What follows belongs to an exercise in optimizing a design on an open flow for small area; a production flow would make more cautious choices.
Only simulation tests tie the RTL to the original design; equivalence was not proved.
The series may have gaps, and a smaller design here may also do less where the tests do not look.

## design/flow/config.mk

```make
export PLATFORM = sky130hd
export DESIGN_NAME = synth_top
export DESIGN_NICKNAME = synth_top
export VERILOG_FILES = /design/flow/design.v
export SDC_FILE = /design/flow/constraint.sdc
export NUM_CORES = 4
export LEC_CHECK = 0
export CAP_MARGIN = 20
export CORE_MARGIN = 2
export CORE_UTILIZATION = 40
export SLEW_MARGIN = 20
```

## design/flow/constraint.sdc

```tcl
create_clock -name core_clock -period 100.0 [get_ports {clk}]
set_input_delay 20.0000 -clock core_clock [delete_from_list [all_inputs] [get_ports {clk}]]
set_output_delay 20.0000 -clock core_clock [all_outputs]
set_load 0.01 [all_outputs]
```

## design/flow/design.v

```verilog
`timescale 1ns / 1ps
module debounce(pb_debounced, pb, clk);
    output pb_debounced;
    input pb;
    input clk;
    reg [3:0] DFF;
    always @(posedge clk) begin
        DFF[3:1] <= DFF[2:0];
        DFF[0] <= pb;
    end
    assign pb_debounced = (DFF == 4'b1111) ? 1'b1 : 1'b0;
endmodule
module button(clk, btn, rst_n);
    input clk;
    input btn;
    output reg rst_n;
    always @(posedge clk) begin
        rst_n <= ~btn;
    end
endmodule
module one_pulse(clk, signal, op);
    input clk;
    input signal;
    output reg op;
    reg delay;
    always @(posedge clk) begin
        if (signal == 1'b1 && delay == 1'b0)
            op <= 1'b1;
        else
            op <= 1'b0;
        delay <= signal;
    end
endmodule
`timescale 1ns / 1ps
module clock_divider(
    input clk,
    input rst_n,
    input [31:0] num,
    output reg clk_div
    );
    reg [31:0] count;
    wire enough;
    assign enough = count >= num - 32'd1;
    always @(posedge clk) begin
        if (~rst_n || !enough) begin
            clk_div <= 1'b0;
        end else begin            
            clk_div <= 1'b1;
        end
        if (~rst_n || enough) begin
            count <= 32'd0;
        end else begin            
            count <= count + 32'd1;
        end
    end
endmodule
`timescale 1ns / 1ps
module pulse_wave_gen(
    input clk,
    input rst,
    input sample_tick,
    input [15:0]wave_length,  
    input [6:0]amplitude,
    input [5:0] duty,
    output [7:0]out
    );
    wire [15:0] high_length;
    wire [15:0] low_length;
    assign high_length = (wave_length * duty) >> 6;
    assign low_length = wave_length - high_length;
    wire state_transition;
    reg state;
    reg [15:0]sample_count;
    parameter up = 1'b0;
    parameter down = 1'b1;
    always @(posedge clk) begin
        if (state_transition || ~rst) begin
            sample_count <= 16'd0;
        end else begin
            if (sample_tick) 
                sample_count <= sample_count + 16'd1;
            else
                sample_count <= sample_count;
        end
        if (~rst) begin
            state <= up;
        end else begin
            if (state_transition)
                state <= ~state;
            else
                state <= state;
        end
    end
    assign state_transition = (sample_count >= high_length && state == up) || (sample_count >= low_length && state == down);
    assign out = (state == down)? (8'd127 - amplitude) : (8'd127 + amplitude);
endmodule
`timescale 1ns / 1ps
module triangle_wave_gen(
    input clk,
    input rst,
    input sample_tick,
    input [15:0]wave_length,  
    input [6:0]amplitude,
    output [7:0]out
    );
    wire [15:0] first_half_length;
    wire [15:0] second_half_length;
    assign first_half_length = wave_length >> 1;
    assign second_half_length = wave_length - first_half_length;
    wire state_transition;
    reg state;
    reg [15:0]sample_count;
    parameter up = 1'b0;
    parameter down = 1'b1;
    always @(posedge clk) begin
        if (state_transition || ~rst) begin
            sample_count <= 16'd0;
        end else begin
            if (sample_tick) 
                sample_count <= sample_count + 16'd1;
            else
                sample_count <= sample_count;
        end
        if (~rst) begin
            state <= up;
        end else begin
            if (state_transition)
                state <= ~state;
            else
                state <= state;
        end
    end
    assign state_transition = (sample_count >= first_half_length && state == up) || (sample_count >= second_half_length && state == down);
    assign out = (state == up)? (sample_count * amplitude * 2 / first_half_length) + (8'd127 - amplitude) : ((second_half_length - sample_count)* amplitude * 2 / second_half_length) + (8'd127 - amplitude);
endmodule
`timescale 1ns / 1ps
module AD_envelope_gen(
    input clk,
    input rst,
    input sample_tick,
    input [15:0]attack_time,
    input [15:0]decay_time,
    input [6:0] amplitude,
    input note_pressed,
    output [7:0]envelope
    );
    wire note_start;
    one_pulse op1(clk, note_pressed, note_start);
    wire state_transition;
    reg [15:0] sample_count;
    reg [1:0] state;
    wire [1:0] next_state;
    parameter attack = 2'd0;
    parameter decay = 2'd1;
    parameter idle = 2'd2;
    assign state_transition = (sample_count >= attack_time && state == attack) || (sample_count >= decay_time && state == decay) || note_start;
    assign next_state = note_start ? attack : (state + 2'd1);
    always @(posedge clk) begin
        if (~rst) begin
            state <= idle;
        end else begin
            if (state_transition)
                state <= next_state;
            else
                state <= state;
        end
        if (~rst || state_transition) begin
            sample_count <= 16'd0;
        end else begin
            if (sample_tick) begin
                sample_count <= sample_count + 16'd1;
            end else begin
                sample_count <= sample_count;
            end
        end
    end
    reg [11:0] ve;
    always @(posedge clk) begin
        if (~rst) begin
            ve <= 8'd0;
        end else begin
            if (sample_tick) begin
                if (state == attack)
                    ve <= amplitude * sample_count / attack_time;
                else if (state == decay)
                    ve <= amplitude * (decay_time - sample_count) / decay_time;
                else
                    ve <= 8'd0;
            end else begin
                ve <= ve;
            end
        end
    end
    assign envelope = ve > 8'd255 ? 8'd255 : ve[7:0];
endmodule
`timescale 1ns / 1ps
module noise_gen(
    input clk,
    input rst,
    input clk_div,
    input [6:0] amplitude,
    output [7:0] out
    );
    reg [7:0] noise;
    always @(posedge clk) begin
        if (~rst) begin
            noise <= 8'd27;
        end else begin
            if (clk_div) begin
                noise[7] <= noise[6];
                noise[6] <= noise[5];
                noise[5] <= noise[4];
                noise[4] <= noise[3];
                noise[3] <= noise[2];
                noise[2] <= noise[1];
                noise[1] <= noise[0];
                noise[0] <= noise[3] ^ noise[7];
            end else begin
                noise <= noise;
            end
        end
    end
    assign out = ((noise * amplitude) / 16'd127) + 8'd127 - amplitude;
endmodule
`timescale 1ns / 1ps
module mixer(
    input clk,
    input rst,
    input sample_tick,
    input [7:0] in0,
    input [7:0] in1,
    input [7:0] in2,
    input [7:0] in3,
    output reg [7:0] out
    );
    reg [9:0] mixed_value;
    wire [7:0] next_value;
    wire [9:0] sum;
    assign sum = ((in0 + in1) + (in2 + in3));
    always @(posedge clk) begin
        if (~rst) begin
            mixed_value <= 10'd0;
            out <= 8'd127;
        end else begin
            mixed_value <= (sum > 10'd381)? sum - 10'd381 : 10'd0;
            out <= sample_tick ? next_value : out;
        end
    end
    assign next_value = (mixed_value > 10'd255)? 8'd255 : mixed_value[7:0];    
endmodule
`timescale 1ns / 1ps
module PWM_gen (
    input clk,
    input rst,
    input [7:0] duty,
    output reg PWM
);
reg [7:0] count;
always @(posedge clk) begin
    if (~rst) begin
        count <= 8'd0;
        PWM <= 1'b0;
    end else begin
        count <= count + 8'd1;
        if(count < duty)
            PWM <= 1'b1;
        else
            PWM <= 1'b0;
    end
end
endmodule
`timescale 1ns / 1ps
module synth_top(
    input clk,
    input rst,
    input btnL,
    input [15:0] sw,
    output [3:0] led,
	output pmod_1,	 
	output pmod_2,	 
	output pmod_4	 
    );
    wire trigger_noise;
    debounce dn(trigger_noise, btnL, clk);
    assign led = sw[3:0];
    assign pmod_2 = 1'd1;	 
    assign pmod_4 = 1'd1;	 
    wire sample_tick;
    wire noise_tick;
    wire rst_n;
    button br(clk, rst, rst_n);
    clock_divider cd(
        clk,
        rst_n,
        16'd1024,
        sample_tick
    );
    clock_divider cdn(
        clk,
        rst_n,
        {16'd0, 16'b1110_1110_0110_0001},
        noise_tick
    );
    wire wnotecd, wnotecd2;
    clock_divider cdnote(
        clk,
        rst_n,
        32'd250_000,
        wnotecd
    );
    clock_divider cdnote2(
        clk,
        rst_n,
        32'd125_000,
        wnotecd2
    );
    reg [15:0] pulse1_wave_len;
    reg [15:0] pulse2_wave_len;
    reg [15:0] tri_wave_len;
    parameter [0:31] score_amp1 = 32'b1111_1111_1111_1111_0000_0000_0000_0000;
    parameter [0:31] score_amp2 = 32'b1000_0010_1000_0000_0000_0000_0000_0000;
    reg [4:0] score_ptr;
    always @(posedge clk) begin
        if (score_ptr == 5'd0) begin
            pulse2_wave_len <= 16'd148;
        end else begin
            pulse2_wave_len <= 16'd187;
        end
        if (~rst_n) begin
            tri_wave_len <= 16'd1493;
        end else begin
            if (wnotecd) begin
                if (tri_wave_len == 16'd747) begin
                    tri_wave_len <= 16'd1493;
                end else begin
                    tri_wave_len <= 16'd747;
                end
            end else begin
                tri_wave_len <= tri_wave_len;
            end
        end
        if (~rst_n) begin
            pulse1_wave_len <= 16'd373;
        end else begin
            if (wnotecd2) begin
                if (pulse1_wave_len == 16'd373) begin
                    pulse1_wave_len <= 16'd333;
                end else if (pulse1_wave_len == 16'd333) begin
                    pulse1_wave_len <= 16'd296;
                end else if (pulse1_wave_len == 16'd296) begin
                    pulse1_wave_len <= 16'd249;
                end else begin
                    pulse1_wave_len <= 16'd373;
                end
            end else begin
                pulse1_wave_len <= pulse1_wave_len;
            end
        end
        if (~rst_n) begin
            score_ptr <= 5'd0;
        end else begin
            if (wnotecd2) begin
                score_ptr <= score_ptr + 5'd1;
            end else begin
                score_ptr <= score_ptr;
            end
        end
    end
    wire [7:0] pulse1_out;
    wire [7:0] pulse2_out;
    wire [7:0] triangle_out;
    wire [7:0] noise_out;
    wire [7:0] mixer_out;
    pulse_wave_gen pwg1(
        .clk(clk),
        .rst(rst_n),
        .sample_tick(sample_tick),
        .wave_length(pulse1_wave_len),  
        .amplitude(7'd7 * score_amp1[score_ptr]),
        .duty(31),
        .out(pulse1_out)
    );
    pulse_wave_gen pwg2(
        .clk(clk),
        .rst(rst_n),
        .sample_tick(sample_tick),
        .wave_length(pulse2_wave_len),  
        .amplitude(7'd15 * score_amp2[score_ptr]),
        .duty(8),
        .out(pulse2_out)
    );
    triangle_wave_gen twg(
        .clk(clk),
        .rst(rst_n),
        .sample_tick(sample_tick),
        .wave_length(tri_wave_len),  
        .amplitude(127),
        .out(triangle_out)
    );
    wire [7:0] noise_envelope;
    AD_envelope_gen noise_ad(
    .clk(clk),
    .rst(rst_n),
    .sample_tick(sample_tick),
    .attack_time(200),
    .decay_time(5000),
    .amplitude(127),
    .note_pressed(trigger_noise),
    .envelope(noise_envelope)
    );
    noise_gen ng(
        .clk(clk),
        .rst(rst_n),
        .clk_div(noise_tick),
        .amplitude(noise_envelope),
        .out(noise_out)
    );
    reg [7:0] pulse1;
    reg [7:0] pulse2;
    reg [7:0] triangle;
    reg [7:0] noise;
    always @(posedge clk) begin
        if (sw[3])
            pulse1 <= pulse1_out;
        else
            pulse1 <= 8'd127;
        if (sw[2])
            pulse2 <= pulse2_out;
        else
            pulse2 <= 8'd127;
        if (sw[1])
            triangle <= triangle_out;
        else
            triangle <= 8'd127;
        if (sw[0])
            noise <= noise_out;
        else
            noise <= 8'd127;
    end
    mixer mx(
        .clk(clk),
        .rst(rst_n),
        .sample_tick(sample_tick),
        .in0(pulse1),
        .in1(pulse2),
        .in2(triangle),
        .in3(noise),
        .out(mixer_out)
    );
    PWM_gen audio_out(
        .clk(clk),
        .rst(rst_n),
        .duty(mixer_out),
        .PWM(pmod_1)
    );
endmodule
```

## design/flow/run.sh

```bash
#!/bin/bash
# synth_recipe.tcl (not shown) runs the flow's synth.tcl, then flattens the netlist and writes it again
# the make line also repeats each setting of config.mk as NAME=value (left out here)
make -C /OpenROAD-flow-scripts/flow DESIGN_CONFIG=/design/flow/config.mk WORK_HOME=/design/flow/orfs CLKGATE_MAP_FILE= SYNTH_SCRIPT=/design/flow/synth_recipe.tcl finish
```

Run 1, clock network drawn from the DEF:
Scale: 2 px per um.
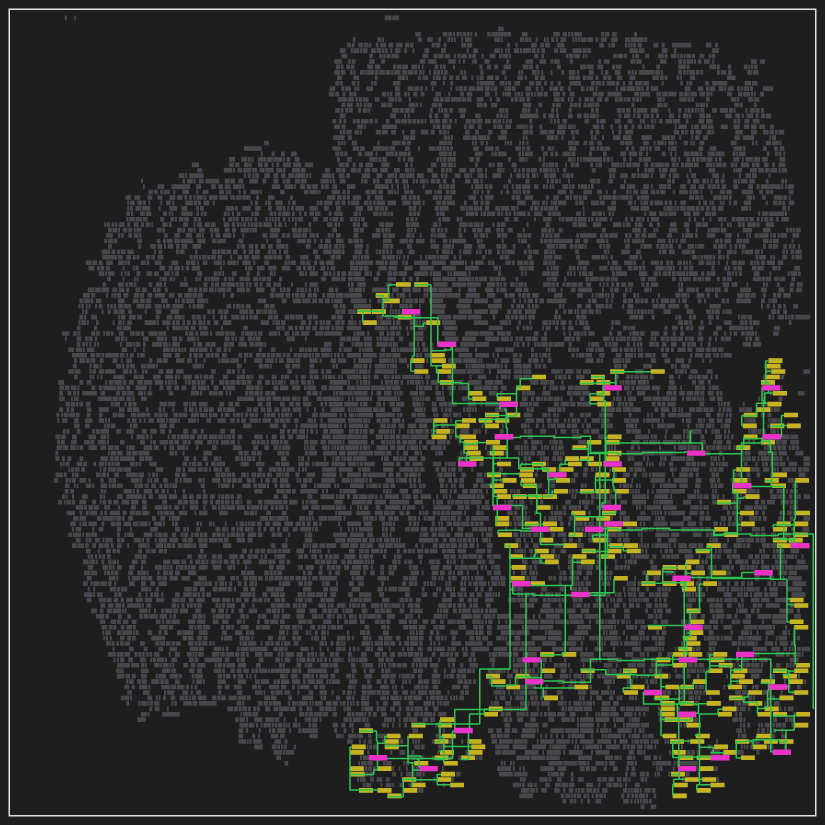
[clock-net drivers] magenta | count: 36
[clock wires] green | length: 4270 um
[flip-flops] yellow | count: 291
routed clock nets	37

Run 1, gate-type map:
Scale: 1.5 px per um.
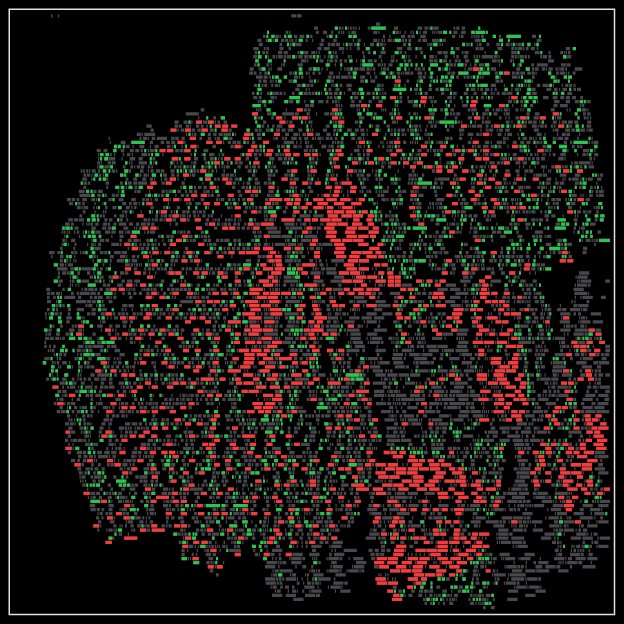
family	color	cells	most used
fa/ha/maj cells	red	1144	ha_1
aoi and oai cells	green	1560	a21oi_1

Run 1, cell classes on the final placement:
Scale: 1 px per um. Fill, decap, tap and diode cells in gray.
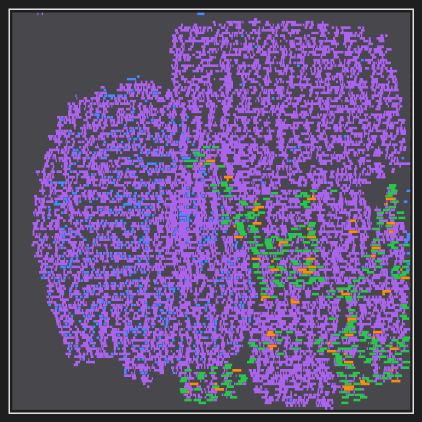
class	color	cells
registers	green	291
remaining buffers and delay cells	blue	501
clock drivers and dummy loads	orange	66
remaining logic cells	purple	8034

==> results.toml, run 1 <==
[clock_network]
path_clk_slew_ns = 0.06
htreeDepth = 2
clk_latency_ns = 0.55
cts_sinks = 291
cts_setup_buffers = 8
clk_path_buf_depth = 3
cts-resized-gates = 19
cts_root_buf = "clkbuf_16"
cts_hold_buf = 0
cts_tree = "yes"
numCtsBuffers = 36

[route]
via_count = 61600
ant_nets = 0
viasPerCell = 5.62
dr.first_iter.drc_count = 3742
drc = 0
drt-total-wl_um = 172000
top_layer = "met4"
wl_met3_um = 4660
routedWlPerCell_um = 15.7
wl_met2_um = 82100
drt-met1-wl_um = 82100
drt_pre_antenna_iters = 6

[die]
io_pins = 26
design.core.area_sq_um = 158000
initial_core_util = 0.402
die_y_um = 402
nWellTaps = 2072
die_w_um = 402
design.die.area_sq_um = 162000
rows = 146

[global_route]
globalRouteMet2Util = 0.360
gr-max-usage-layer = "met2"
met1_usage = 0.274
antenna_found_initial = 1
grt_max_degree = 56
groute.usage.overall = 0.203
grt_pass1_vias = 59000
grt_overflow = 0
grt_pass1_wl_um = 285000
grt_use_met3 = 0.00975

[synthesis]
synth.avg_cell_area_sq_um = 7.59
synth_xor_area_frac = 0.0844
synth.area.top_cells = "ha_1 (18%), dfxtp_1 (9.2%), fa_1 (7.5%)"
synth_common_cells = "ha_1 (891), nand2_1 (765), nor2_1 (736)"
synth_top_area_cell = "ha_1"
yosysTopAreaCellShare = 0.176
yosys-mux-area-fraction = 0.0338
ys_types = 143
synthArstFlopShare = 0
synth_simple_gate_area_frac = 0.243
yosys_warnings = 18
synth_edf_count = 0
netlist_area_sq_um = 63500
synth-compound-area-share = 0.246
yosysSeqAreaShare = 0.0917
synth-adder-area-share = 0.253
synthCells = 8372
synth-seq-cells = 291
ys.flop_type = "dfxtp_1"
synth_top_family_by_area = "adder cells"
synth.most_common_cell = "ha_1"

[hold_path]
hp-start = "dn.DFF[0]$_DFF_P_"
holdPathStages = 0
min_to = "dn.DFF[1]$_DFF_P_"
min_path_type = "register to register"

[cells_and_area]
final_nets = 10000
multi_input_area_share = 0.785
top_area_cell_class = "multi-input combinational cells"
n_all_inverters = 558
drive_gt1_frac = 0.133
postLayoutCellArea_sq_um = 72800
seq_share = 0.0802
instances_no_fill = 11000
n_antenna_cell = 1
final_cell_mix = "ha_1 (862), nand2_1 (757), nor2_1 (686)"
clockBufferCount = 47
area_delta_synth_final_pct = 14.7
multi_input_area_sq_um = 57100
signal_buffers = 501
postLayoutCoreUtil = 0.461
clk_share = 0.0160
fill_cells = 15600
bufAreaShareNonClock = 0.0548
layout_commonest_cell = "ha_1"
seq_cells = 291
regArea_sq_um = 5840
multi_input_gates = 7476

[setup_path]
slowest_stage = "or4_4"
crit_arrival_ns = 97.26
cpPeakStageDelay_ns = 0.58
r2r_cells = 554
cp.buffers_inverters = 30
cp.required_ns = 100.39
startpoint_type = "register"
rr_endpoint = "triangle[0]$_SDFF_PN1_"
rr_startpoint = "tri_wave_len[9]$_SDFFE_PN0P_"
crit_start = "tri_wave_len[9]$_SDFFE_PN0P_"
endpoint = "triangle[0]$_SDFF_PN1_"
path_class = "register to register"
rrSetupSlack_ns = 3.13
critPathMaxFanout = 14
crit_cells = 554
critPathCaptureType = "register"
crit_top_cell = "o21a_1"
critical_path.top_delay_family = "compound AO/OA/AOI/OAI gates"

[timing]
fmax_mhz = 10.3
worstMarginPinSlew_ns = 1.05
slew_violations = 0
rsz0062_at_grt = "yes"
finalSetupViolations = 0
relSlewSlack = 0.296
fin_crit_sh = 0.969
timing.final.ws_setup_ns = 3.13
fin_hold_ws_ns = 0.337
clock_skew_ns = 0.0187
fin_tns_setup_ns = 0
hold_violations = 0
fin_crit_ns = 96.87

[placed_design]
hpwl_um = 137000
dpl_cell_area_sq_um = 69000
numPlacedInstances = 10700
gp_congestion = 0.879
pre_cts_slack_ns = -1.09
port-buffer-count = 11

[flow_run]
maxCapViolCount = 0

[status]
status = "no timing/DRC/antenna violations"
--- run 2 (changed files replaced; the others as in run 1) ---
==> design/flow/design.v <==
`timescale 1ns / 1ps
module synth_top(
    input clk,
    input rst,
    input btnL,
    input [15:0] sw,
    output [3:0] led,
    output pmod_1,   
    output pmod_2,   
    output pmod_4    
    );
    assign led = sw[3:0];
    assign pmod_2 = 1'b1;
    assign pmod_4 = 1'b1;
    reg rst_n;
    always @(posedge clk) rst_n <= ~rst;
    reg [9:0] ph;
    always @(posedge clk) ph <= rst_n ? ph + 10'd1 : 10'd0;
    localparam integer P_NOTE = 125000;
    localparam integer P_NOISE = 61025;
    localparam [6:0] NOTE_FR = P_NOTE / 1024 - 1;
    localparam [6:0] NOTE_PH = (P_NOTE % 1024) / 8;
    localparam [5:0] NOISE_FR = P_NOISE / 1024 - 1;
    localparam [9:0] NOISE_PH = P_NOISE % 1024;
    localparam [5:0] NOISE_FR0 = (P_NOISE - 1022) / 1024;
    localparam [9:0] NOISE_PH0 = (P_NOISE - 1022) % 1024;
    wire upd = ph == 10'd1022;    
    wire ini = ph == 10'd1023;    
    reg [2:0] run;
    always @(posedge clk)
        run <= btnL ? (run[2] ? 3'd5 : run + 3'd1) : 3'd0;
    wire ns1 = run[2] & ~run[0];
    reg nsf;
    always @(posedge clk)
        nsf <= ~rst_n ? ns1 : (upd ? 1'b0 : (nsf | ns1));
    wire ns_win = nsf | ns1;
    reg [6:0] fc;
    reg [6:0] fp;
    wire note_nf = fc == 7'd0;            
    wire note_0 = note_nf & (fp == 7'd0);  
    wire [7:0] fp_sum = fp + NOTE_PH;
    always @(posedge clk) begin
        if (~rst_n) begin
            fc <= NOTE_FR;
            fp <= NOTE_PH;
        end else if (upd) begin
            if (note_nf) begin
                fc <= NOTE_FR + fp_sum[7];
                fp <= fp_sum[6:0];
            end else begin
                fc <= fc - 7'd1;
            end
        end
    end
    reg [5:0] nc;
    reg [9:0] np;
    wire noise_nf = nc == 6'd0;
    wire [10:0] np_sum = np + NOISE_PH;
    always @(posedge clk) begin
        if (~rst_n) begin
            nc <= NOISE_FR0;
            np <= NOISE_PH0;
        end else if (upd) begin
            if (noise_nf) begin
                nc <= NOISE_FR + np_sum[10];
                np <= np_sum[9:0];
            end else begin
                nc <= nc - 6'd1;
            end
        end
    end
    reg [4:0] sp;
    wire [4:0] sp_n = sp + note_nf;
    function [7:0] thr1;
        input s;
        input [1:0] i;
        case ({s, i})
            3'd0: thr1 = 8'd180;
            3'd1: thr1 = 8'd161;
            3'd2: thr1 = 8'd143;
            3'd3: thr1 = 8'd120;
            3'd4: thr1 = 8'd193;
            3'd5: thr1 = 8'd172;
            3'd6: thr1 = 8'd153;
            default: thr1 = 8'd129;
        endcase
    endfunction
    function [7:0] thr2;
        input s;
        input first;
        case ({s, first})
            2'd0: thr2 = 8'd23;
            2'd1: thr2 = 8'd18;
            2'd2: thr2 = 8'd164;
            default: thr2 = 8'd130;
        endcase
    endfunction
    function [9:0] thrt;
        input s;
        input lng;
        case ({s, lng})
            2'd0: thrt = 10'd373;
            2'd1: thrt = 10'd746;
            2'd2: thrt = 10'd374;
            default: thrt = 10'd747;
        endcase
    endfunction
    reg p1s, p2s, ts;
    reg [7:0] p1c, p2c;
    reg [9:0] tc;
    wire [7:0] p1c1 = p1c + 8'd1;
    wire [7:0] p2c1 = p2c + 8'd1;
    wire [9:0] tc1 = tc + 10'd1;
    wire p1t = (~note_0 & (p1c1 >= thr1(p1s, sp[1:0]))) |
               (note_nf & (p1c1 >= thr1(p1s, sp_n[1:0])));
    wire p2t = (p2c1 >= thr2(p2s, sp == 5'd0)) |
               (note_nf & (p2c1 >= thr2(p2s, sp_n == 5'd0)));
    wire tt  = (~note_0 & (tc1 >= thrt(ts, ~sp[1]))) |
               (note_nf & (tc1 >= thrt(ts, ~sp_n[1])));
    reg est;
    reg [6:0] eq;
    reg [12:0] er;
    reg est_n;
    reg [6:0] eq_n;
    reg [12:0] er_n;
    always @(*) begin
        est_n = est;
        eq_n = eq;
        er_n = er;
        if (ns_win) begin
            est_n = 1'b0;
            eq_n = 7'd0;
            er_n = 13'd0;
        end else if (~est) begin
            if (er[7:0] >= 8'd73) begin
                if (eq == 7'd126) begin
                    est_n = 1'b1;
                    eq_n = 7'd9;
                    er_n = 13'd176;
                end else begin
                    eq_n = eq + 7'd1;
                    er_n = er - 13'd73;
                end
            end else begin
                er_n = er + 13'd127;
            end
        end else begin
            if (er >= 13'd127) begin
                er_n = er - 13'd127;
            end else if (eq != 7'd0) begin
                eq_n = eq - 7'd1;
                er_n = er + 13'd4873;
            end else if (er != 13'd0) begin
                eq_n = 7'd13;
                er_n = er + 13'd409;
            end
        end
    end
    reg [7:0] lfsr;
    always @(posedge clk) begin
        if (~rst_n) begin
            sp <= 5'd0;
            p1s <= 1'b0; p1c <= 8'd0;
            p2s <= 1'b0; p2c <= 8'd0;
            ts <= 1'b0;  tc <= 10'd0;
            est <= 1'b1; eq <= 7'd0; er <= 13'd0;
            lfsr <= 8'd27;
        end else if (upd) begin
            sp <= sp_n;
            p1s <= p1s ^ p1t; p1c <= p1t ? 8'd0 : p1c1;
            p2s <= p2s ^ p2t; p2c <= p2t ? 8'd0 : p2c1;
            ts <= ts ^ tt;    tc <= tt ? 10'd0 : tc1;
            est <= est_n; eq <= eq_n; er <= er_n;
            if (noise_nf)
                lfsr <= {lfsr[6:0], lfsr[3] ^ lfsr[7]};
        end
    end
    wire [9:0] tm = thrt(ts, ~sp[1]);
    reg [9:0] tacc;
    reg [7:0] tq;
    wire [10:0] tsum = tacc + 10'd254;
    wire tge = tsum >= {1'b0, tm};
    always @(posedge clk) begin
        if (~rst_n) begin
            tacc <= 10'd0;
            tq <= 8'd0;
        end else if (ini) begin
            tacc <= ts ? tm - 10'd1 : 10'd0;
            tq <= ts ? 8'd254 : 8'd0;
        end else if (ph < tc) begin
            tacc <= tge ? tsum - tm : tsum;
            if (tge)
                tq <= ts ? tq - 8'd1 : tq + 8'd1;
        end
    end
    reg [6:0] nacc;
    reg [7:0] nq;
    wire [7:0] nsum = nacc + eq;
    wire nge = nsum >= 8'd127;
    always @(posedge clk) begin
        if (~rst_n) begin
            nacc <= 7'd0;
            nq <= 8'd127;
        end else if (ini) begin
            nacc <= 7'd0;
            nq <= {1'b0, ~eq};
        end else if (ph[9:8] == 2'd0 && ph[7:0] < lfsr) begin
            nacc <= nge ? nsum - 8'd127 : nsum;
            if (nge)
                nq <= nq + 8'd1;
        end
    end
    wire [6:0] a1 = sp[4] ? 7'd0 : 7'd7;
    wire [6:0] a2 = (sp == 5'd0 || sp == 5'd6 || sp == 5'd8) ? 7'd15 : 7'd0;
    wire [7:0] v1 = sw[3] ? (p1s ? 8'd127 - a1 : 8'd127 + a1) : 8'd127;
    wire [7:0] v2 = sw[2] ? (p2s ? 8'd127 - a2 : 8'd127 + a2) : 8'd127;
    wire [7:0] v3 = sw[1] ? tq : 8'd127;
    wire [7:0] v4 = sw[0] ? nq : 8'd127;
    wire [9:0] sum = (v1 + v2) + (v3 + v4);
    wire [9:0] mixed = (sum > 10'd381) ? sum - 10'd381 : 10'd0;
    wire [7:0] mix = (mixed > 10'd255) ? 8'd255 : mixed[7:0];
    reg [7:0] duty;
    reg nz;
    reg pwm;
    always @(posedge clk) begin
        if (~rst_n) begin
            duty <= 8'd127;
            nz <= 1'b1;
            pwm <= 1'b0;
        end else begin
            if (upd) begin
                duty <= mix;
                nz <= duty != 8'd0;
            end
            pwm <= (ph == 10'd0) ? nz : (ph[7:0] < duty);
        end
    end
    assign pmod_1 = pwm;
endmodule
==> design/flow/config.mk <==
export PLATFORM = sky130hd
export DESIGN_NAME = synth_top
export DESIGN_NICKNAME = synth_top
export VERILOG_FILES = /design/flow/design.v
export SDC_FILE = /design/flow/constraint.sdc
export NUM_CORES = 4
export LEC_CHECK = 0
export ABC_AREA = 1
export CAP_MARGIN = 20
export CORE_MARGIN = 2
export CORE_UTILIZATION = 60
export SLEW_MARGIN = 20
Run 2, finished layout with every layer on:
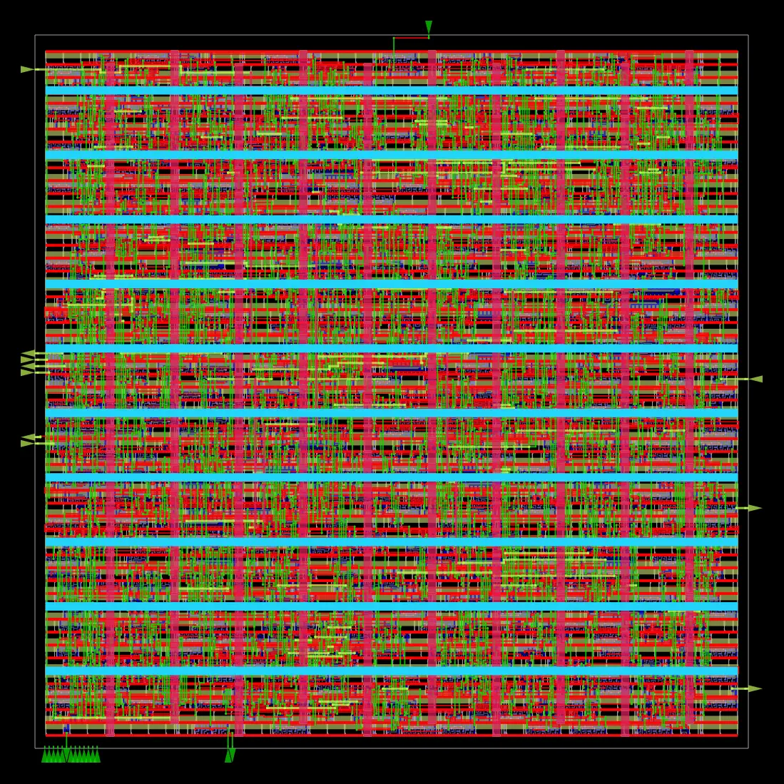
Core Util, Final: 0.649
Top-Level Pins: 26

Run 2, gate-type map:
Scale: 4 px per um.
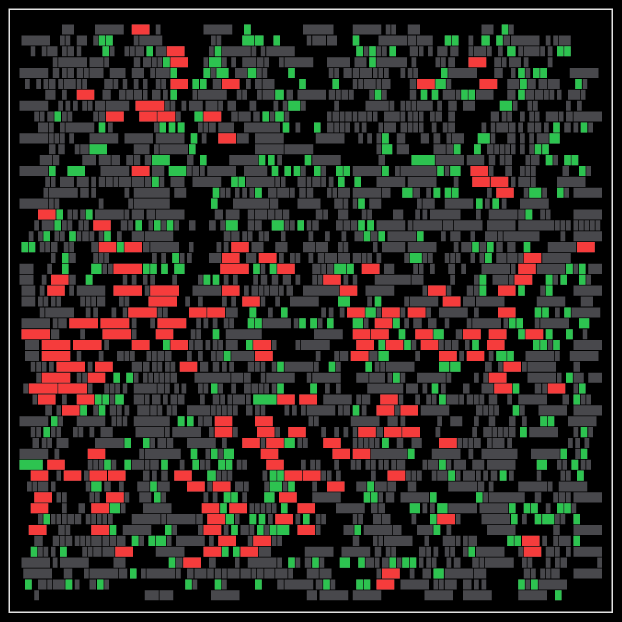
family	color	cells	most used
fa/ha/maj cells	red	154	ha_1
aoi and oai cells	green	331	a21oi_1
fraction of area in multi-input gates: 0.622
most common cell after layout, fill and taps aside: nand2_1
Post-Layout Cell Count: 2146

==> results.toml, run 2 <==
[synthesis]
synth_top_area_cell = "dfxtp_1"
synth_common_cells = "nand2_1 (378), inv_1 (251), a21oi_1 (157)"
synth.area.top_cells = "dfxtp_1 (24%), ha_1 (13%), nand2_1 (11%)"
synth.most_common_cell = "nand2_1"
yosys-mux-area-fraction = 0
synthArstFlopShare = 0
yosys_warnings = 1
synth_top_family_by_area = "simple AND/OR/NAND/NOR gates"
synth.avg_cell_area_sq_um = 6.83
synth-adder-area-share = 0.161
netlist_area_sq_um = 12900
synth-compound-area-share = 0.151
synth_xor_area_frac = 0.0596
synth_edf_count = 0
ys_types = 66
ys.flop_type = "dfxtp_1"
yosysSeqAreaShare = 0.235

[clock_network]
clk_latency_ns = 0.44
clk_path_buf_depth = 2
cts_hold_buf = 0
cts_tree = "yes"
cts-resized-gates = 0
cts_setup_buffers = 0
path_clk_slew_ns = 0.07

[die]
design.die.area_sq_um = 22600
die_w_um = 150
design.core.area_sq_um = 21000
initial_core_util = 0.612
rows = 53

[route]
viasPerCell = 5.46
wl_met3_um = 1040
top_layer = "met4"
via_count = 11700
ant_nets = 0
drc = 0
drt_pre_antenna_iters = 7
drt-met1-wl_um = 14600
dr.first_iter.drc_count = 704
drt-total-wl_um = 28800
wl_met2_um = 12900

[timing]
fin_crit_ns = 41.13
timing.final.ws_setup_ns = 58.87
fin_tns_setup_ns = 0
clock_skew_ns = 0.0105
hold_violations = 0
worstMarginPinSlew_ns = 0.760
fin_crit_sh = 0.411
fmax_mhz = 24.3
rsz0062_at_grt = "no"
relSlewSlack = 0.493
finalSetupViolations = 0

[setup_path]
crit_start = "sw[1]"
crit_cells = 2
startpoint_type = "primary input"
crit_top_cell = "clkdlybuf4s50_1"
rr_startpoint = "sp[1]$_SDFFE_PN0N_"
path_class = "primary input to primary output"
cp.buffers_inverters = 2
slowest_stage = "clkdlybuf4s50_1"
cpPeakStageDelay_ns = 0.57
rr_endpoint = "duty[0]$_SDFFE_PN1N_"
rrSetupSlack_ns = 95.25
cp.required_ns = 80.00
critPathMaxFanout = 5

[placed_design]
pre_cts_slack_ns = 58.87
gp_congestion = 0.935
port-buffer-count = 11
hpwl_um = 21500
numPlacedInstances = 2114
dpl_cell_area_sq_um = 13000

[cells_and_area]
bufAreaShareNonClock = 0.0108
top_area_cell_class = "multi-input combinational cells"
clockBufferCount = 17
postLayoutCellArea_sq_um = 13600
seq_share = 0.222
clk_share = 0.0440
final_nets = 2031
fill_cells = 1936
area_delta_synth_final_pct = 6.10
drive_gt1_frac = 0.0689
final_cell_mix = "nand2_1 (378), inv_1 (251), a21oi_1 (157)"
multi_input_gates = 1399
signal_buffers = 16
seq_cells = 151
n_all_inverters = 273
multi_input_area_sq_um = 8490

[global_route]
gr-max-usage-layer = "met2"
groute.usage.overall = 0.262
globalRouteMet2Util = 0.424
grt_overflow = 0
grt_use_met3 = 0.0318
met1_usage = 0.377
grt_pass1_vias = 10500
antenna_found_initial = 0
grt_max_degree = 68
grt_pass1_wl_um = 49000

[hold_path]
hp-start = "run[2]$_SDFF_PN0_"
min_to = "run[1]$_SDFF_PP0_"
min_path_type = "register to register"
holdPathStages = 1

[status]
status = "no timing/DRC/antenna violations"
Run 2, clock tree branches:
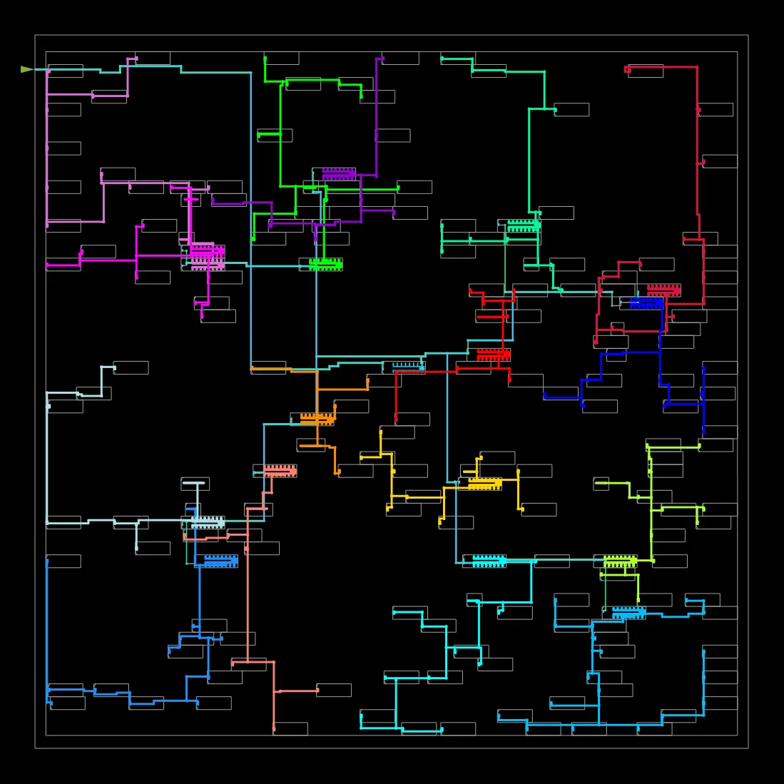
Root Buffer: clkbuf_16
TritonCTS Buffers: 17
Sink Count: 151
H-tree Lvls: 4

## Run 3: files that changed since run 2, shown whole
==> design/flow/design.v <==
`timescale 1ns / 1ps
module button(clk, btn, rst_n);
    input clk;
    input btn;
    output reg rst_n;
    always @(posedge clk)
        rst_n <= ~btn;
endmodule
module debounce(clk, rst_n, upd, pb, win);
    input clk;
    input rst_n;
    input upd;
    input pb;
    output win;
    reg [2:0] run;
    always @(posedge clk)
        run <= pb ? (run[2] ? 3'd5 : run + 3'd1) : 3'd0;
    wire ns1 = run[2] & ~run[0];
    reg seen;
    always @(posedge clk)
        seen <= ~rst_n ? ns1 : (~upd & (seen | ns1));
    assign win = seen | ns1;
endmodule
`timescale 1ns / 1ps
module clock_divider(
    input clk,
    input rst_n,
    input upd,
    output note_nf,     
    output note_0,      
    output noise_nf     
    );
    localparam integer P_NOTE = 125000;
    localparam integer P_NOISE = 61025;
    localparam [6:0] NOTE_FR = P_NOTE / 1024 - 1;
    localparam [6:0] NOTE_PH = (P_NOTE % 1024) / 8;
    localparam [5:0] NOISE_FR = P_NOISE / 1024 - 1;
    localparam [9:0] NOISE_PH = P_NOISE % 1024;
    localparam [5:0] NOISE_FR0 = (P_NOISE - 1022) / 1024;
    localparam [9:0] NOISE_PH0 = (P_NOISE - 1022) % 1024;
    reg [6:0] fc;
    reg [6:0] fp;
    assign note_nf = fc == 7'd0;
    assign note_0 = note_nf & (fp == 7'd0);
    wire [7:0] fp_sum = fp + NOTE_PH;
    always @(posedge clk) begin
        if (~rst_n) begin
            fc <= NOTE_FR;
            fp <= NOTE_PH;
        end else if (upd) begin
            if (note_nf) begin
                fc <= NOTE_FR + fp_sum[7];
                fp <= fp_sum[6:0];
            end else begin
                fc <= fc - 7'd1;
            end
        end
    end
    reg [5:0] nc;
    reg [9:0] np;
    assign noise_nf = nc == 6'd0;
    wire [10:0] np_sum = np + NOISE_PH;
    always @(posedge clk) begin
        if (~rst_n) begin
            nc <= NOISE_FR0;
            np <= NOISE_PH0;
        end else if (upd) begin
            if (noise_nf) begin
                nc <= NOISE_FR + np_sum[10];
                np <= np_sum[9:0];
            end else begin
                nc <= nc - 6'd1;
            end
        end
    end
endmodule
`timescale 1ns / 1ps
module pulse1_gen(
    input clk,
    input rst_n,
    input upd,
    input note_nf,
    input note_0,
    input [1:0] idx,
    output reg s
    );
    reg [7:0] c;
    reg hit;
    always @(*)
        case ({s, idx})
            3'd0: hit = c == 8'd179;
            3'd1: hit = c == 8'd160;
            3'd2: hit = c == 8'd142;
            3'd3: hit = c == 8'd119;
            3'd4: hit = c == 8'd192;
            3'd5: hit = c == 8'd171;
            3'd6: hit = c == 8'd152;
            default: hit = c == 8'd128;
        endcase
    reg hit_n;
    always @(*)
        case ({s, idx})
            3'd0: hit_n = c >= 8'd160;
            3'd1: hit_n = c >= 8'd142;
            3'd2: hit_n = c >= 8'd119;
            3'd4: hit_n = c >= 8'd171;
            3'd5: hit_n = c >= 8'd152;
            3'd6: hit_n = c >= 8'd128;
            default: hit_n = 1'b0;
        endcase
    wire t = (~note_0 & hit) | (note_nf & hit_n);
    always @(posedge clk) begin
        if (~rst_n) begin
            s <= 1'b0;
            c <= 8'd0;
        end else if (upd) begin
            s <= s ^ t;
            c <= t ? 8'd0 : c + 8'd1;
        end
    end
endmodule
module pulse2_gen(
    input clk,
    input rst_n,
    input upd,
    input note_nf,
    input [4:0] sp,
    output reg s
    );
    reg [7:0] c;
    wire first = sp == 5'd0;
    wire hit = s ? (first ? c == 8'd129 : c == 8'd163)
                 : (first ? c == 8'd17 : c == 8'd22);
    wire hit_n = (&sp) & (s ? c >= 8'd129 : c >= 8'd17);
    wire t = hit | (note_nf & hit_n);
    always @(posedge clk) begin
        if (~rst_n) begin
            s <= 1'b0;
            c <= 8'd0;
        end else if (upd) begin
            s <= s ^ t;
            c <= t ? 8'd0 : c + 8'd1;
        end
    end
endmodule
`timescale 1ns / 1ps
module triangle_wave_gen(
    input clk,
    input rst_n,
    input upd,
    input ph0,
    input [9:0] ph,
    input note_nf,
    input note_0,
    input sp1,           
    input sp0,           
    output [7:0] out
    );
    reg s;
    reg [9:0] c;
    reg hit;
    always @(*)
        case ({s, sp1})
            2'd0: hit = c == 10'd745;
            2'd1: hit = c == 10'd372;
            2'd2: hit = c == 10'd746;
            default: hit = c == 10'd373;
        endcase
    wire hit_s = s ? c >= 10'd373 : c >= 10'd372;
    wire shorten = note_nf & sp0 & ~sp1;
    wire t = ((~note_0 | ~sp0) & hit) | (shorten & hit_s);
    always @(posedge clk) begin
        if (~rst_n) begin
            s <= 1'b0;
            c <= 10'd0;
        end else if (upd) begin
            s <= s ^ t;
            c <= t ? 10'd0 : c + 10'd1;
        end
    end
    function [9:0] radd;
        input [9:0] x;
        input [9:0] y;
        integer i;
        reg cy;
        begin
            cy = 1'b0;
            for (i = 0; i < 10; i = i + 1) begin
                radd[i] = x[i] ^ y[i] ^ cy;
                cy = (x[i] & y[i]) | (cy & (x[i] ^ y[i]));
            end
        end
    endfunction
    function rle;
        input [9:0] x;
        input [9:0] y;
        integer i;
        reg le;
        begin
            le = 1'b1;
            for (i = 0; i < 10; i = i + 1)
                le = y[i] ? (~x[i] | le) : (~x[i] & le);
            rle = le;
        end
    endfunction
    reg [9:0] acc;
    reg [7:0] q;
    reg ge;
    reg [9:0] wrap;    
    always @(*)
        case ({s, sp1})
            2'd0: begin ge = acc >= 10'd492; wrap = 10'd532; end
            2'd1: begin ge = acc >= 10'd119; wrap = 10'd905; end
            2'd2: begin ge = acc >= 10'd493; wrap = 10'd531; end
            default: begin ge = acc >= 10'd120; wrap = 10'd904; end
        endcase
    always @(posedge clk) begin
        if (ph0) begin
            acc <= s ? (sp1 ? 10'd373 : 10'd746) : 10'd0;
            q <= {7'd0, s};
        end else if (rle(ph, c)) begin
            acc <= radd(acc, ge ? wrap : 10'd254);
            q <= q + ge;
        end
    end
    assign out = q ^ {8{s}};
endmodule
`timescale 1ns / 1ps
module AD_envelope_gen(
    input clk,
    input rst_n,
    input upd,
    input note_start,
    output reg [6:0] q
    );
    reg s;
    reg [12:0] r;
    function [12:0] radd;
        input [12:0] x;
        input [12:0] y;
        integer i;
        reg cy;
        begin
            cy = 1'b0;
            for (i = 0; i < 13; i = i + 1) begin
                radd[i] = x[i] ^ y[i] ^ cy;
                cy = (x[i] & y[i]) | (cy & (x[i] ^ y[i]));
            end
        end
    endfunction
    wire a_wrap = r[7:0] >= 8'd73;           
    wire a_end = a_wrap & (q == 7'd126);     
    wire d_big = r >= 13'd127;               
    wire q_nz = q != 7'd0;
    wire idle = ~q_nz & (r == 13'd0);
    reg [12:0] k;
    always @(*)
        if (~s)
            k = a_wrap ? 13'd8119 : 13'd127;    
        else if (d_big)
            k = 13'd8065;                       
        else if (q_nz)
            k = 13'd4873;                       
        else
            k = 13'd409;                        
    wire [12:0] r_n = radd(r, k);
    function [6:0] qadd;
        input [6:0] x;
        input dn;
        integer i;
        reg cy;
        begin
            cy = 1'b1;
            for (i = 0; i < 7; i = i + 1) begin
                qadd[i] = x[i] ^ cy;
                cy = dn ? (cy & ~x[i]) : (cy & x[i]);
            end
        end
    endfunction
    always @(posedge clk) begin
        if (~rst_n | (upd & note_start)) begin
            s <= rst_n ? 1'b0 : 1'b1;
            q <= 7'd0;
            r <= 13'd0;
        end else if (upd) begin
            if (a_end & ~s) begin
                s <= 1'b1;
                q <= 7'd9;
                r <= 13'd176;
            end else if (~(s & idle)) begin
                r <= r_n;
                if (~s ? a_wrap : ~d_big)
                    q <= (s & ~q_nz) ? 7'd13 : qadd(q, s);
            end
        end
    end
endmodule
`timescale 1ns / 1ps
module noise_gen(
    input clk,
    input rst_n,
    input upd,
    input ph0,
    input [9:0] ph,
    input tick,
    input [6:0] a,
    output reg [7:0] q,
    output corr
    );
    reg [7:0] lfsr;
    always @(posedge clk) begin
        if (~rst_n)
            lfsr <= 8'd27;
        else if (upd & tick)
            lfsr <= {lfsr[6:0], lfsr[3] ^ lfsr[7]};
    end
    function rle;
        input [7:0] x;
        input [7:0] y;
        integer i;
        reg le;
        begin
            le = 1'b1;
            for (i = 0; i < 8; i = i + 1)
                le = y[i] ? (~x[i] | le) : (~x[i] & le);
            rle = le;
        end
    endfunction
    function [7:0] radd;
        input [6:0] x;
        input [6:0] y;
        input ci;
        integer i;
        reg cy;
        begin
            cy = ci;
            for (i = 0; i < 7; i = i + 1) begin
                radd[i] = x[i] ^ y[i] ^ cy;
                cy = (x[i] & y[i]) | (cy & (x[i] ^ y[i]));
            end
            radd[7] = cy;
        end
    endfunction
    reg [6:0] acc;
    reg cy;
    wire [7:0] sum = radd(acc, a, cy);
    always @(posedge clk) begin
        if (ph0) begin
            acc <= 7'd0;
            cy <= 1'b0;
            q <= {1'b0, ~a};
        end else if (ph[9:8] == 2'd0 && rle(ph[7:0], lfsr)) begin
            acc <= sum[6:0];
            cy <= sum[7];
            q <= q + sum[7];
        end
    end
    assign corr = (&acc[6:1]) & (acc[0] | cy);
endmodule
`timescale 1ns / 1ps
module mixer(
    input clk,
    input rst_n,
    input upd,
    input [3:0] sw,
    input [4:0] sp,
    input p1s,
    input p2s,
    input [7:0] tri_v,
    input [7:0] noise_q,
    input noise_c,       
    output reg [7:0] duty,
    output reg nz
    );
    wire a1 = ~sp[4];
    wire a2 = (sp == 5'd0) | (sp == 5'd6) | (sp == 5'd8);
    wire on1 = sw[3] & a1;
    wire on2 = sw[2] & a2;
    wire [7:0] v3 = sw[1] ? tri_v : 8'd127;
    wire [7:0] v4 = sw[0] ? noise_q : 8'd127;
    reg [9:0] k;
    always @(*)
        case ({on1, p1s, on2, p2s})
            4'b1010: k = 10'd919;    
            4'b1011: k = 10'd889;    
            4'b1110: k = 10'd905;    
            4'b1111: k = 10'd875;    
            4'b1000, 4'b1001: k = 10'd904;    
            4'b1100, 4'b1101: k = 10'd890;    
            4'b0010, 4'b0110: k = 10'd912;    
            4'b0011, 4'b0111: k = 10'd882;    
            default: k = 10'd897;    
        endcase
    function [9:0] radd;
        input [9:0] x;
        input [9:0] y;
        input ci;
        integer i;
        reg cy;
        begin
            cy = ci;
            for (i = 0; i < 10; i = i + 1) begin
                radd[i] = x[i] ^ y[i] ^ cy;
                cy = (x[i] & y[i]) | (cy & (x[i] ^ y[i]));
            end
        end
    endfunction
    wire [9:0] x = radd({2'd0, v3}, {2'd0, v4}, sw[0] & noise_c);
    wire [9:0] y = radd(x, k, 1'b0);
    wire [7:0] mix = y[9] ? 8'd0 : (y[8] ? 8'd255 : y[7:0]);
    always @(posedge clk) begin
        if (~rst_n) begin
            duty <= 8'd127;
            nz <= 1'b1;
        end else if (upd) begin
            duty <= mix;
            nz <= duty != 8'd0;
        end
    end
endmodule
`timescale 1ns / 1ps
module PWM_gen (
    input clk,
    input rst_n,
    input ph0,
    input [7:0] count,
    input [7:0] duty,
    input nz,
    output reg PWM
);
always @(posedge clk) begin
    if (~rst_n)
        PWM <= 1'b0;
    else
        PWM <= ph0 ? nz : (count < duty);
end
endmodule
`timescale 1ns / 1ps
module synth_top(
    input clk,
    input rst,
    input btnL,
    input [15:0] sw,
    output [3:0] led,
    output pmod_1,   
    output pmod_2,   
    output pmod_4    
    );
    assign led = sw[3:0];
    assign pmod_2 = 1'b1;
    assign pmod_4 = 1'b1;
    wire rst_n;
    button br(clk, rst, rst_n);
    reg [9:0] ph;
    always @(posedge clk) ph <= rst_n ? ph + 10'd1 : 10'd0;
    wire upd = ph == 10'd1022;    
    wire ph0 = ph == 10'd0;       
    wire ns_win;
    debounce dn(clk, rst_n, upd, btnL, ns_win);
    wire note_nf, note_0, noise_nf;
    clock_divider cd(clk, rst_n, upd, note_nf, note_0, noise_nf);
    reg [4:0] sp;
    wire [4:0] sp_n = sp + note_nf;
    always @(posedge clk)
        if (~rst_n)
            sp <= 5'd0;
        else if (upd)
            sp <= sp_n;
    wire p1s, p2s;
    pulse1_gen pwg1(clk, rst_n, upd, note_nf, note_0, sp[1:0], p1s);
    pulse2_gen pwg2(clk, rst_n, upd, note_nf, sp, p2s);
    wire [7:0] tri_v;
    triangle_wave_gen twg(clk, rst_n, upd, ph0, ph, note_nf, note_0, sp[1], sp[0], tri_v);
    wire [6:0] env;
    AD_envelope_gen noise_ad(clk, rst_n, upd, ns_win, env);
    wire [7:0] noise_q;
    wire noise_c;
    noise_gen ng(clk, rst_n, upd, ph0, ph, noise_nf, env, noise_q, noise_c);
    wire [7:0] duty;
    wire nz;
    mixer mx(clk, rst_n, upd, sw[3:0], sp, p1s, p2s, tri_v, noise_q, noise_c, duty, nz);
    PWM_gen audio_out(clk, rst_n, ph0, ph[7:0], duty, nz, pmod_1);
endmodule
Run 3, clock network drawn from the DEF:
Scale: 6 px per um.
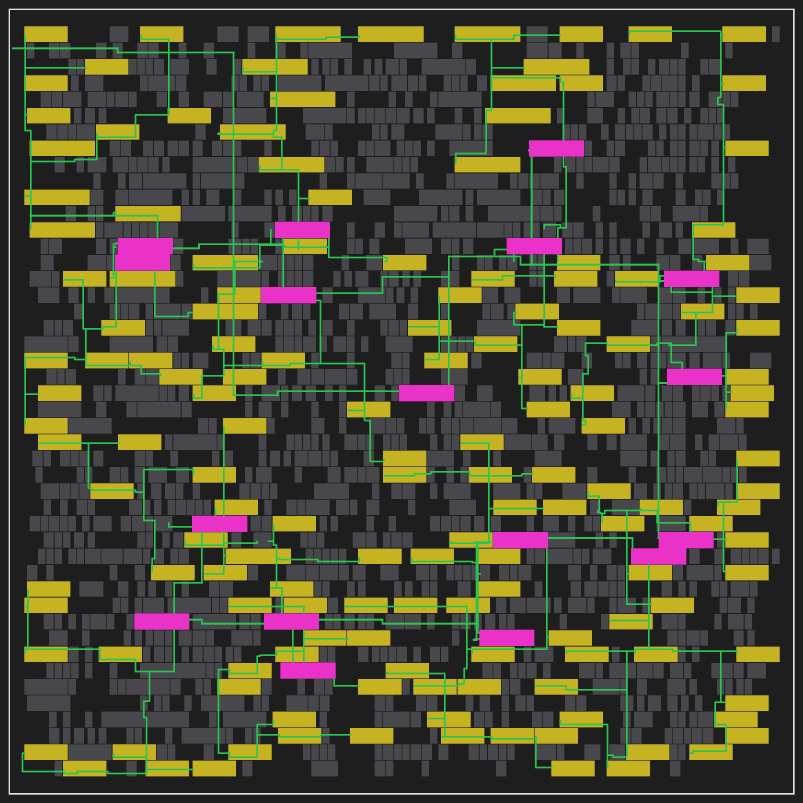
Clock Skew: 0.0116 ns
Worst-Skew Late Latency: 0.43 ns

Run 3, finished layout with every layer on:
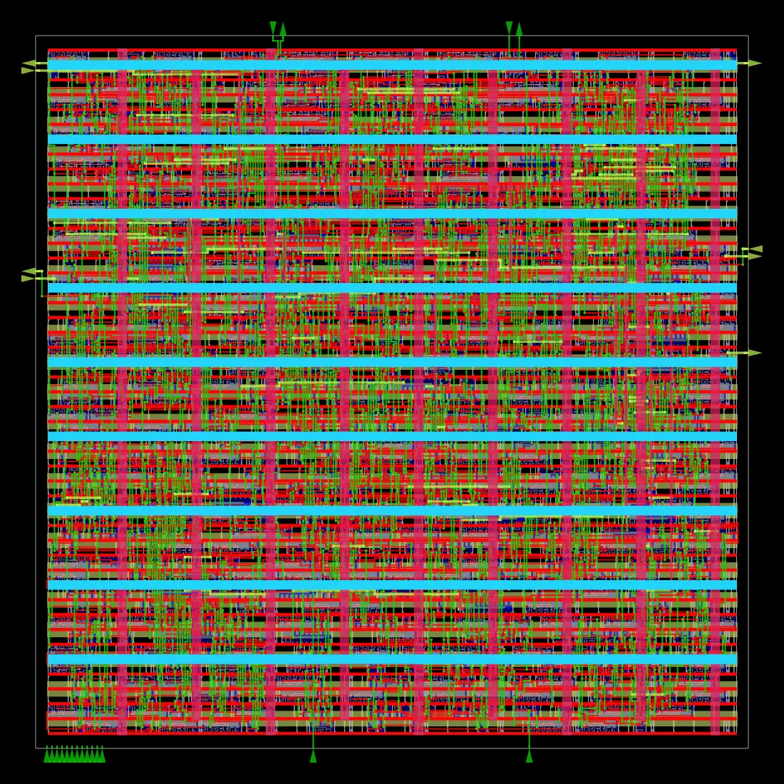
Die Ht: 131 um
Post-Layout Cell Count: 1541
Core Util, Final: 0.659
total wire length: 21200 um
row count: 46

==> results.toml, run 3 <==
[route]
drt_pre_antenna_iters = 5
wl_met2_um = 9880
viasPerCell = 5.36
top_layer = "met4"
routedWlPerCell_um = 13.8
ant_nets = 0
drt-met1-wl_um = 10300
wl_met3_um = 687
drc = 0

[cells_and_area]
fill_cells = 1439
n_antenna_cell = 0
n_all_inverters = 202
drive_gt1_frac = 0.0460
final_nets = 1413
regArea_sq_um = 3230
area_delta_synth_final_pct = 8.29
multi_input_gates = 925
layout_commonest_cell = "nand2_1"
clockBufferCount = 22

[synthesis]
synth_xor_area_frac = 0.0301
synth-adder-area-share = 0.139
yosys_warnings = 11
yosys-mux-area-fraction = 0
synth-seq-cells = 152
synth_top_area_cell = "dfxtp_1"
synthArstFlopShare = 0
synth.avg_cell_area_sq_um = 7.29
synthCells = 1318
ys_types = 51
synth_top_family_by_area = "simple AND/OR/NAND/NOR gates"
yosysTopAreaCellShare = 0.277
synth.area.top_cells = "dfxtp_1 (28%), nand2_1 (11%), fa_1 (8.5%)"
synth_edf_count = 19

[status]
status = "no timing/DRC/antenna violations"

[setup_path]
slowest_stage = "clkdlybuf4s50_1"
rr_startpoint = "twg.s$_SDFFE_PN0P_"
crit_cells = 2
startpoint_type = "primary input"
rr_endpoint = "twg.acc[9]$_DFFE_PP_"
cpPeakStageDelay_ns = 0.58
endpoint = "led[0]"
r2r_cells = 26
critPathCaptureType = "primary output"
cp.buffers_inverters = 2
crit_start = "sw[0]"
crit_top_cell = "clkdlybuf4s50_1"

[hold_path]
min_to = "dn.run[1]$_SDFF_PP0_"
holdPathStages = 1

[clock_network]
htreeDepth = 4
clk_path_buf_depth = 2
numCtsBuffers = 17
path_clk_slew_ns = 0.06
cts-resized-gates = 0
cts_setup_buffers = 0
cts_hold_buf = 0

[global_route]
gr-max-usage-layer = "met2"
grt_pass1_vias = 7542
grt_use_met3 = 0.0428
grt_pass1_wl_um = 35800
globalRouteMet2Util = 0.441
met1_usage = 0.357
groute.usage.overall = 0.264

[die]
initial_core_util = 0.609
io_pins = 26
design.core.area_sq_um = 15800
die_w_um = 131
design.die.area_sq_um = 17000

[timing]
fin_hold_ws_ns = 0.440
hold_violations = 0
slew_violations = 0

[placed_design]
gp_congestion = 0.872
numPlacedInstances = 1509
dpl_cell_area_sq_um = 9810
pre_cts_slack_ns = 58.88
Run 3, clock tree branches:
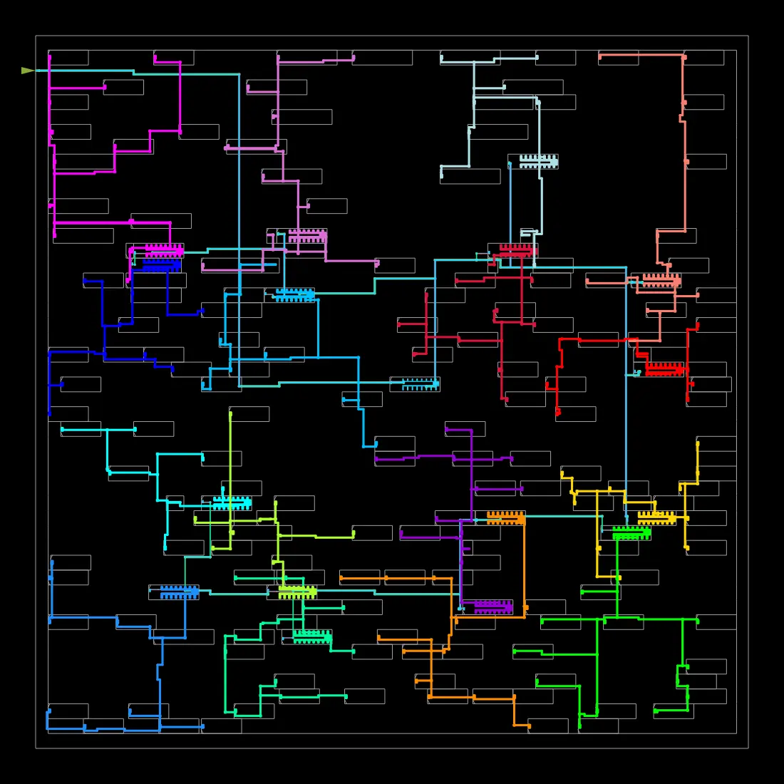
layout sequential cell count: 152
Sink Count: 152

## Run 4: what changed since run 3
--- a/design/flow/design.v
+++ b/design/flow/design.v
@@ -43,16 +43,13 @@
     assign note_nf = fc == 7'd0;
     assign note_0 = note_nf & (fp == 7'd0);
-    wire [7:0] fp_sum = fp + NOTE_PH;
+    wire ld = upd & note_nf;
+    wire [7:0] fp_sum = fp + (ld ? NOTE_PH : 7'd0);
     always @(posedge clk) begin
         if (~rst_n) begin
             fc <= NOTE_FR;
             fp <= NOTE_PH;
-        end else if (upd) begin
-            if (note_nf) begin
-                fc <= NOTE_FR + fp_sum[7];
-                fp <= fp_sum[6:0];
-            end else begin
-                fc <= fc - 7'd1;
-            end
+        end else begin
+            fc <= ld ? NOTE_FR + fp_sum[7] : fc - upd;
+            fp <= fp_sum[6:0];
         end
     end
@@ -60,16 +57,13 @@
     reg [9:0] np;
     assign noise_nf = nc == 6'd0;
-    wire [10:0] np_sum = np + NOISE_PH;
+    wire nld = upd & noise_nf;
+    wire [10:0] np_sum = np + (nld ? NOISE_PH : 10'd0);
     always @(posedge clk) begin
         if (~rst_n) begin
             nc <= NOISE_FR0;
             np <= NOISE_PH0;
-        end else if (upd) begin
-            if (noise_nf) begin
-                nc <= NOISE_FR + np_sum[10];
-                np <= np_sum[9:0];
-            end else begin
-                nc <= nc - 6'd1;
-            end
+        end else begin
+            nc <= nld ? NOISE_FR + np_sum[10] : nc - upd;
+            np <= np_sum[9:0];
         end
     end
@@ -111,11 +105,6 @@
     wire t = (~note_0 & hit) | (note_nf & hit_n);
     always @(posedge clk) begin
-        if (~rst_n) begin
-            s <= 1'b0;
-            c <= 8'd0;
-        end else if (upd) begin
-            s <= s ^ t;
-            c <= t ? 8'd0 : c + 8'd1;
-        end
+        s <= rst_n & (s ^ (upd & t));
+        c <= (~rst_n | (upd & t)) ? 8'd0 : c + upd;
     end
 endmodule
@@ -135,11 +124,6 @@
     wire t = hit | (note_nf & hit_n);
     always @(posedge clk) begin
-        if (~rst_n) begin
-            s <= 1'b0;
-            c <= 8'd0;
-        end else if (upd) begin
-            s <= s ^ t;
-            c <= t ? 8'd0 : c + 8'd1;
-        end
+        s <= rst_n & (s ^ (upd & t));
+        c <= (~rst_n | (upd & t)) ? 8'd0 : c + upd;
     end
 endmodule
@@ -171,11 +155,6 @@
     wire t = ((~note_0 | ~sp0) & hit) | (shorten & hit_s);
     always @(posedge clk) begin
-        if (~rst_n) begin
-            s <= 1'b0;
-            c <= 10'd0;
-        end else if (upd) begin
-            s <= s ^ t;
-            c <= t ? 10'd0 : c + 10'd1;
-        end
+        s <= rst_n & (s ^ (upd & t));
+        c <= (~rst_n | (upd & t)) ? 10'd0 : c + upd;
     end
     function [9:0] radd;
@@ -215,14 +194,16 @@
             default: begin ge = acc >= 10'd120; wrap = 10'd904; end
         endcase
+    wire le = rle(ph, c);
+    wire it = s ? (~le & (sp1 ? ph <= 10'd374 : ph <= 10'd747)) : le;
     always @(posedge clk) begin
         if (ph0) begin
-            acc <= s ? (sp1 ? 10'd373 : 10'd746) : 10'd0;
-            q <= {7'd0, s};
-        end else if (rle(ph, c)) begin
-            acc <= radd(acc, ge ? wrap : 10'd254);
-            q <= q + ge;
+            acc <= 10'd0;
+            q <= 8'd0;
+        end else begin
+            acc <= radd(acc, it ? (ge ? wrap : 10'd254) : 10'd0);
+            q <= q + (it & ge);
         end
     end
-    assign out = q ^ {8{s}};
+    assign out = q;
 endmodule
 `timescale 1ns / 1ps
@@ -264,12 +245,15 @@
         else
             k = 13'd409;                        
-    wire [12:0] r_n = radd(r, k);
+    wire step = upd & ~(s & idle);
+    wire [12:0] r_n = radd(r, step ? k : 13'd0);
+    wire qstep = step & (~s ? a_wrap : ~d_big);
     function [6:0] qadd;
         input [6:0] x;
+        input en;
         input dn;
         integer i;
         reg cy;
         begin
-            cy = 1'b1;
+            cy = en;
             for (i = 0; i < 7; i = i + 1) begin
                 qadd[i] = x[i] ^ cy;
@@ -280,17 +264,14 @@
     always @(posedge clk) begin
         if (~rst_n | (upd & note_start)) begin
-            s <= rst_n ? 1'b0 : 1'b1;
+            s <= ~rst_n;
             q <= 7'd0;
             r <= 13'd0;
-        end else if (upd) begin
-            if (a_end & ~s) begin
-                s <= 1'b1;
-                q <= 7'd9;
-                r <= 13'd176;
-            end else if (~(s & idle)) begin
-                r <= r_n;
-                if (~s ? a_wrap : ~d_big)
-                    q <= (s & ~q_nz) ? 7'd13 : qadd(q, s);
-            end
+        end else if (upd & a_end & ~s) begin
+            s <= 1'b1;
+            q <= 7'd9;
+            r <= 13'd176;
+        end else begin
+            r <= r_n;
+            q <= (qstep & s & ~q_nz) ? 7'd13 : qadd(q, qstep, s);
         end
     end
@@ -344,5 +325,6 @@
     reg [6:0] acc;
     reg cy;
-    wire [7:0] sum = radd(acc, a, cy);
+    wire it = (ph[9:8] == 2'd0) & rle(ph[7:0], lfsr);
+    wire [7:0] sum = radd(acc, it ? a : 7'd0, it & cy);
     always @(posedge clk) begin
         if (ph0) begin
@@ -350,7 +332,7 @@
             cy <= 1'b0;
             q <= {1'b0, ~a};
-        end else if (ph[9:8] == 2'd0 && rle(ph[7:0], lfsr)) begin
+        end else begin
             acc <= sum[6:0];
-            cy <= sum[7];
+            cy <= it ? sum[7] : cy;
             q <= q + sum[7];
         end
@@ -461,10 +443,6 @@
     clock_divider cd(clk, rst_n, upd, note_nf, note_0, noise_nf);
     reg [4:0] sp;
-    wire [4:0] sp_n = sp + note_nf;
     always @(posedge clk)
-        if (~rst_n)
-            sp <= 5'd0;
-        else if (upd)
-            sp <= sp_n;
+        sp <= rst_n ? sp + (upd & note_nf) : 5'd0;
     wire p1s, p2s;
     pulse1_gen pwg1(clk, rst_n, upd, note_nf, note_0, sp[1:0], p1s);
Run 4, clock network drawn from the DEF:
Scale: 6 px per um.
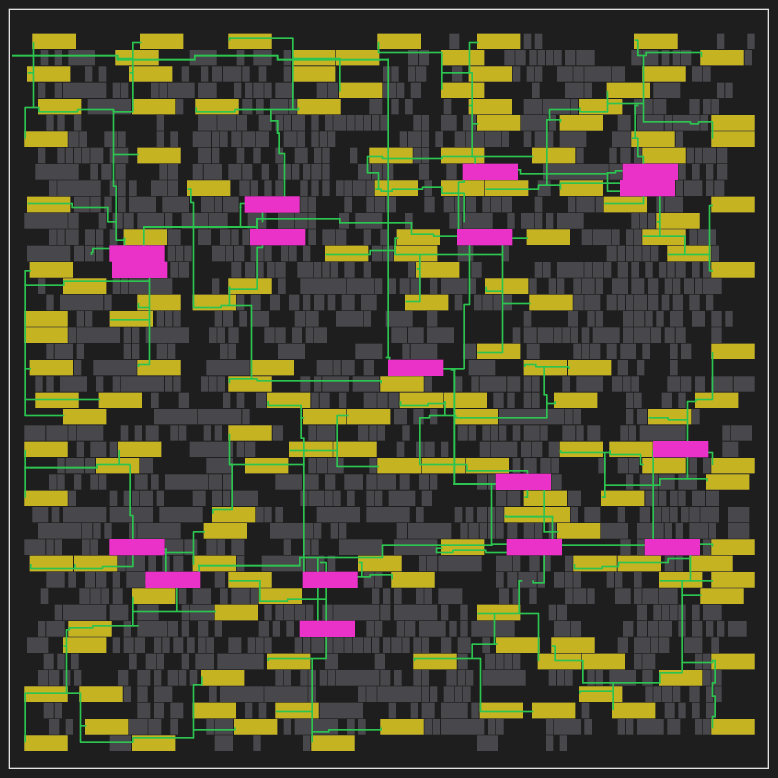
[flip-flops] yellow | count: 152
[clock wires] green | length: 1980 um
[clock-net drivers] magenta | count: 17
routed clock nets	18
flops lie	all over the die

Run 4, M1 wires:
Scale: 3 px per um. Supply wires on this layer in gray.
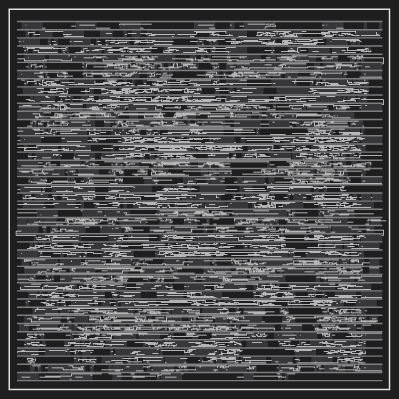
longest straight run	54.7 um
nets with wire on the layer	1249
wire length on this layer	9100 um
main direction	horizontal
met1 GRT Util: 0.339
vias post-DR: 7395

==> results.toml, run 4 <==
[synthesis]
ys_types = 50
synth_xor_area_frac = 0.0391
netlist_area_sq_um = 8970
synth_top_family_by_area = "simple AND/OR/NAND/NOR gates"
synth.area.top_cells = "dfxtp_1 (34%), fa_1 (9.2%), inv_1 (9.1%)"
synth.avg_cell_area_sq_um = 7.49
synth-compound-area-share = 0.106
synth_top_area_cell = "dfxtp_1"
synth_common_cells = "inv_1 (217), nand2_1 (179), nor2_1 (159)"
synth_edf_count = 1

[hold_path]
min_path_type = "register to register"

[route]
dr.first_iter.drc_count = 512
drt_pre_antenna_iters = 5
drt-met1-wl_um = 9100
wl_met3_um = 736
viasPerCell = 5.26

[global_route]
grt_max_degree = 42
grt_pass1_wl_um = 32700
antenna_found_initial = 0
grt_pass1_vias = 7169
grt_overflow = 0

[die]
nWellTaps = 184
rows = 44
die_w_um = 126
design.die.area_sq_um = 15900
design.core.area_sq_um = 14600
initial_core_util = 0.615

[placed_design]
port-buffer-count = 11
dpl_cell_area_sq_um = 9220
hpwl_um = 13900

[cells_and_area]
clk_share = 0.0609
n_all_inverters = 222
area_delta_synth_final_pct = 9.42
postLayoutCoreUtil = 0.673
clockBufferCount = 19
seq_cells = 152
regArea_sq_um = 3050
bufAreaShareNonClock = 0.0150
final_nets = 1311

[setup_path]
crit_arrival_ns = 21.20
cpPeakStageDelay_ns = 0.61
r2r_cells = 24
rr_startpoint = "noise_ad.s$_SDFFCE_PN1P_"
path_class = "primary input to primary output"
slowest_stage = "clkdlybuf4s50_1"
cp.required_ns = 80.00
rr_endpoint = "noise_ad.r[12]$_SDFF_PP0_"
startpoint_type = "primary input"
critPathCaptureType = "primary output"
cp.buffers_inverters = 2

[clock_network]
path_clk_slew_ns = 0.06
cts_hold_buf = 0
htreeDepth = 4
cts_setup_buffers = 0
cts_sinks = 152
clk_latency_ns = 0.42
cts_root_buf = "clkbuf_16"
cts-resized-gates = 0
cts_tree = "yes"

[timing]
fin_tns_setup_ns = 0
clock_skew_ns = 0.00773
fin_crit_ns = 41.20
fin_crit_sh = 0.412
slew_violations = 0
fin_hold_ws_ns = 0.451
fmax_mhz = 24.3
rsz0062_at_grt = "no"

[status]
status = "no timing/DRC/antenna violations"
Run 4, gate-type map:
Scale: 4 px per um.
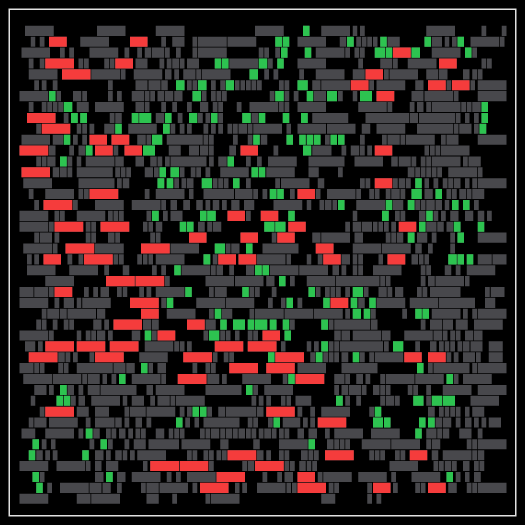
family	color	cells	most used	where
aoi and oai cells	green	164	a21oi_1	all over the die
fa/ha/maj cells	red	84	ha_1	all over the die
fraction of area in multi-input gates: 0.505
Post-Layout Cell Count: 1405

## Run 5: what changed since run 4
==> design/flow/flow/run.sh (new file) <==
#!/bin/bash
# Layout flow: the standard synthesis, then the combinational logic of
# its netlist is re-mapped by ABC with an area-oriented script (every
# register instance is kept as it is: same name, same cell), then the standard flow's
# standard layout steps from floorplan to finish. Clock tree synthesis uses
# small buffers and no dummy loads.
set -euo pipefail
HERE=$(pwd)
R=$HERE/orfs/results/sky130hd/synth_top/base
LIB=$FLOW_HOME/platforms/sky130hd/lib/sky130_fd_sc_hd__tt_025C_1v80.lib
YOSYS=$FLOW_HOME/../tools/install/yosys/bin/yosys
[ -x "$YOSYS" ] || YOSYS=yosys

export CTS_ARGS="-sink_clustering_enable -repair_clock_nets -buf_list sky130_fd_sc_hd__clkbuf_8 -dont_use_dummy_load"

bash standard.sh synth > 1_standard_synth.log 2>&1
cp $R/1_2_yosys.v standard_1_2_yosys.v

cat > remap.ys <<EOY
read_liberty -ignore_miss_func $LIB
read_verilog $HERE/standard_1_2_yosys.v
hierarchy -top synth_top
setattr -mod -set keep_hierarchy 1 sky130_fd_sc_hd__dfxtp_1 sky130_fd_sc_hd__edfxtp_1 sky130_fd_sc_hd__conb_1
flatten
opt_clean
abc -liberty $LIB -dont_use sky130_fd_sc_hd__lpflow_bleeder_1 -dont_use sky130_fd_sc_hd__lpflow_clkbufkapwr_1 -dont_use sky130_fd_sc_hd__lpflow_clkbufkapwr_16 -dont_use sky130_fd_sc_hd__lpflow_clkbufkapwr_2 -dont_use sky130_fd_sc_hd__lpflow_clkbufkapwr_4 -dont_use sky130_fd_sc_hd__lpflow_clkbufkapwr_8 -dont_use sky130_fd_sc_hd__lpflow_clkinvkapwr_1 -dont_use sky130_fd_sc_hd__lpflow_clkinvkapwr_16 -dont_use sky130_fd_sc_hd__lpflow_clkinvkapwr_2 -dont_use sky130_fd_sc_hd__lpflow_clkinvkapwr_4 -dont_use sky130_fd_sc_hd__lpflow_clkinvkapwr_8 -dont_use sky130_fd_sc_hd__lpflow_decapkapwr_12 -dont_use sky130_fd_sc_hd__lpflow_decapkapwr_3 -dont_use sky130_fd_sc_hd__lpflow_decapkapwr_4 -dont_use sky130_fd_sc_hd__lpflow_decapkapwr_6 -dont_use sky130_fd_sc_hd__lpflow_decapkapwr_8 -dont_use sky130_fd_sc_hd__lpflow_inputiso0n_1 -dont_use sky130_fd_sc_hd__lpflow_inputiso0p_1 -dont_use sky130_fd_sc_hd__lpflow_inputiso1n_1 -dont_use sky130_fd_sc_hd__lpflow_inputiso1p_1 -dont_use sky130_fd_sc_hd__lpflow_inputisolatch_1 -dont_use sky130_fd_sc_hd__lpflow_isobufsrc_1 -dont_use sky130_fd_sc_hd__lpflow_isobufsrc_16 -dont_use sky130_fd_sc_hd__lpflow_isobufsrc_2 -dont_use sky130_fd_sc_hd__lpflow_isobufsrc_4 -dont_use sky130_fd_sc_hd__lpflow_isobufsrc_8 -dont_use sky130_fd_sc_hd__lpflow_isobufsrckapwr_16 -dont_use sky130_fd_sc_hd__lpflow_lsbuf_lh_hl_isowell_tap_1 -dont_use sky130_fd_sc_hd__lpflow_lsbuf_lh_hl_isowell_tap_2 -dont_use sky130_fd_sc_hd__lpflow_lsbuf_lh_hl_isowell_tap_4 -dont_use sky130_fd_sc_hd__lpflow_lsbuf_lh_isowell_4 -dont_use sky130_fd_sc_hd__lpflow_lsbuf_lh_isowell_tap_1 -dont_use sky130_fd_sc_hd__lpflow_lsbuf_lh_isowell_tap_2 -dont_use sky130_fd_sc_hd__lpflow_lsbuf_lh_isowell_tap_4 -dont_use sky130_fd_sc_hd__probe_p_8 -dont_use sky130_fd_sc_hd__probec_p_8  -script "+&get -n;&st;&dc2;&dch -f;&nf -a -R 1000;&put"
opt_clean -purge
hilomap -singleton -hicell sky130_fd_sc_hd__conb_1 HI -locell sky130_fd_sc_hd__conb_1 LO
insbuf -buf sky130_fd_sc_hd__buf_4 A X
splitnets
opt_clean -purge
stat -liberty $LIB
select synth_top
write_verilog -noattr -nohex -nodec -selected $HERE/remapped.v
EOY
ok=0
if "$YOSYS" -l 1_remap_yosys.log -s remap.ys > /dev/null 2>&1; then
    grep -o '^ *sky130_fd_sc_hd__e\?dfxtp_1 [^ ]*' standard_1_2_yosys.v | sed 's/^ *//' | sort > regs_standard.txt
    grep -o '^ *sky130_fd_sc_hd__e\?dfxtp_1 [^ ]*' remapped.v | sed 's/^ *//' | sort > regs_remapped.txt
    if [ -s regs_standard.txt ] && cmp -s regs_standard.txt regs_remapped.txt; then ok=1; fi
fi
if [ $ok = 1 ]; then
    echo "using the re-mapped netlist" > remap_result.txt
    cp remapped.v $R/1_2_yosys.v
    rm -f $R/1_synth.odb $R/1_synth.sdc
else
    echo "re-mapping rejected; using the standard netlist" > remap_result.txt
fi

bash standard.sh > 2_standard_layout.log 2>&1
==> design/flow/standard.sh (new file) <==
#!/bin/bash
# synth_recipe.tcl (not shown) runs the flow's synth.tcl, then flattens the netlist and writes it again
# the make line also repeats each setting of config.mk as NAME=value (left out here)
make -C /OpenROAD-flow-scripts/flow DESIGN_CONFIG=/design/flow/config.mk WORK_HOME=/design/flow/orfs CLKGATE_MAP_FILE= SYNTH_SCRIPT=/design/flow/synth_recipe.tcl "${@:-finish}"
--- a/design/flow/config.mk
+++ b/design/flow/config.mk
@@ -10,3 +10,4 @@
 export CORE_MARGIN = 2
 export CORE_UTILIZATION = 60
+export CTS_BUF_LIST = sky130_fd_sc_hd__clkbuf_2
 export SLEW_MARGIN = 20
removed: design/flow/run.sh
Run 5, clock tree branches:
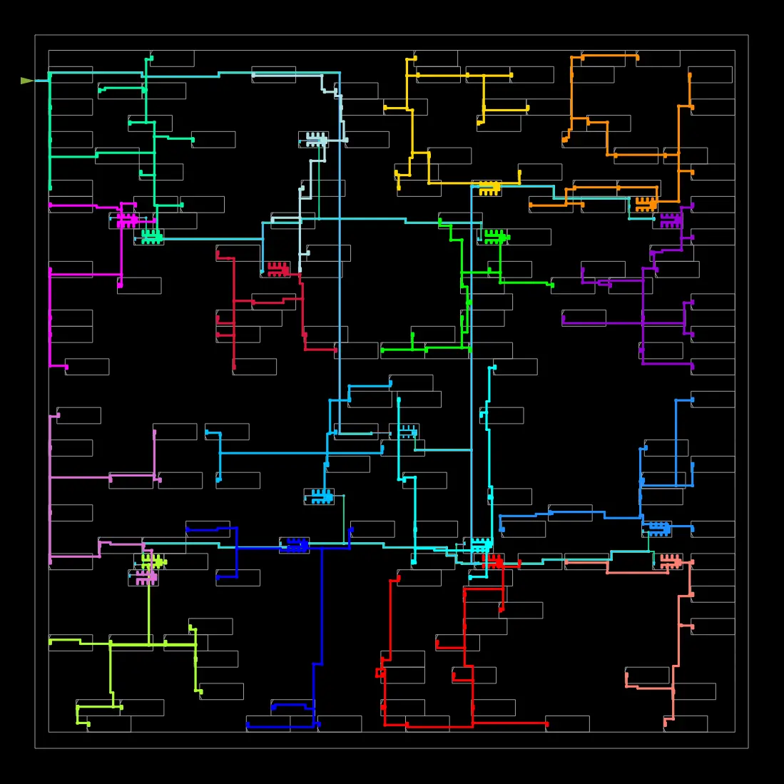
Root Buffer: clkbuf_8

Run 5, clock network drawn from the DEF:
Scale: 6 px per um.
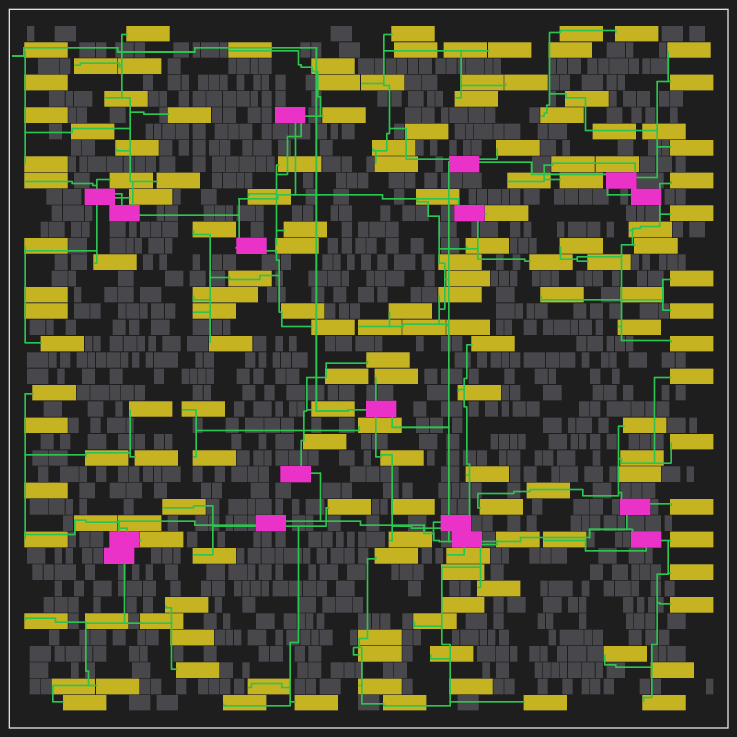
[clock wires] green | length: 1770 um
[clock-net drivers] magenta | count: 17
[flip-flops] yellow | count: 152
flops lie	all over the die
routed clock nets	18

==> results.toml, run 5 <==
[status]
status = "no timing/DRC/antenna violations"

[die]
io_pins = 26
die_w_um = 120
initial_core_util = 0.610
design.die.area_sq_um = 14300
die_y_um = 120
nWellTaps = 176

[clock_network]
htreeDepth = 4
numCtsBuffers = 17
cts_tree = "yes"
cts_setup_buffers = 0
clk_latency_ns = 0.45
cts_hold_buf = 0
cts_sinks = 152
clk_path_buf_depth = 2
path_clk_slew_ns = 0.09
cts-resized-gates = 0

[timing]
fin_crit_ns = 41.18
fin_crit_sh = 0.412
worstMarginPinSlew_ns = 0.859
hold_violations = 0
relSlewSlack = 0.426
slew_violations = 0
fin_tns_setup_ns = 0
fin_hold_ws_ns = 0.444
clock_skew_ns = 0.0245
timing.final.ws_setup_ns = 58.82
rsz0062_at_grt = "no"
finalSetupViolations = 0
fmax_mhz = 24.3

[setup_path]
critical_path.top_delay_family = "buffers and inverters"
crit_start = "sw[0]"
crit_arrival_ns = 21.18
cpPeakStageDelay_ns = 0.60
rr_endpoint = "twg.acc[9]$_SDFF_PP0_"
crit_top_cell = "clkdlybuf4s50_1"
critPathCaptureType = "primary output"
cp.required_ns = 80.00
r2r_cells = 33
crit_cells = 2
slowest_stage = "clkdlybuf4s50_1"
critPathMaxFanout = 6
endpoint = "led[0]"
cp.buffers_inverters = 2
startpoint_type = "primary input"
crit_chain = "clkdlybuf4s50_1 > clkdlybuf4s50_1"
rr_startpoint = "ph[1]$_SDFF_PN0_"
path_class = "primary input to primary output"
rrSetupSlack_ns = 94.30

[hold_path]
min_path_type = "register to register"
min_to = "cd.np[4]$_SDFF_PN0_"
holdPathStages = 2
hp-start = "cd.np[4]$_SDFF_PN0_"

[global_route]
globalRouteMet2Util = 0.420
gr-max-usage-layer = "met2"
met1_usage = 0.337
grt_pass1_wl_um = 30300
groute.usage.overall = 0.255
grt_max_degree = 45
antenna_found_initial = 0
grt_pass1_vias = 6590
grt_use_met3 = 0.0594
grt_overflow = 0

[route]
drt-total-wl_um = 17600
top_layer = "met4"
wl_met3_um = 735
viasPerCell = 5.93
wl_met2_um = 8040
ant_nets = 0
drt-met1-wl_um = 8640
routedWlPerCell_um = 14.1
via_count = 7404
drt_pre_antenna_iters = 6
drc = 0
dr.first_iter.drc_count = 452

[synthesis]
netlist_area_sq_um = 8010
yosys_warnings = 11
synthCells = 1041
synth.avg_cell_area_sq_um = 7.69

[cells_and_area]
regArea_sq_um = 3050
seq_cells = 152
n_all_inverters = 41
area_delta_synth_final_pct = 7.42
bufAreaShareNonClock = 0.0189
final_cell_mix = "dfxtp_1 (151), nor2_1 (133), a21oi_1 (112)"
instances_no_fill = 1248
multi_input_area_sq_um = 4780
top_area_cell_class = "multi-input combinational cells"
multi_input_area_share = 0.556
clockBufferCount = 17
largest_reg_flops = 13
fill_cells = 1173
final_nets = 1093
multi_input_gates = 844
n_antenna_cell = 0
signal_buffers = 18
drive_gt1_frac = 0.0243
layout_commonest_cell = "dfxtp_1"
regMostFlops = "noise_ad.r"
clk_share = 0.0272

[placed_design]
pre_cts_slack_ns = 58.80
gp_congestion = 0.858
port-buffer-count = 11
hpwl_um = 12300
dpl_cell_area_sq_um = 8370
numPlacedInstances = 1231

[flow_run]
maxCapViolCount = 0
Run 5, cell classes on the final placement:
Scale: 4 px per um. Fill, decap, tap and diode cells in gray.
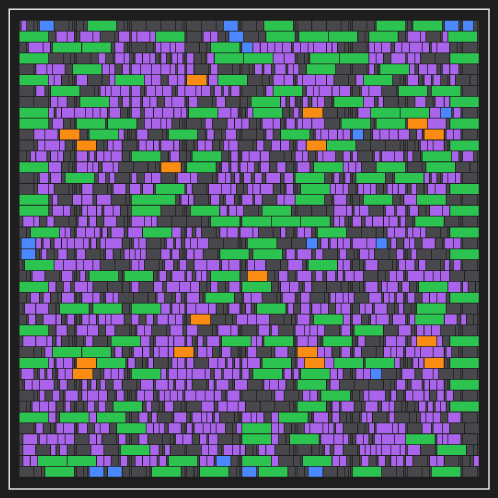
row count: 42
sequential share of cell area: 0.355
design area: 8600 sq um
Core Box Area: 13100 sq um
Core Util, Final: 0.655

## Run 6: what changed since run 5
--- a/design/flow/flow/run.sh
+++ b/design/flow/flow/run.sh
@@ -13,4 +13,5 @@
 
 export CTS_ARGS="-sink_clustering_enable -repair_clock_nets -buf_list sky130_fd_sc_hd__clkbuf_8 -dont_use_dummy_load"
+export BUFFER_PORTS_ARGS="-buffer_cell sky130_fd_sc_hd__buf_1"
 
 bash standard.sh synth > 1_standard_synth.log 2>&1
Run 6, clock tree branches:
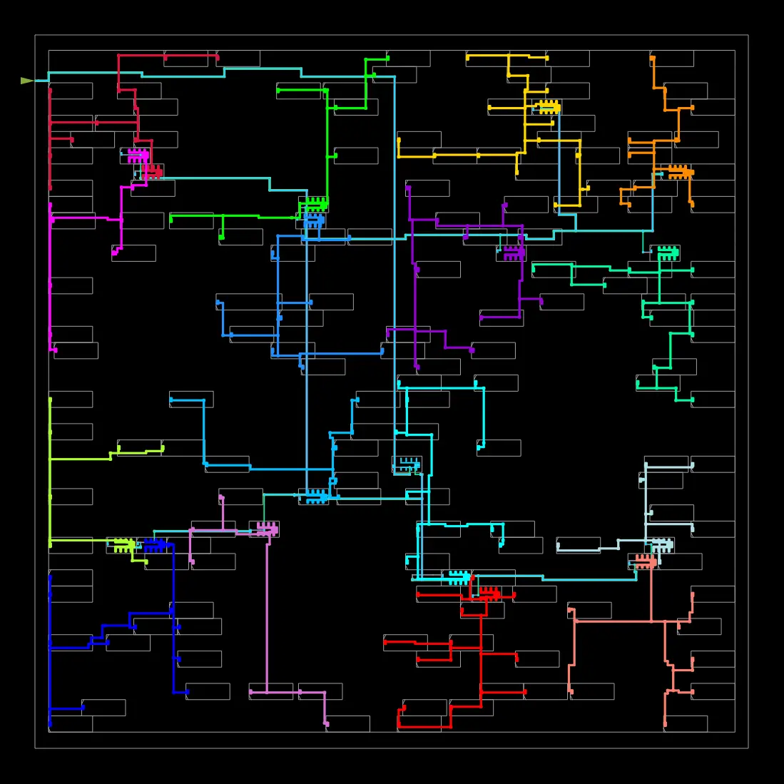

Run 6, finished layout with every layer on:
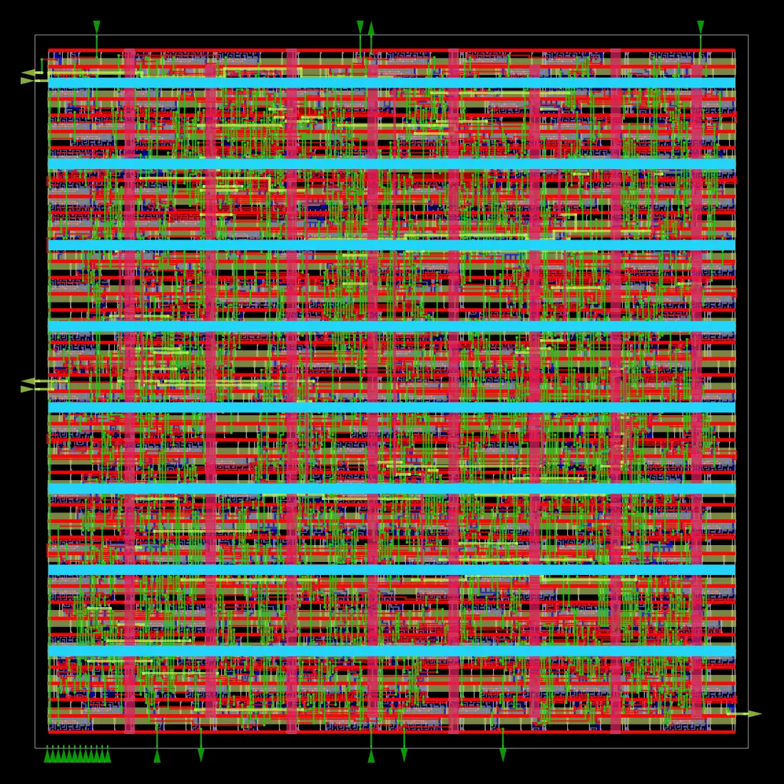
Die Wd: 120 um
die area: 14300 sq um
Core Util, Final: 0.649

==> results.toml, run 6 <==
[status]
status = "no timing/DRC/antenna violations"

[cells_and_area]
bufAreaShareNonClock = 0.0101
fill_cells = 1194
multi_input_gates = 844
seq_share = 0.358
seq_cells = 152
final_cell_mix = "dfxtp_1 (151), nor2_1 (133), a21oi_1 (112)"
signal_buffers = 17
postLayoutCellArea_sq_um = 8530
regArea_sq_um = 3050
regMostFlops = "noise_ad.r"
n_all_inverters = 41
clockBufferCount = 17
largest_reg_flops = 13
clk_share = 0.0274
drive_gt1_frac = 0.0233
final_nets = 1092
multi_input_area_sq_um = 4780
n_antenna_cell = 0
area_delta_synth_final_pct = 6.47
top_area_cell_class = "multi-input combinational cells"

[clock_network]
cts_sinks = 152
cts_hold_buf = 0
cts_setup_buffers = 0
clk_latency_ns = 0.45
path_clk_slew_ns = 0.07
htreeDepth = 4
cts_tree = "yes"
cts_root_buf = "clkbuf_8"
numCtsBuffers = 17
clk_path_buf_depth = 2
cts-resized-gates = 0

[synthesis]
synth.avg_cell_area_sq_um = 7.69
yosys_warnings = 11
synthCells = 1041
netlist_area_sq_um = 8010

[hold_path]
holdPathStages = 2
min_path_type = "register to register"
min_to = "cd.np[4]$_SDFF_PN0_"
hp-start = "cd.np[4]$_SDFF_PN0_"

[route]
wl_met2_um = 8000
drt-met1-wl_um = 8890
via_count = 7443
drt_pre_antenna_iters = 5
top_layer = "met4"
drc = 0
viasPerCell = 5.97
ant_nets = 0
wl_met3_um = 760
drt-total-wl_um = 17900
routedWlPerCell_um = 14.4
dr.first_iter.drc_count = 483

[setup_path]
r2r_cells = 33
rr_endpoint = "twg.acc[9]$_SDFF_PP0_"
crit_top_cell = "buf_1"
rr_startpoint = "ph[1]$_SDFF_PN0_"
crit_arrival_ns = 20.42
path_class = "primary input to primary output"
critPathMaxFanout = 6
slowest_stage = "buf_1"
cpPeakStageDelay_ns = 0.24
rrSetupSlack_ns = 94.21
critical_path.top_delay_family = "buffers and inverters"
crit_cells = 2
startpoint_type = "primary input"
crit_start = "sw[0]"
cp.buffers_inverters = 2
endpoint = "led[0]"
crit_chain = "buf_1 > buf_1"
cp.required_ns = 80.00
critPathCaptureType = "primary output"

[global_route]
met1_usage = 0.346
grt_pass1_wl_um = 30000
grt_overflow = 0
groute.usage.overall = 0.254
grt_use_met3 = 0.0575
gr-max-usage-layer = "met2"
antenna_found_initial = 0
grt_max_degree = 45
grt_pass1_vias = 6456
globalRouteMet2Util = 0.405

[placed_design]
pre_cts_slack_ns = 59.57
hpwl_um = 12600
gp_congestion = 0.913
dpl_cell_area_sq_um = 8290
port-buffer-count = 11
numPlacedInstances = 1230

[die]
initial_core_util = 0.610
rows = 42
design.core.area_sq_um = 13100
io_pins = 26
nWellTaps = 176

[flow_run]
maxCapViolCount = 0

[timing]
slew_violations = 0
fin_crit_sh = 0.404
fin_tns_setup_ns = 0
hold_violations = 0
fmax_mhz = 24.7
fin_crit_ns = 40.42
finalSetupViolations = 0
fin_hold_ws_ns = 0.440
worstMarginPinSlew_ns = 0.904
relSlewSlack = 0.396
clock_skew_ns = 0.0244
timing.final.ws_setup_ns = 59.58
rsz0062_at_grt = "no"
Run 6, gate-type map:
Scale: 4 px per um.
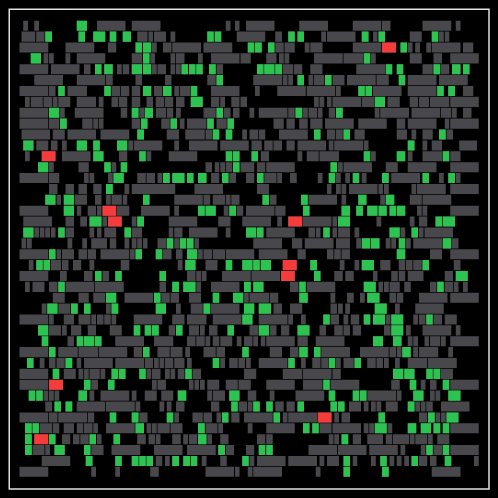
most common cell after layout, fill and taps aside: dfxtp_1
Post-Layout Cell Count: 1247
fraction of area in multi-input gates: 0.561

## Run 7: what changed since run 6
--- a/design/flow/flow/run.sh
+++ b/design/flow/flow/run.sh
@@ -12,6 +12,5 @@
 [ -x "$YOSYS" ] || YOSYS=yosys
 
-export CTS_ARGS="-sink_clustering_enable -repair_clock_nets -buf_list sky130_fd_sc_hd__clkbuf_8 -dont_use_dummy_load"
-export BUFFER_PORTS_ARGS="-buffer_cell sky130_fd_sc_hd__buf_1"
+export CTS_ARGS="-sink_clustering_enable -repair_clock_nets -buf_list {sky130_fd_sc_hd__clkbuf_4 sky130_fd_sc_hd__clkbuf_8} -dont_use_dummy_load"
 
 bash standard.sh synth > 1_standard_synth.log 2>&1
Run 7, M1 wires:
Scale: 3 px per um. Supply wires on this layer in gray.
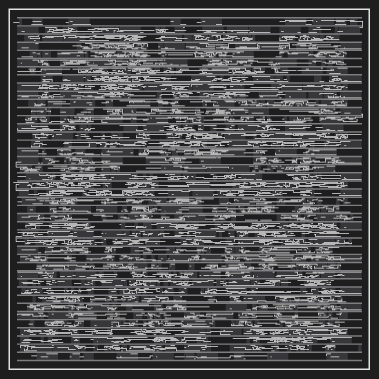
main direction	horizontal
longest straight run	27.1 um
vias post-DR: 7404
met1 GRT Util: 0.337

Run 7, gate-type map:
Scale: 4 px per um.
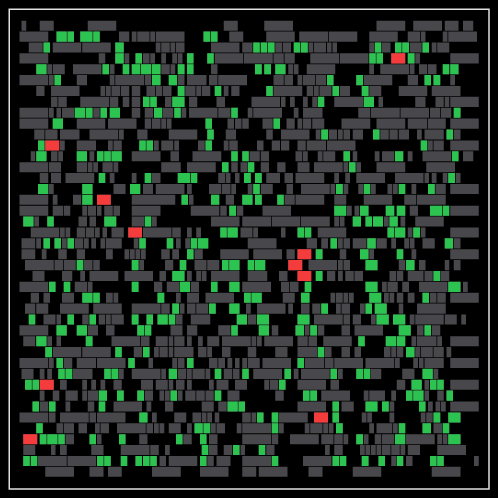
family	color	cells	most used
aoi and oai cells	green	296	a21oi_1
fa/ha/maj cells	red	10	maj3_1

==> results.toml, run 7 <==
[status]
status = "no timing/DRC/antenna violations"

[setup_path]
crit_top_cell = "clkdlybuf4s50_1"
crit_chain = "clkdlybuf4s50_1 > clkdlybuf4s50_1"
critPathMaxFanout = 6
startpoint_type = "primary input"
cpPeakStageDelay_ns = 0.60
cp.buffers_inverters = 2
rr_endpoint = "twg.acc[9]$_SDFF_PP0_"
crit_cells = 2
slowest_stage = "clkdlybuf4s50_1"
endpoint = "led[0]"
cp.required_ns = 80.00
path_class = "primary input to primary output"
crit_start = "sw[0]"
rrSetupSlack_ns = 94.30
rr_startpoint = "ph[1]$_SDFF_PN0_"
r2r_cells = 33
critPathCaptureType = "primary output"
crit_arrival_ns = 21.18
critical_path.top_delay_family = "buffers and inverters"

[route]
routedWlPerCell_um = 14.1
dr.first_iter.drc_count = 452
drc = 0
wl_met3_um = 735
viasPerCell = 5.93
drt_pre_antenna_iters = 6
drt-total-wl_um = 17600
drt-met1-wl_um = 8640
ant_nets = 0

[global_route]
grt_overflow = 0
gr-max-usage-layer = "met2"
grt_pass1_vias = 6590
globalRouteMet2Util = 0.420
grt_pass1_wl_um = 30300
grt_use_met3 = 0.0594
antenna_found_initial = 0
grt_max_degree = 45
groute.usage.overall = 0.255

[clock_network]
clk_path_buf_depth = 2
cts-resized-gates = 0
cts_sinks = 152
cts_setup_buffers = 0
cts_hold_buf = 0
clk_latency_ns = 0.45
htreeDepth = 4
numCtsBuffers = 17
cts_root_buf = "clkbuf_8"
path_clk_slew_ns = 0.09
cts_tree = "yes"

[cells_and_area]
multi_input_gates = 844
seq_cells = 152
fill_cells = 1173
final_nets = 1093
regMostFlops = "noise_ad.r"
bufAreaShareNonClock = 0.0189
top_area_cell_class = "multi-input combinational cells"
postLayoutCellArea_sq_um = 8600
n_antenna_cell = 0
largest_reg_flops = 13
regArea_sq_um = 3050
clk_share = 0.0272
clockBufferCount = 17
seq_share = 0.355
layout_commonest_cell = "dfxtp_1"
area_delta_synth_final_pct = 7.42
signal_buffers = 18
multi_input_area_sq_um = 4780
final_cell_mix = "dfxtp_1 (151), nor2_1 (133), a21oi_1 (112)"
drive_gt1_frac = 0.0243
n_all_inverters = 41

[die]
io_pins = 26
design.die.area_sq_um = 14300
rows = 42
initial_core_util = 0.610
design.core.area_sq_um = 13100
nWellTaps = 176
die_w_um = 120

[timing]
finalSetupViolations = 0
clock_skew_ns = 0.0245
fin_crit_sh = 0.412
fin_tns_setup_ns = 0
hold_violations = 0
fin_hold_ws_ns = 0.444
rsz0062_at_grt = "no"
relSlewSlack = 0.426
timing.final.ws_setup_ns = 58.82
worstMarginPinSlew_ns = 0.859
slew_violations = 0
fin_crit_ns = 41.18

[synthesis]
yosys_warnings = 11
synthCells = 1041
synth.avg_cell_area_sq_um = 7.69
netlist_area_sq_um = 8010

[placed_design]
dpl_cell_area_sq_um = 8370
port-buffer-count = 11
gp_congestion = 0.858
hpwl_um = 12300
pre_cts_slack_ns = 58.80
numPlacedInstances = 1231

[hold_path]
min_to = "cd.np[4]$_SDFF_PN0_"
holdPathStages = 2
min_path_type = "register to register"
hp-start = "cd.np[4]$_SDFF_PN0_"

[flow_run]
maxCapViolCount = 0
Run 7, finished layout with every layer on:
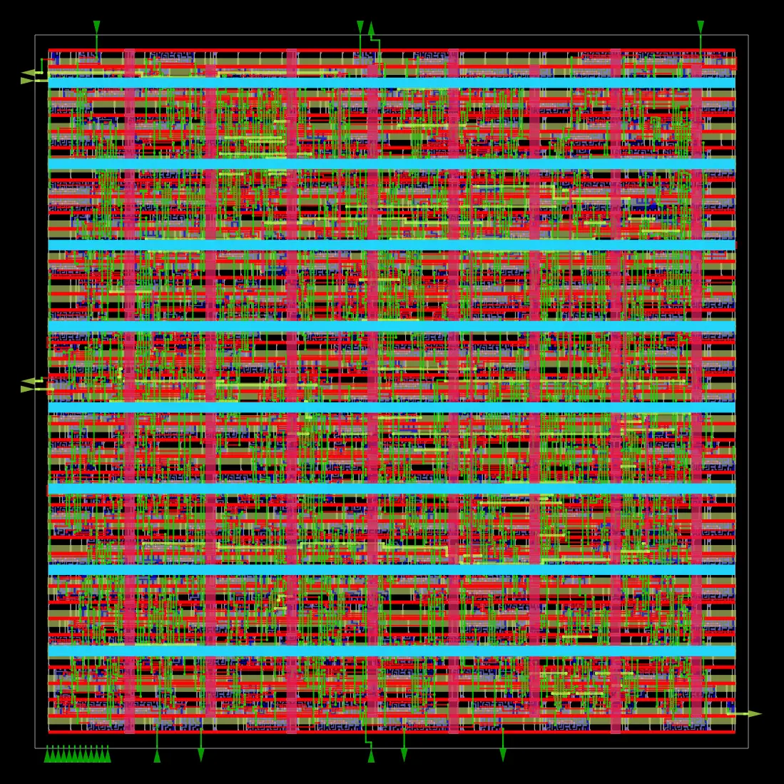
Core Util, Final: 0.655
Post-Layout Cell Count: 1248
Die Ht: 120 um

## Run 8: what changed since run 7
--- a/design/flow/design.v
+++ b/design/flow/design.v
@@ -139,5 +139,9 @@
     input sp1,           
     input sp0,           
-    output [7:0] out
+    input [7:0] lfsr,    
+    input [6:0] a,       
+    output reg [7:0] out,
+    output reg [7:0] nq,
+    output ncorr
     );
     reg s;
@@ -158,17 +162,4 @@
         c <= (~rst_n | (upd & t)) ? 10'd0 : c + upd;
     end
-    function [9:0] radd;
-        input [9:0] x;
-        input [9:0] y;
-        integer i;
-        reg cy;
-        begin
-            cy = 1'b0;
-            for (i = 0; i < 10; i = i + 1) begin
-                radd[i] = x[i] ^ y[i] ^ cy;
-                cy = (x[i] & y[i]) | (cy & (x[i] ^ y[i]));
-            end
-        end
-    endfunction
     function rle;
         input [9:0] x;
@@ -184,5 +175,5 @@
     endfunction
     reg [9:0] acc;
-    reg [7:0] q;
+    reg cy;
     reg ge;
     reg [9:0] wrap;    
@@ -196,14 +187,44 @@
     wire le = rle(ph, c);
     wire it = s ? (~le & (sp1 ? ph <= 10'd374 : ph <= 10'd747)) : le;
+    wire nw = ph[9:8] == 2'b11;
+    wire nini = nw & (ph[7:0] == 8'd0);
+    wire [7:0] pl = ph[7:0];
+    wire nle = pl <= lfsr;
+    wire itn = nw & nle & ~nini;
+    function [10:0] radd;
+        input [9:0] x;
+        input [9:0] y;
+        input ci;
+        integer i;
+        reg cc;
+        begin
+            cc = ci;
+            radd[10] = 1'b0;
+            for (i = 0; i < 10; i = i + 1) begin
+                radd[i] = x[i] ^ y[i] ^ cc;
+                cc = (x[i] & y[i]) | (cc & (x[i] ^ y[i]));
+                if (i == 6) radd[10] = cc;
+            end
+        end
+    endfunction
+    wire [9:0] op = it ? (ge ? wrap : 10'd254) : (itn ? {3'd0, a} : 10'd0);
+    wire [10:0] sum = radd(acc, op, itn & cy);
     always @(posedge clk) begin
-        if (ph0) begin
+        if (ph0 | nini) begin
             acc <= 10'd0;
-            q <= 8'd0;
+            cy <= 1'b0;
         end else begin
-            acc <= radd(acc, it ? (ge ? wrap : 10'd254) : 10'd0);
-            q <= q + (it & ge);
+            acc <= itn ? {3'd0, sum[6:0]} : sum[9:0];
+            cy <= itn ? sum[10] : cy;
+        end
+        if (ph0) begin
+            out <= 8'd0;
+            nq <= {1'b0, ~a};
+        end else begin
+            out <= out + (it & ge);
+            nq <= nq + (itn & sum[10]);
         end
     end
-    assign out = q;
+    assign ncorr = (&acc[6:1]) & (acc[0] | cy);
 endmodule
 `timescale 1ns / 1ps
@@ -282,12 +303,7 @@
     input rst_n,
     input upd,
-    input ph0,
-    input [9:0] ph,
     input tick,
-    input [6:0] a,
-    output reg [7:0] q,
-    output corr
+    output reg [7:0] lfsr
     );
-    reg [7:0] lfsr;
     always @(posedge clk) begin
         if (~rst_n)
@@ -296,47 +312,4 @@
             lfsr <= {lfsr[6:0], lfsr[3] ^ lfsr[7]};
     end
-    function rle;
-        input [7:0] x;
-        input [7:0] y;
-        integer i;
-        reg le;
-        begin
-            le = 1'b1;
-            for (i = 0; i < 8; i = i + 1)
-                le = y[i] ? (~x[i] | le) : (~x[i] & le);
-            rle = le;
-        end
-    endfunction
-    function [7:0] radd;
-        input [6:0] x;
-        input [6:0] y;
-        input ci;
-        integer i;
-        reg cy;
-        begin
-            cy = ci;
-            for (i = 0; i < 7; i = i + 1) begin
-                radd[i] = x[i] ^ y[i] ^ cy;
-                cy = (x[i] & y[i]) | (cy & (x[i] ^ y[i]));
-            end
-            radd[7] = cy;
-        end
-    endfunction
-    reg [6:0] acc;
-    reg cy;
-    wire it = (ph[9:8] == 2'd0) & rle(ph[7:0], lfsr);
-    wire [7:0] sum = radd(acc, it ? a : 7'd0, it & cy);
-    always @(posedge clk) begin
-        if (ph0) begin
-            acc <= 7'd0;
-            cy <= 1'b0;
-            q <= {1'b0, ~a};
-        end else begin
-            acc <= sum[6:0];
-            cy <= it ? sum[7] : cy;
-            q <= q + sum[7];
-        end
-    end
-    assign corr = (&acc[6:1]) & (acc[0] | cy);
 endmodule
 `timescale 1ns / 1ps
@@ -448,11 +421,13 @@
     pulse1_gen pwg1(clk, rst_n, upd, note_nf, note_0, sp[1:0], p1s);
     pulse2_gen pwg2(clk, rst_n, upd, note_nf, sp, p2s);
-    wire [7:0] tri_v;
-    triangle_wave_gen twg(clk, rst_n, upd, ph0, ph, note_nf, note_0, sp[1], sp[0], tri_v);
     wire [6:0] env;
     AD_envelope_gen noise_ad(clk, rst_n, upd, ns_win, env);
+    wire [7:0] lfsr;
+    noise_gen ng(clk, rst_n, upd, noise_nf, lfsr);
+    wire [7:0] tri_v;
     wire [7:0] noise_q;
     wire noise_c;
-    noise_gen ng(clk, rst_n, upd, ph0, ph, noise_nf, env, noise_q, noise_c);
+    triangle_wave_gen twg(clk, rst_n, upd, ph0, ph, note_nf, note_0, sp[1], sp[0],
+                          lfsr, env, tri_v, noise_q, noise_c);
     wire [7:0] duty;
     wire nz;
--- a/design/flow/flow/run.sh
+++ b/design/flow/flow/run.sh
@@ -12,5 +12,5 @@
 [ -x "$YOSYS" ] || YOSYS=yosys
 
-export CTS_ARGS="-sink_clustering_enable -repair_clock_nets -buf_list {sky130_fd_sc_hd__clkbuf_4 sky130_fd_sc_hd__clkbuf_8} -dont_use_dummy_load"
+export CTS_ARGS="-sink_clustering_enable -repair_clock_nets -buf_list sky130_fd_sc_hd__clkbuf_8 -dont_use_dummy_load"
 
 bash standard.sh synth > 1_standard_synth.log 2>&1
Run 8, finished layout with every layer on:
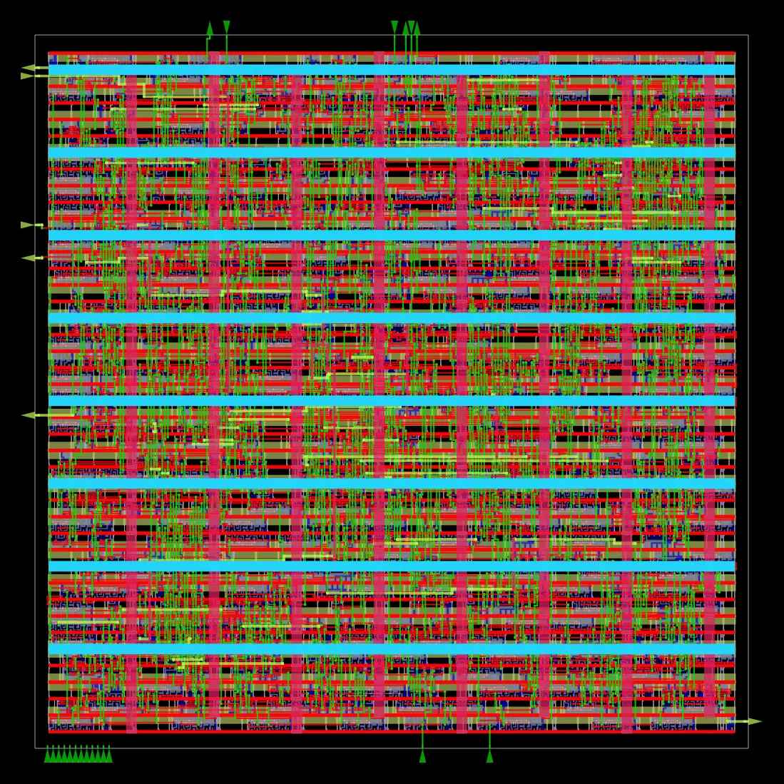
row count: 41
Die Wd: 117 um

Run 8, M1 wires:
Scale: 3 px per um. Supply wires on this layer in gray.
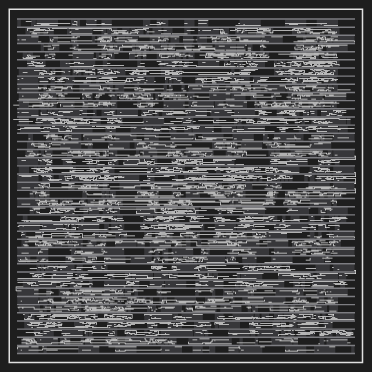
nets with wire on the layer	1016
longest straight run	38.6 um
share of all routed wire	49%
wire length on this layer	8240 um
total wire length: 16800 um
vias post-DR: 7164
met1 GRT Util: 0.333

==> results.toml, run 8 <==
[synthesis]
synth.avg_cell_area_sq_um = 7.67
yosys_warnings = 11
netlist_area_sq_um = 7690

[setup_path]
crit_chain = "clkdlybuf4s50_1 > clkdlybuf4s50_1"
crit_start = "sw[1]"
rrSetupSlack_ns = 93.17
cpPeakStageDelay_ns = 0.75
r2r_cells = 33
path_class = "primary input to primary output"
critPathCaptureType = "primary output"
rr_startpoint = "twg.c[1]$_SDFF_PP0_"
crit_arrival_ns = 21.38
crit_cells = 2
cp.required_ns = 80.00
startpoint_type = "primary input"

[route]
wl_met2_um = 7770
drc = 0
drt-met1-wl_um = 8240
top_layer = "met4"

[cells_and_area]
multi_input_area_sq_um = 4590
multi_input_gates = 808
n_all_inverters = 46
seq_share = 0.352
clockBufferCount = 17
n_antenna_cell = 0
top_area_cell_class = "multi-input combinational cells"
drive_gt1_frac = 0.0261
signal_buffers = 18
regMostFlops = "noise_ad.r"
final_cell_mix = "dfxtp_1 (143), nor2_1 (115), nand2_1 (104)"
postLayoutCoreUtil = 0.659

[global_route]
grt_overflow = 0
gr-max-usage-layer = "met2"
grt_pass1_vias = 6153
grt_max_degree = 72

[timing]
fmax_mhz = 24.2
relSlewSlack = 0.348
slew_violations = 0
timing.final.ws_setup_ns = 58.62
fin_crit_ns = 41.38
fin_tns_setup_ns = 0

[die]
nWellTaps = 172
initial_core_util = 0.612
io_pins = 26
design.die.area_sq_um = 13700
design.core.area_sq_um = 12600

[hold_path]
holdPathStages = 2

[clock_network]
path_clk_slew_ns = 0.07
cts-resized-gates = 0
cts_root_buf = "clkbuf_8"
cts_hold_buf = 0
cts_tree = "yes"
cts_setup_buffers = 0

[placed_design]
pre_cts_slack_ns = 58.61
gp_congestion = 0.868

[flow_run]
maxCapViolCount = 0

[status]
status = "no timing/DRC/antenna violations"
Run 8, clock network drawn from the DEF:
Scale: 6 px per um.
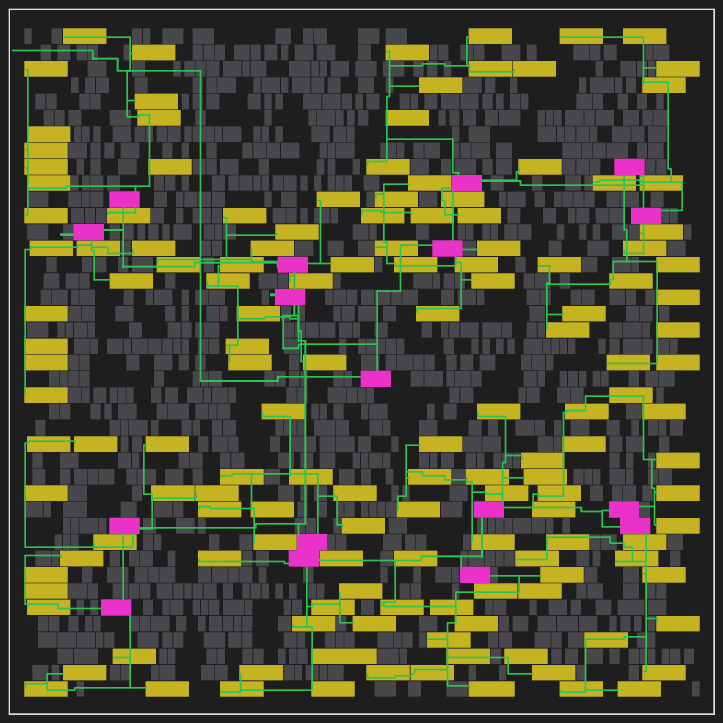
[flip-flops] yellow | count: 145
[clock-net drivers] magenta | count: 17
[clock wires] green | length: 1710 um
flops lie	all over the die
Worst-Skew Late Latency: 0.46 ns
Clock Skew: 0.0282 ns

## Run 9: what changed since run 8
==> design/flow/flow/run.sh (replaced) <==
#!/bin/bash
# Layout flow: the standard synthesis; then the combinational logic of
# its netlist is re-mapped by ABC with area-oriented scripts (every register
# instance is kept as it is: same name, same cell) and the smallest result
# is kept; then the standard layout steps from floorplan to finish.
# Clock tree synthesis uses clkbuf_8 buffers and no dummy loads; ports are
# buffered with buf_1.
set -uo pipefail
HERE=$(pwd)
R=$HERE/orfs/results/sky130hd/synth_top/base
LIB=$FLOW_HOME/platforms/sky130hd/lib/sky130_fd_sc_hd__tt_025C_1v80.lib
YOSYS=$FLOW_HOME/../tools/install/yosys/bin/yosys
[ -x "$YOSYS" ] || YOSYS=yosys

export CTS_ARGS="-sink_clustering_enable -repair_clock_nets -buf_list sky130_fd_sc_hd__clkbuf_8 -dont_use_dummy_load"
export BUFFER_PORTS_ARGS="-buffer_cell sky130_fd_sc_hd__buf_1"

bash standard.sh synth > 1_standard_synth.log 2>&1 || exit 1
cp $R/1_2_yosys.v standard_1_2_yosys.v
grep -o '^ *sky130_fd_sc_hd__e\?dfxtp_1 [^ ]*' standard_1_2_yosys.v | sed 's/^ *//' | sort > regs_standard.txt

# remap N SCRIPT: writes remap_N.v and its area to remap_N.area
remap() {
    cat > remap_$1.ys <<EOY
read_liberty -ignore_miss_func $LIB
read_verilog $HERE/standard_1_2_yosys.v
hierarchy -top synth_top
setattr -mod -set keep_hierarchy 1 sky130_fd_sc_hd__dfxtp_1 sky130_fd_sc_hd__edfxtp_1 sky130_fd_sc_hd__conb_1
flatten
opt_clean
abc -liberty $LIB -dont_use sky130_fd_sc_hd__lpflow_bleeder_1 -dont_use sky130_fd_sc_hd__lpflow_clkbufkapwr_1 -dont_use sky130_fd_sc_hd__lpflow_clkbufkapwr_16 -dont_use sky130_fd_sc_hd__lpflow_clkbufkapwr_2 -dont_use sky130_fd_sc_hd__lpflow_clkbufkapwr_4 -dont_use sky130_fd_sc_hd__lpflow_clkbufkapwr_8 -dont_use sky130_fd_sc_hd__lpflow_clkinvkapwr_1 -dont_use sky130_fd_sc_hd__lpflow_clkinvkapwr_16 -dont_use sky130_fd_sc_hd__lpflow_clkinvkapwr_2 -dont_use sky130_fd_sc_hd__lpflow_clkinvkapwr_4 -dont_use sky130_fd_sc_hd__lpflow_clkinvkapwr_8 -dont_use sky130_fd_sc_hd__lpflow_decapkapwr_12 -dont_use sky130_fd_sc_hd__lpflow_decapkapwr_3 -dont_use sky130_fd_sc_hd__lpflow_decapkapwr_4 -dont_use sky130_fd_sc_hd__lpflow_decapkapwr_6 -dont_use sky130_fd_sc_hd__lpflow_decapkapwr_8 -dont_use sky130_fd_sc_hd__lpflow_inputiso0n_1 -dont_use sky130_fd_sc_hd__lpflow_inputiso0p_1 -dont_use sky130_fd_sc_hd__lpflow_inputiso1n_1 -dont_use sky130_fd_sc_hd__lpflow_inputiso1p_1 -dont_use sky130_fd_sc_hd__lpflow_inputisolatch_1 -dont_use sky130_fd_sc_hd__lpflow_isobufsrc_1 -dont_use sky130_fd_sc_hd__lpflow_isobufsrc_16 -dont_use sky130_fd_sc_hd__lpflow_isobufsrc_2 -dont_use sky130_fd_sc_hd__lpflow_isobufsrc_4 -dont_use sky130_fd_sc_hd__lpflow_isobufsrc_8 -dont_use sky130_fd_sc_hd__lpflow_isobufsrckapwr_16 -dont_use sky130_fd_sc_hd__lpflow_lsbuf_lh_hl_isowell_tap_1 -dont_use sky130_fd_sc_hd__lpflow_lsbuf_lh_hl_isowell_tap_2 -dont_use sky130_fd_sc_hd__lpflow_lsbuf_lh_hl_isowell_tap_4 -dont_use sky130_fd_sc_hd__lpflow_lsbuf_lh_isowell_4 -dont_use sky130_fd_sc_hd__lpflow_lsbuf_lh_isowell_tap_1 -dont_use sky130_fd_sc_hd__lpflow_lsbuf_lh_isowell_tap_2 -dont_use sky130_fd_sc_hd__lpflow_lsbuf_lh_isowell_tap_4 -dont_use sky130_fd_sc_hd__probe_p_8 -dont_use sky130_fd_sc_hd__probec_p_8  -script "$2"
opt_clean -purge
hilomap -singleton -hicell sky130_fd_sc_hd__conb_1 HI -locell sky130_fd_sc_hd__conb_1 LO
insbuf -buf sky130_fd_sc_hd__buf_4 A X
splitnets
opt_clean -purge
tee -o $HERE/remap_$1.stat stat -liberty $LIB
select synth_top
write_verilog -noattr -nohex -nodec -selected $HERE/remap_$1.v
EOY
    rm -f remap_$1.area
    if timeout 1200 "$YOSYS" -l 1_remap_$1_yosys.log -s remap_$1.ys > /dev/null 2>&1; then
        grep -o '^ *sky130_fd_sc_hd__e\?dfxtp_1 [^ ]*' remap_$1.v | sed 's/^ *//' | sort > regs_remap_$1.txt
        if [ -s regs_standard.txt ] && cmp -s regs_standard.txt regs_remap_$1.txt; then
            grep "Chip area" remap_$1.stat | tail -1 | awk '{print $NF}' > remap_$1.area
        fi
    fi
}

remap 0 "+&get -n;&st;&dc2;&dc2;&dch -f;&nf -a -R 1000;&put"
remap 1 "+&get -n;&st;&deepsyn -T 240 -o;&dch -f;&nf -a -R 1000;&put" &
remap 2 "+&get -n;&st;&deepsyn -T 240;&dch -f;&nf -a -R 1000;&put" &
remap 3 "+&get -n;&st;&deepsyn -T 240 -S 7;&dch -f;&nf -a -R 1000;&put" &
remap 4 "+&get -n;&st;&dc2;&deepsyn -T 240 -S 3;&dch -f;&nf -a -R 1000;&put" &
wait

best=""
for n in 0 1 2 3 4; do
    if [ -s remap_$n.area ]; then
        a=$(cat remap_$n.area)
        echo "remap $n: $a" >> remap_result.txt
        if [ -z "$best" ] || awk -v a="$a" -v b="$(cat remap_$best.area)" 'BEGIN{exit !(a < b)}'; then best=$n; fi
    else
        echo "remap $n: rejected" >> remap_result.txt
    fi
done
if [ -n "$best" ]; then
    echo "using remap $best" >> remap_result.txt
    cp remap_$best.v $R/1_2_yosys.v
    rm -f $R/1_synth.odb $R/1_synth.sdc
else
    echo "using the standard netlist" >> remap_result.txt
fi

bash standard.sh > 2_standard_layout.log 2>&1
--- a/design/flow/config.mk
+++ b/design/flow/config.mk
@@ -10,4 +10,3 @@
 export CORE_MARGIN = 2
 export CORE_UTILIZATION = 60
-export CTS_BUF_LIST = sky130_fd_sc_hd__clkbuf_2
 export SLEW_MARGIN = 20
Run 9, clock network drawn from the DEF:
Scale: 6 px per um.
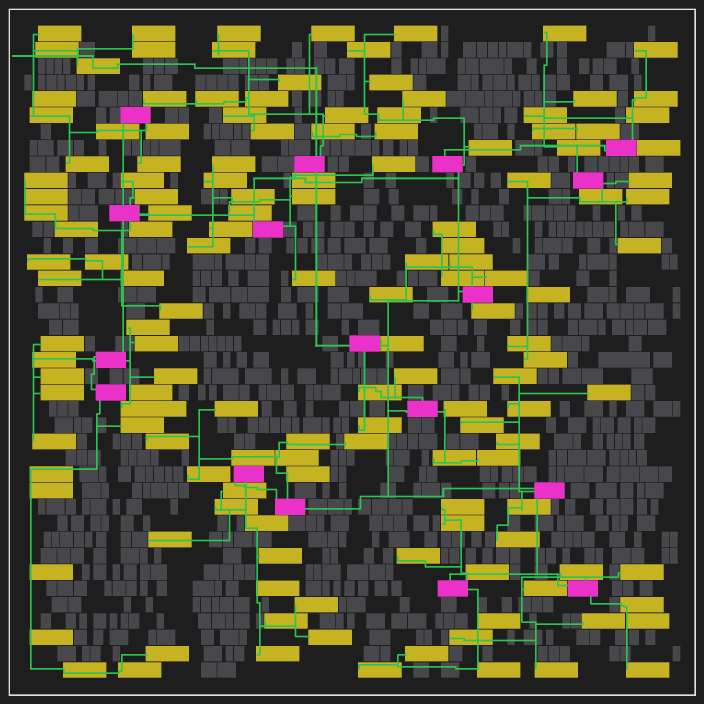
[clock-net drivers] magenta | count: 17
[clock wires] green | length: 1590 um
[flip-flops] yellow | count: 145
flops lie	all over the die
routed clock nets	18
Worst-Skew Late Latency: 0.45 ns
Clock Skew: 0.0243 ns

Run 9, clock tree branches:
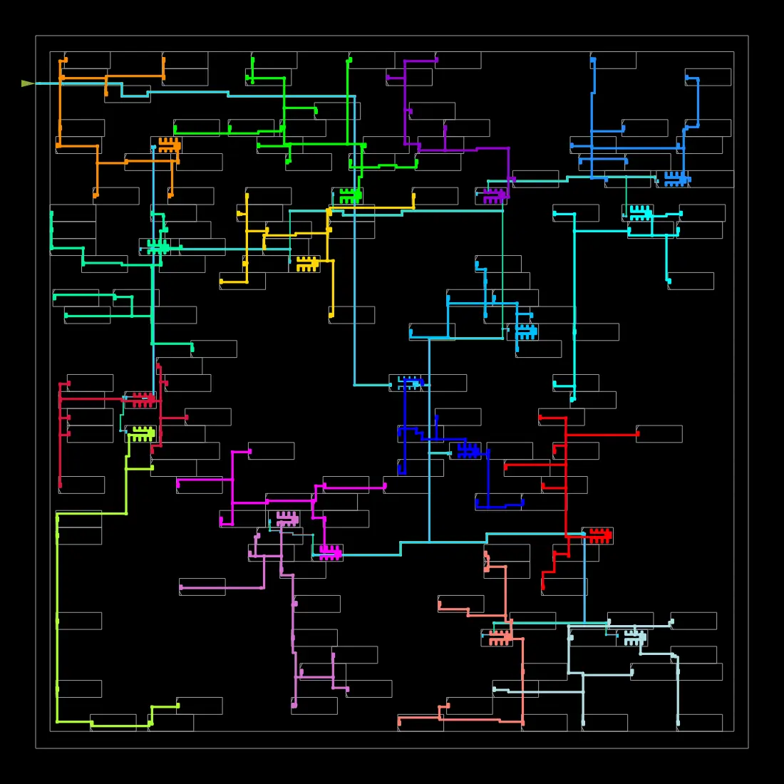
layout sequential cell count: 145
Sink Count: 145

==> results.toml, run 9 <==
[clock_network]
cts_root_buf = "clkbuf_8"
clk_path_buf_depth = 2
cts_setup_buffers = 0
cts_tree = "yes"
cts-resized-gates = 0

[route]
wl_met2_um = 7550
ant_nets = 0
top_layer = "met4"
routedWlPerCell_um = 14.9
drt-met1-wl_um = 7740

[global_route]
antenna_found_initial = 0
globalRouteMet2Util = 0.433
grt_max_degree = 39
grt_pass1_wl_um = 27600
grt_pass1_vias = 6080

[timing]
relSlewSlack = 0.477
fin_crit_ns = 40.43
hold_violations = 0
timing.final.ws_setup_ns = 59.57
finalSetupViolations = 0
fin_crit_sh = 0.404
fmax_mhz = 24.7
fin_tns_setup_ns = 0

[status]
status = "no timing/DRC/antenna violations"

[cells_and_area]
top_area_cell_class = "multi-input combinational cells"
multi_input_gates = 732
regMostFlops = "noise_ad.r"
layout_commonest_cell = "dfxtp_1"
fill_cells = 1072
instances_no_fill = 1095
n_all_inverters = 35
final_cell_mix = "dfxtp_1 (144), nor2_1 (120), a21oi_1 (86)"
regArea_sq_um = 2910
n_antenna_cell = 0

[setup_path]
critPathCaptureType = "primary output"
path_class = "primary input to primary output"
crit_start = "sw[0]"
cp.buffers_inverters = 2
crit_cells = 2
crit_top_cell = "buf_1"

[hold_path]
min_path_type = "register to register"
min_to = "cd.np[8]$_SDFF_PN0_"
hp-start = "cd.np[8]$_SDFF_PN0_"

[synthesis]
synthCells = 916
synth.avg_cell_area_sq_um = 7.94
yosys_warnings = 11
netlist_area_sq_um = 7270

[die]
io_pins = 26
design.die.area_sq_um = 13000

[placed_design]
gp_congestion = 0.910
hpwl_um = 11800
Run 9, finished layout with every layer on:
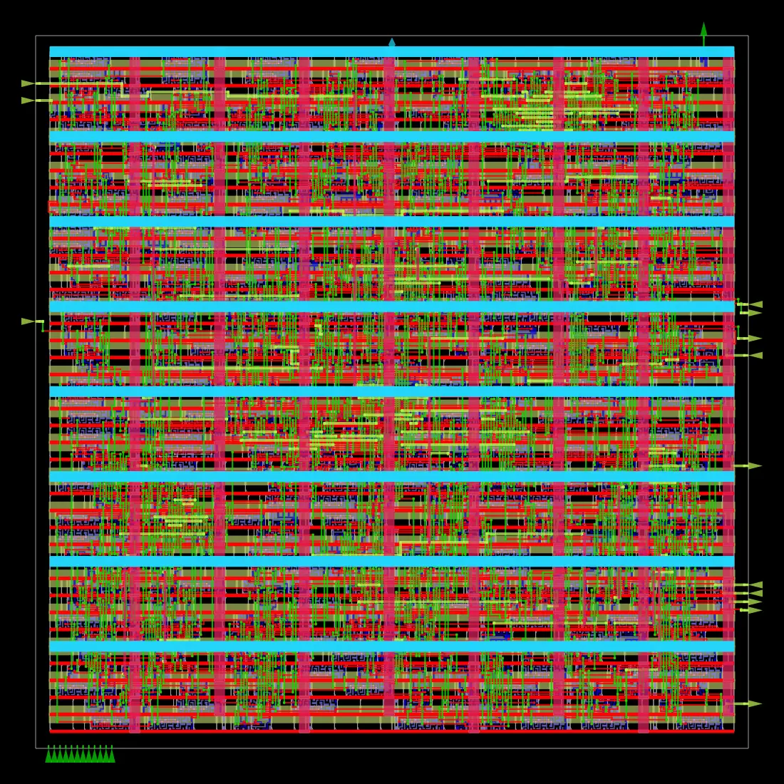
total wire length: 16300 um
Core Util, Final: 0.653
Die Wd: 114 um
design area: 7770 sq um


==> layout pictures side by side <==
M1 wires.
panel A
Scale: 3 px per um. Supply wires on this layer in gray.
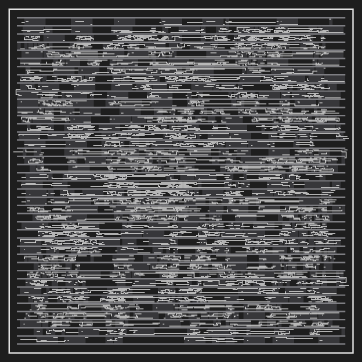
panel B
Scale: 3 px per um. Supply wires on this layer in gray.
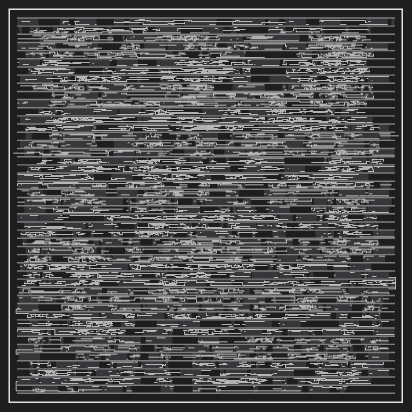
panel C
Scale: 1 px per um. Supply wires on this layer in gray.
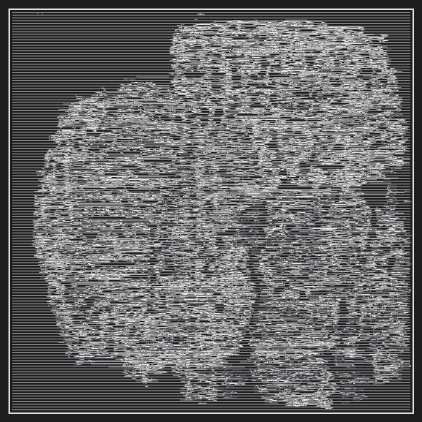
panel D
Scale: 2 px per um. Supply wires on this layer in gray.
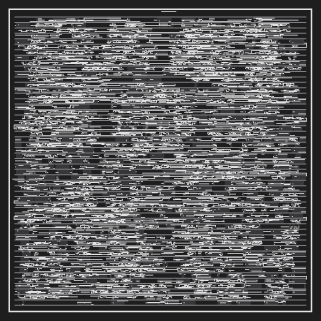
panel E
Scale: 3 px per um. Supply wires on this layer in gray.
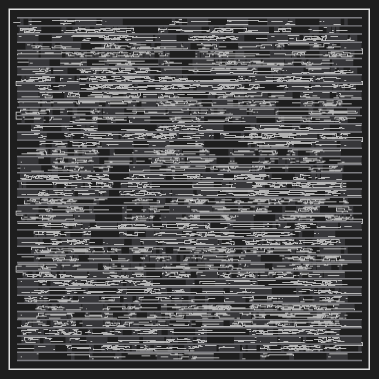
For run 2, see panel D.
For run 3, see panel B.
For run 6, see panel E.
For run 1, see panel C.
For run 9, see panel A.
The one with the largest die is panel C.


==> screenshots <==
Clock tree branches.
(a)
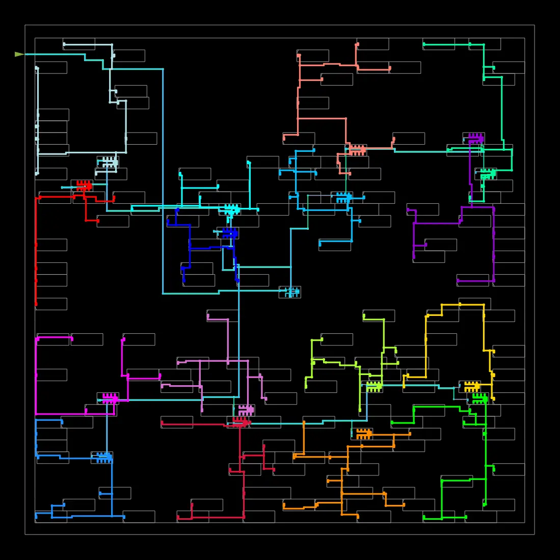
(b)
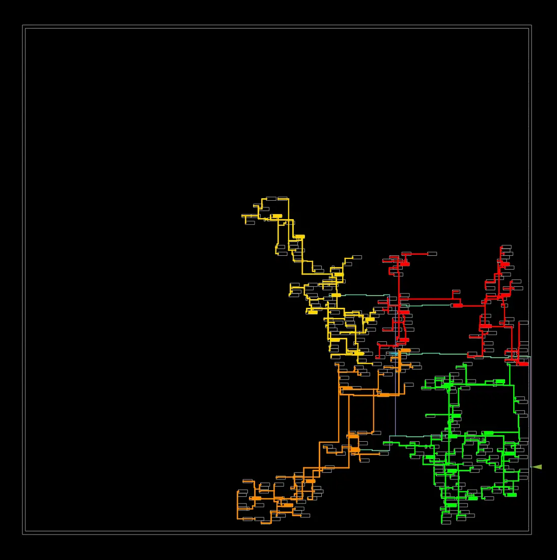
(c)
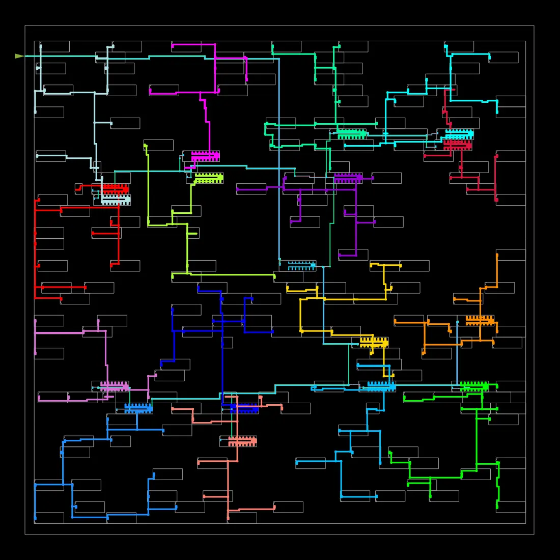
- most sequential cells: (b)
| from | picture |
|---|---|
| run 4 | (c) |
| run 8 | (a) |
| run 1 | (b) |

-- re-timing with driven ports --
No port has a modelled driver above. Below, the same layouts with a new extraction and two added sets of constraints.
Step 1 (the two cells are an assumption about what drives the block):
set clk [get_ports {clk}]
set_driving_cell -lib_cell sky130_fd_sc_hd__clkbuf_16 $clk
set_driving_cell -lib_cell sky130_fd_sc_hd__buf_2 [delete_from_list [all_inputs] $clk]
Step 2, shift: input delay + t, output delay - t, t = (earliest + latest rising clock arrival at the registers) / 2. This alone moves slack from input paths to output paths.
a / b / c = no drivers / after step 1 / after step 2; a / b = the first two.
run	t, ns	setup WS [ns]	clock arrival spread, ns	slew at the worst register clock pin (ns)
run 1	0.598	3.129 / 3.129 / 3.129	0.019 / 0.020	0.07 / 0.07
run 2	0.479	58.868 / 58.846 / 58.846	0.012 / 0.011	0.08 / 0.08
run 3	0.471	58.839 / 58.817 / 58.817	0.011 / 0.012	0.06 / 0.06
run 4	0.456	58.800 / 58.778 / 58.778	0.009 / 0.008	0.06 / 0.06
run 5	0.478	58.821 / 58.799 / 58.799	0.025 / 0.026	0.09 / 0.09
run 6	0.486	59.576 / 59.556 / 59.556	0.025 / 0.025	0.08 / 0.08
run 7	0.478	58.821 / 58.799 / 58.799	0.025 / 0.026	0.09 / 0.09
run 8	0.484	58.620 / 58.598 / 58.598	0.028 / 0.028	0.08 / 0.08
run 9	0.471	59.565 / 59.541 / 59.541	0.025 / 0.024	0.08 / 0.08
After both steps setup and hold are still met in every run listed. The setup slack of run 9, which loses most, moves by -0.024 ns with the drivers and by -0.024 ns with both steps.
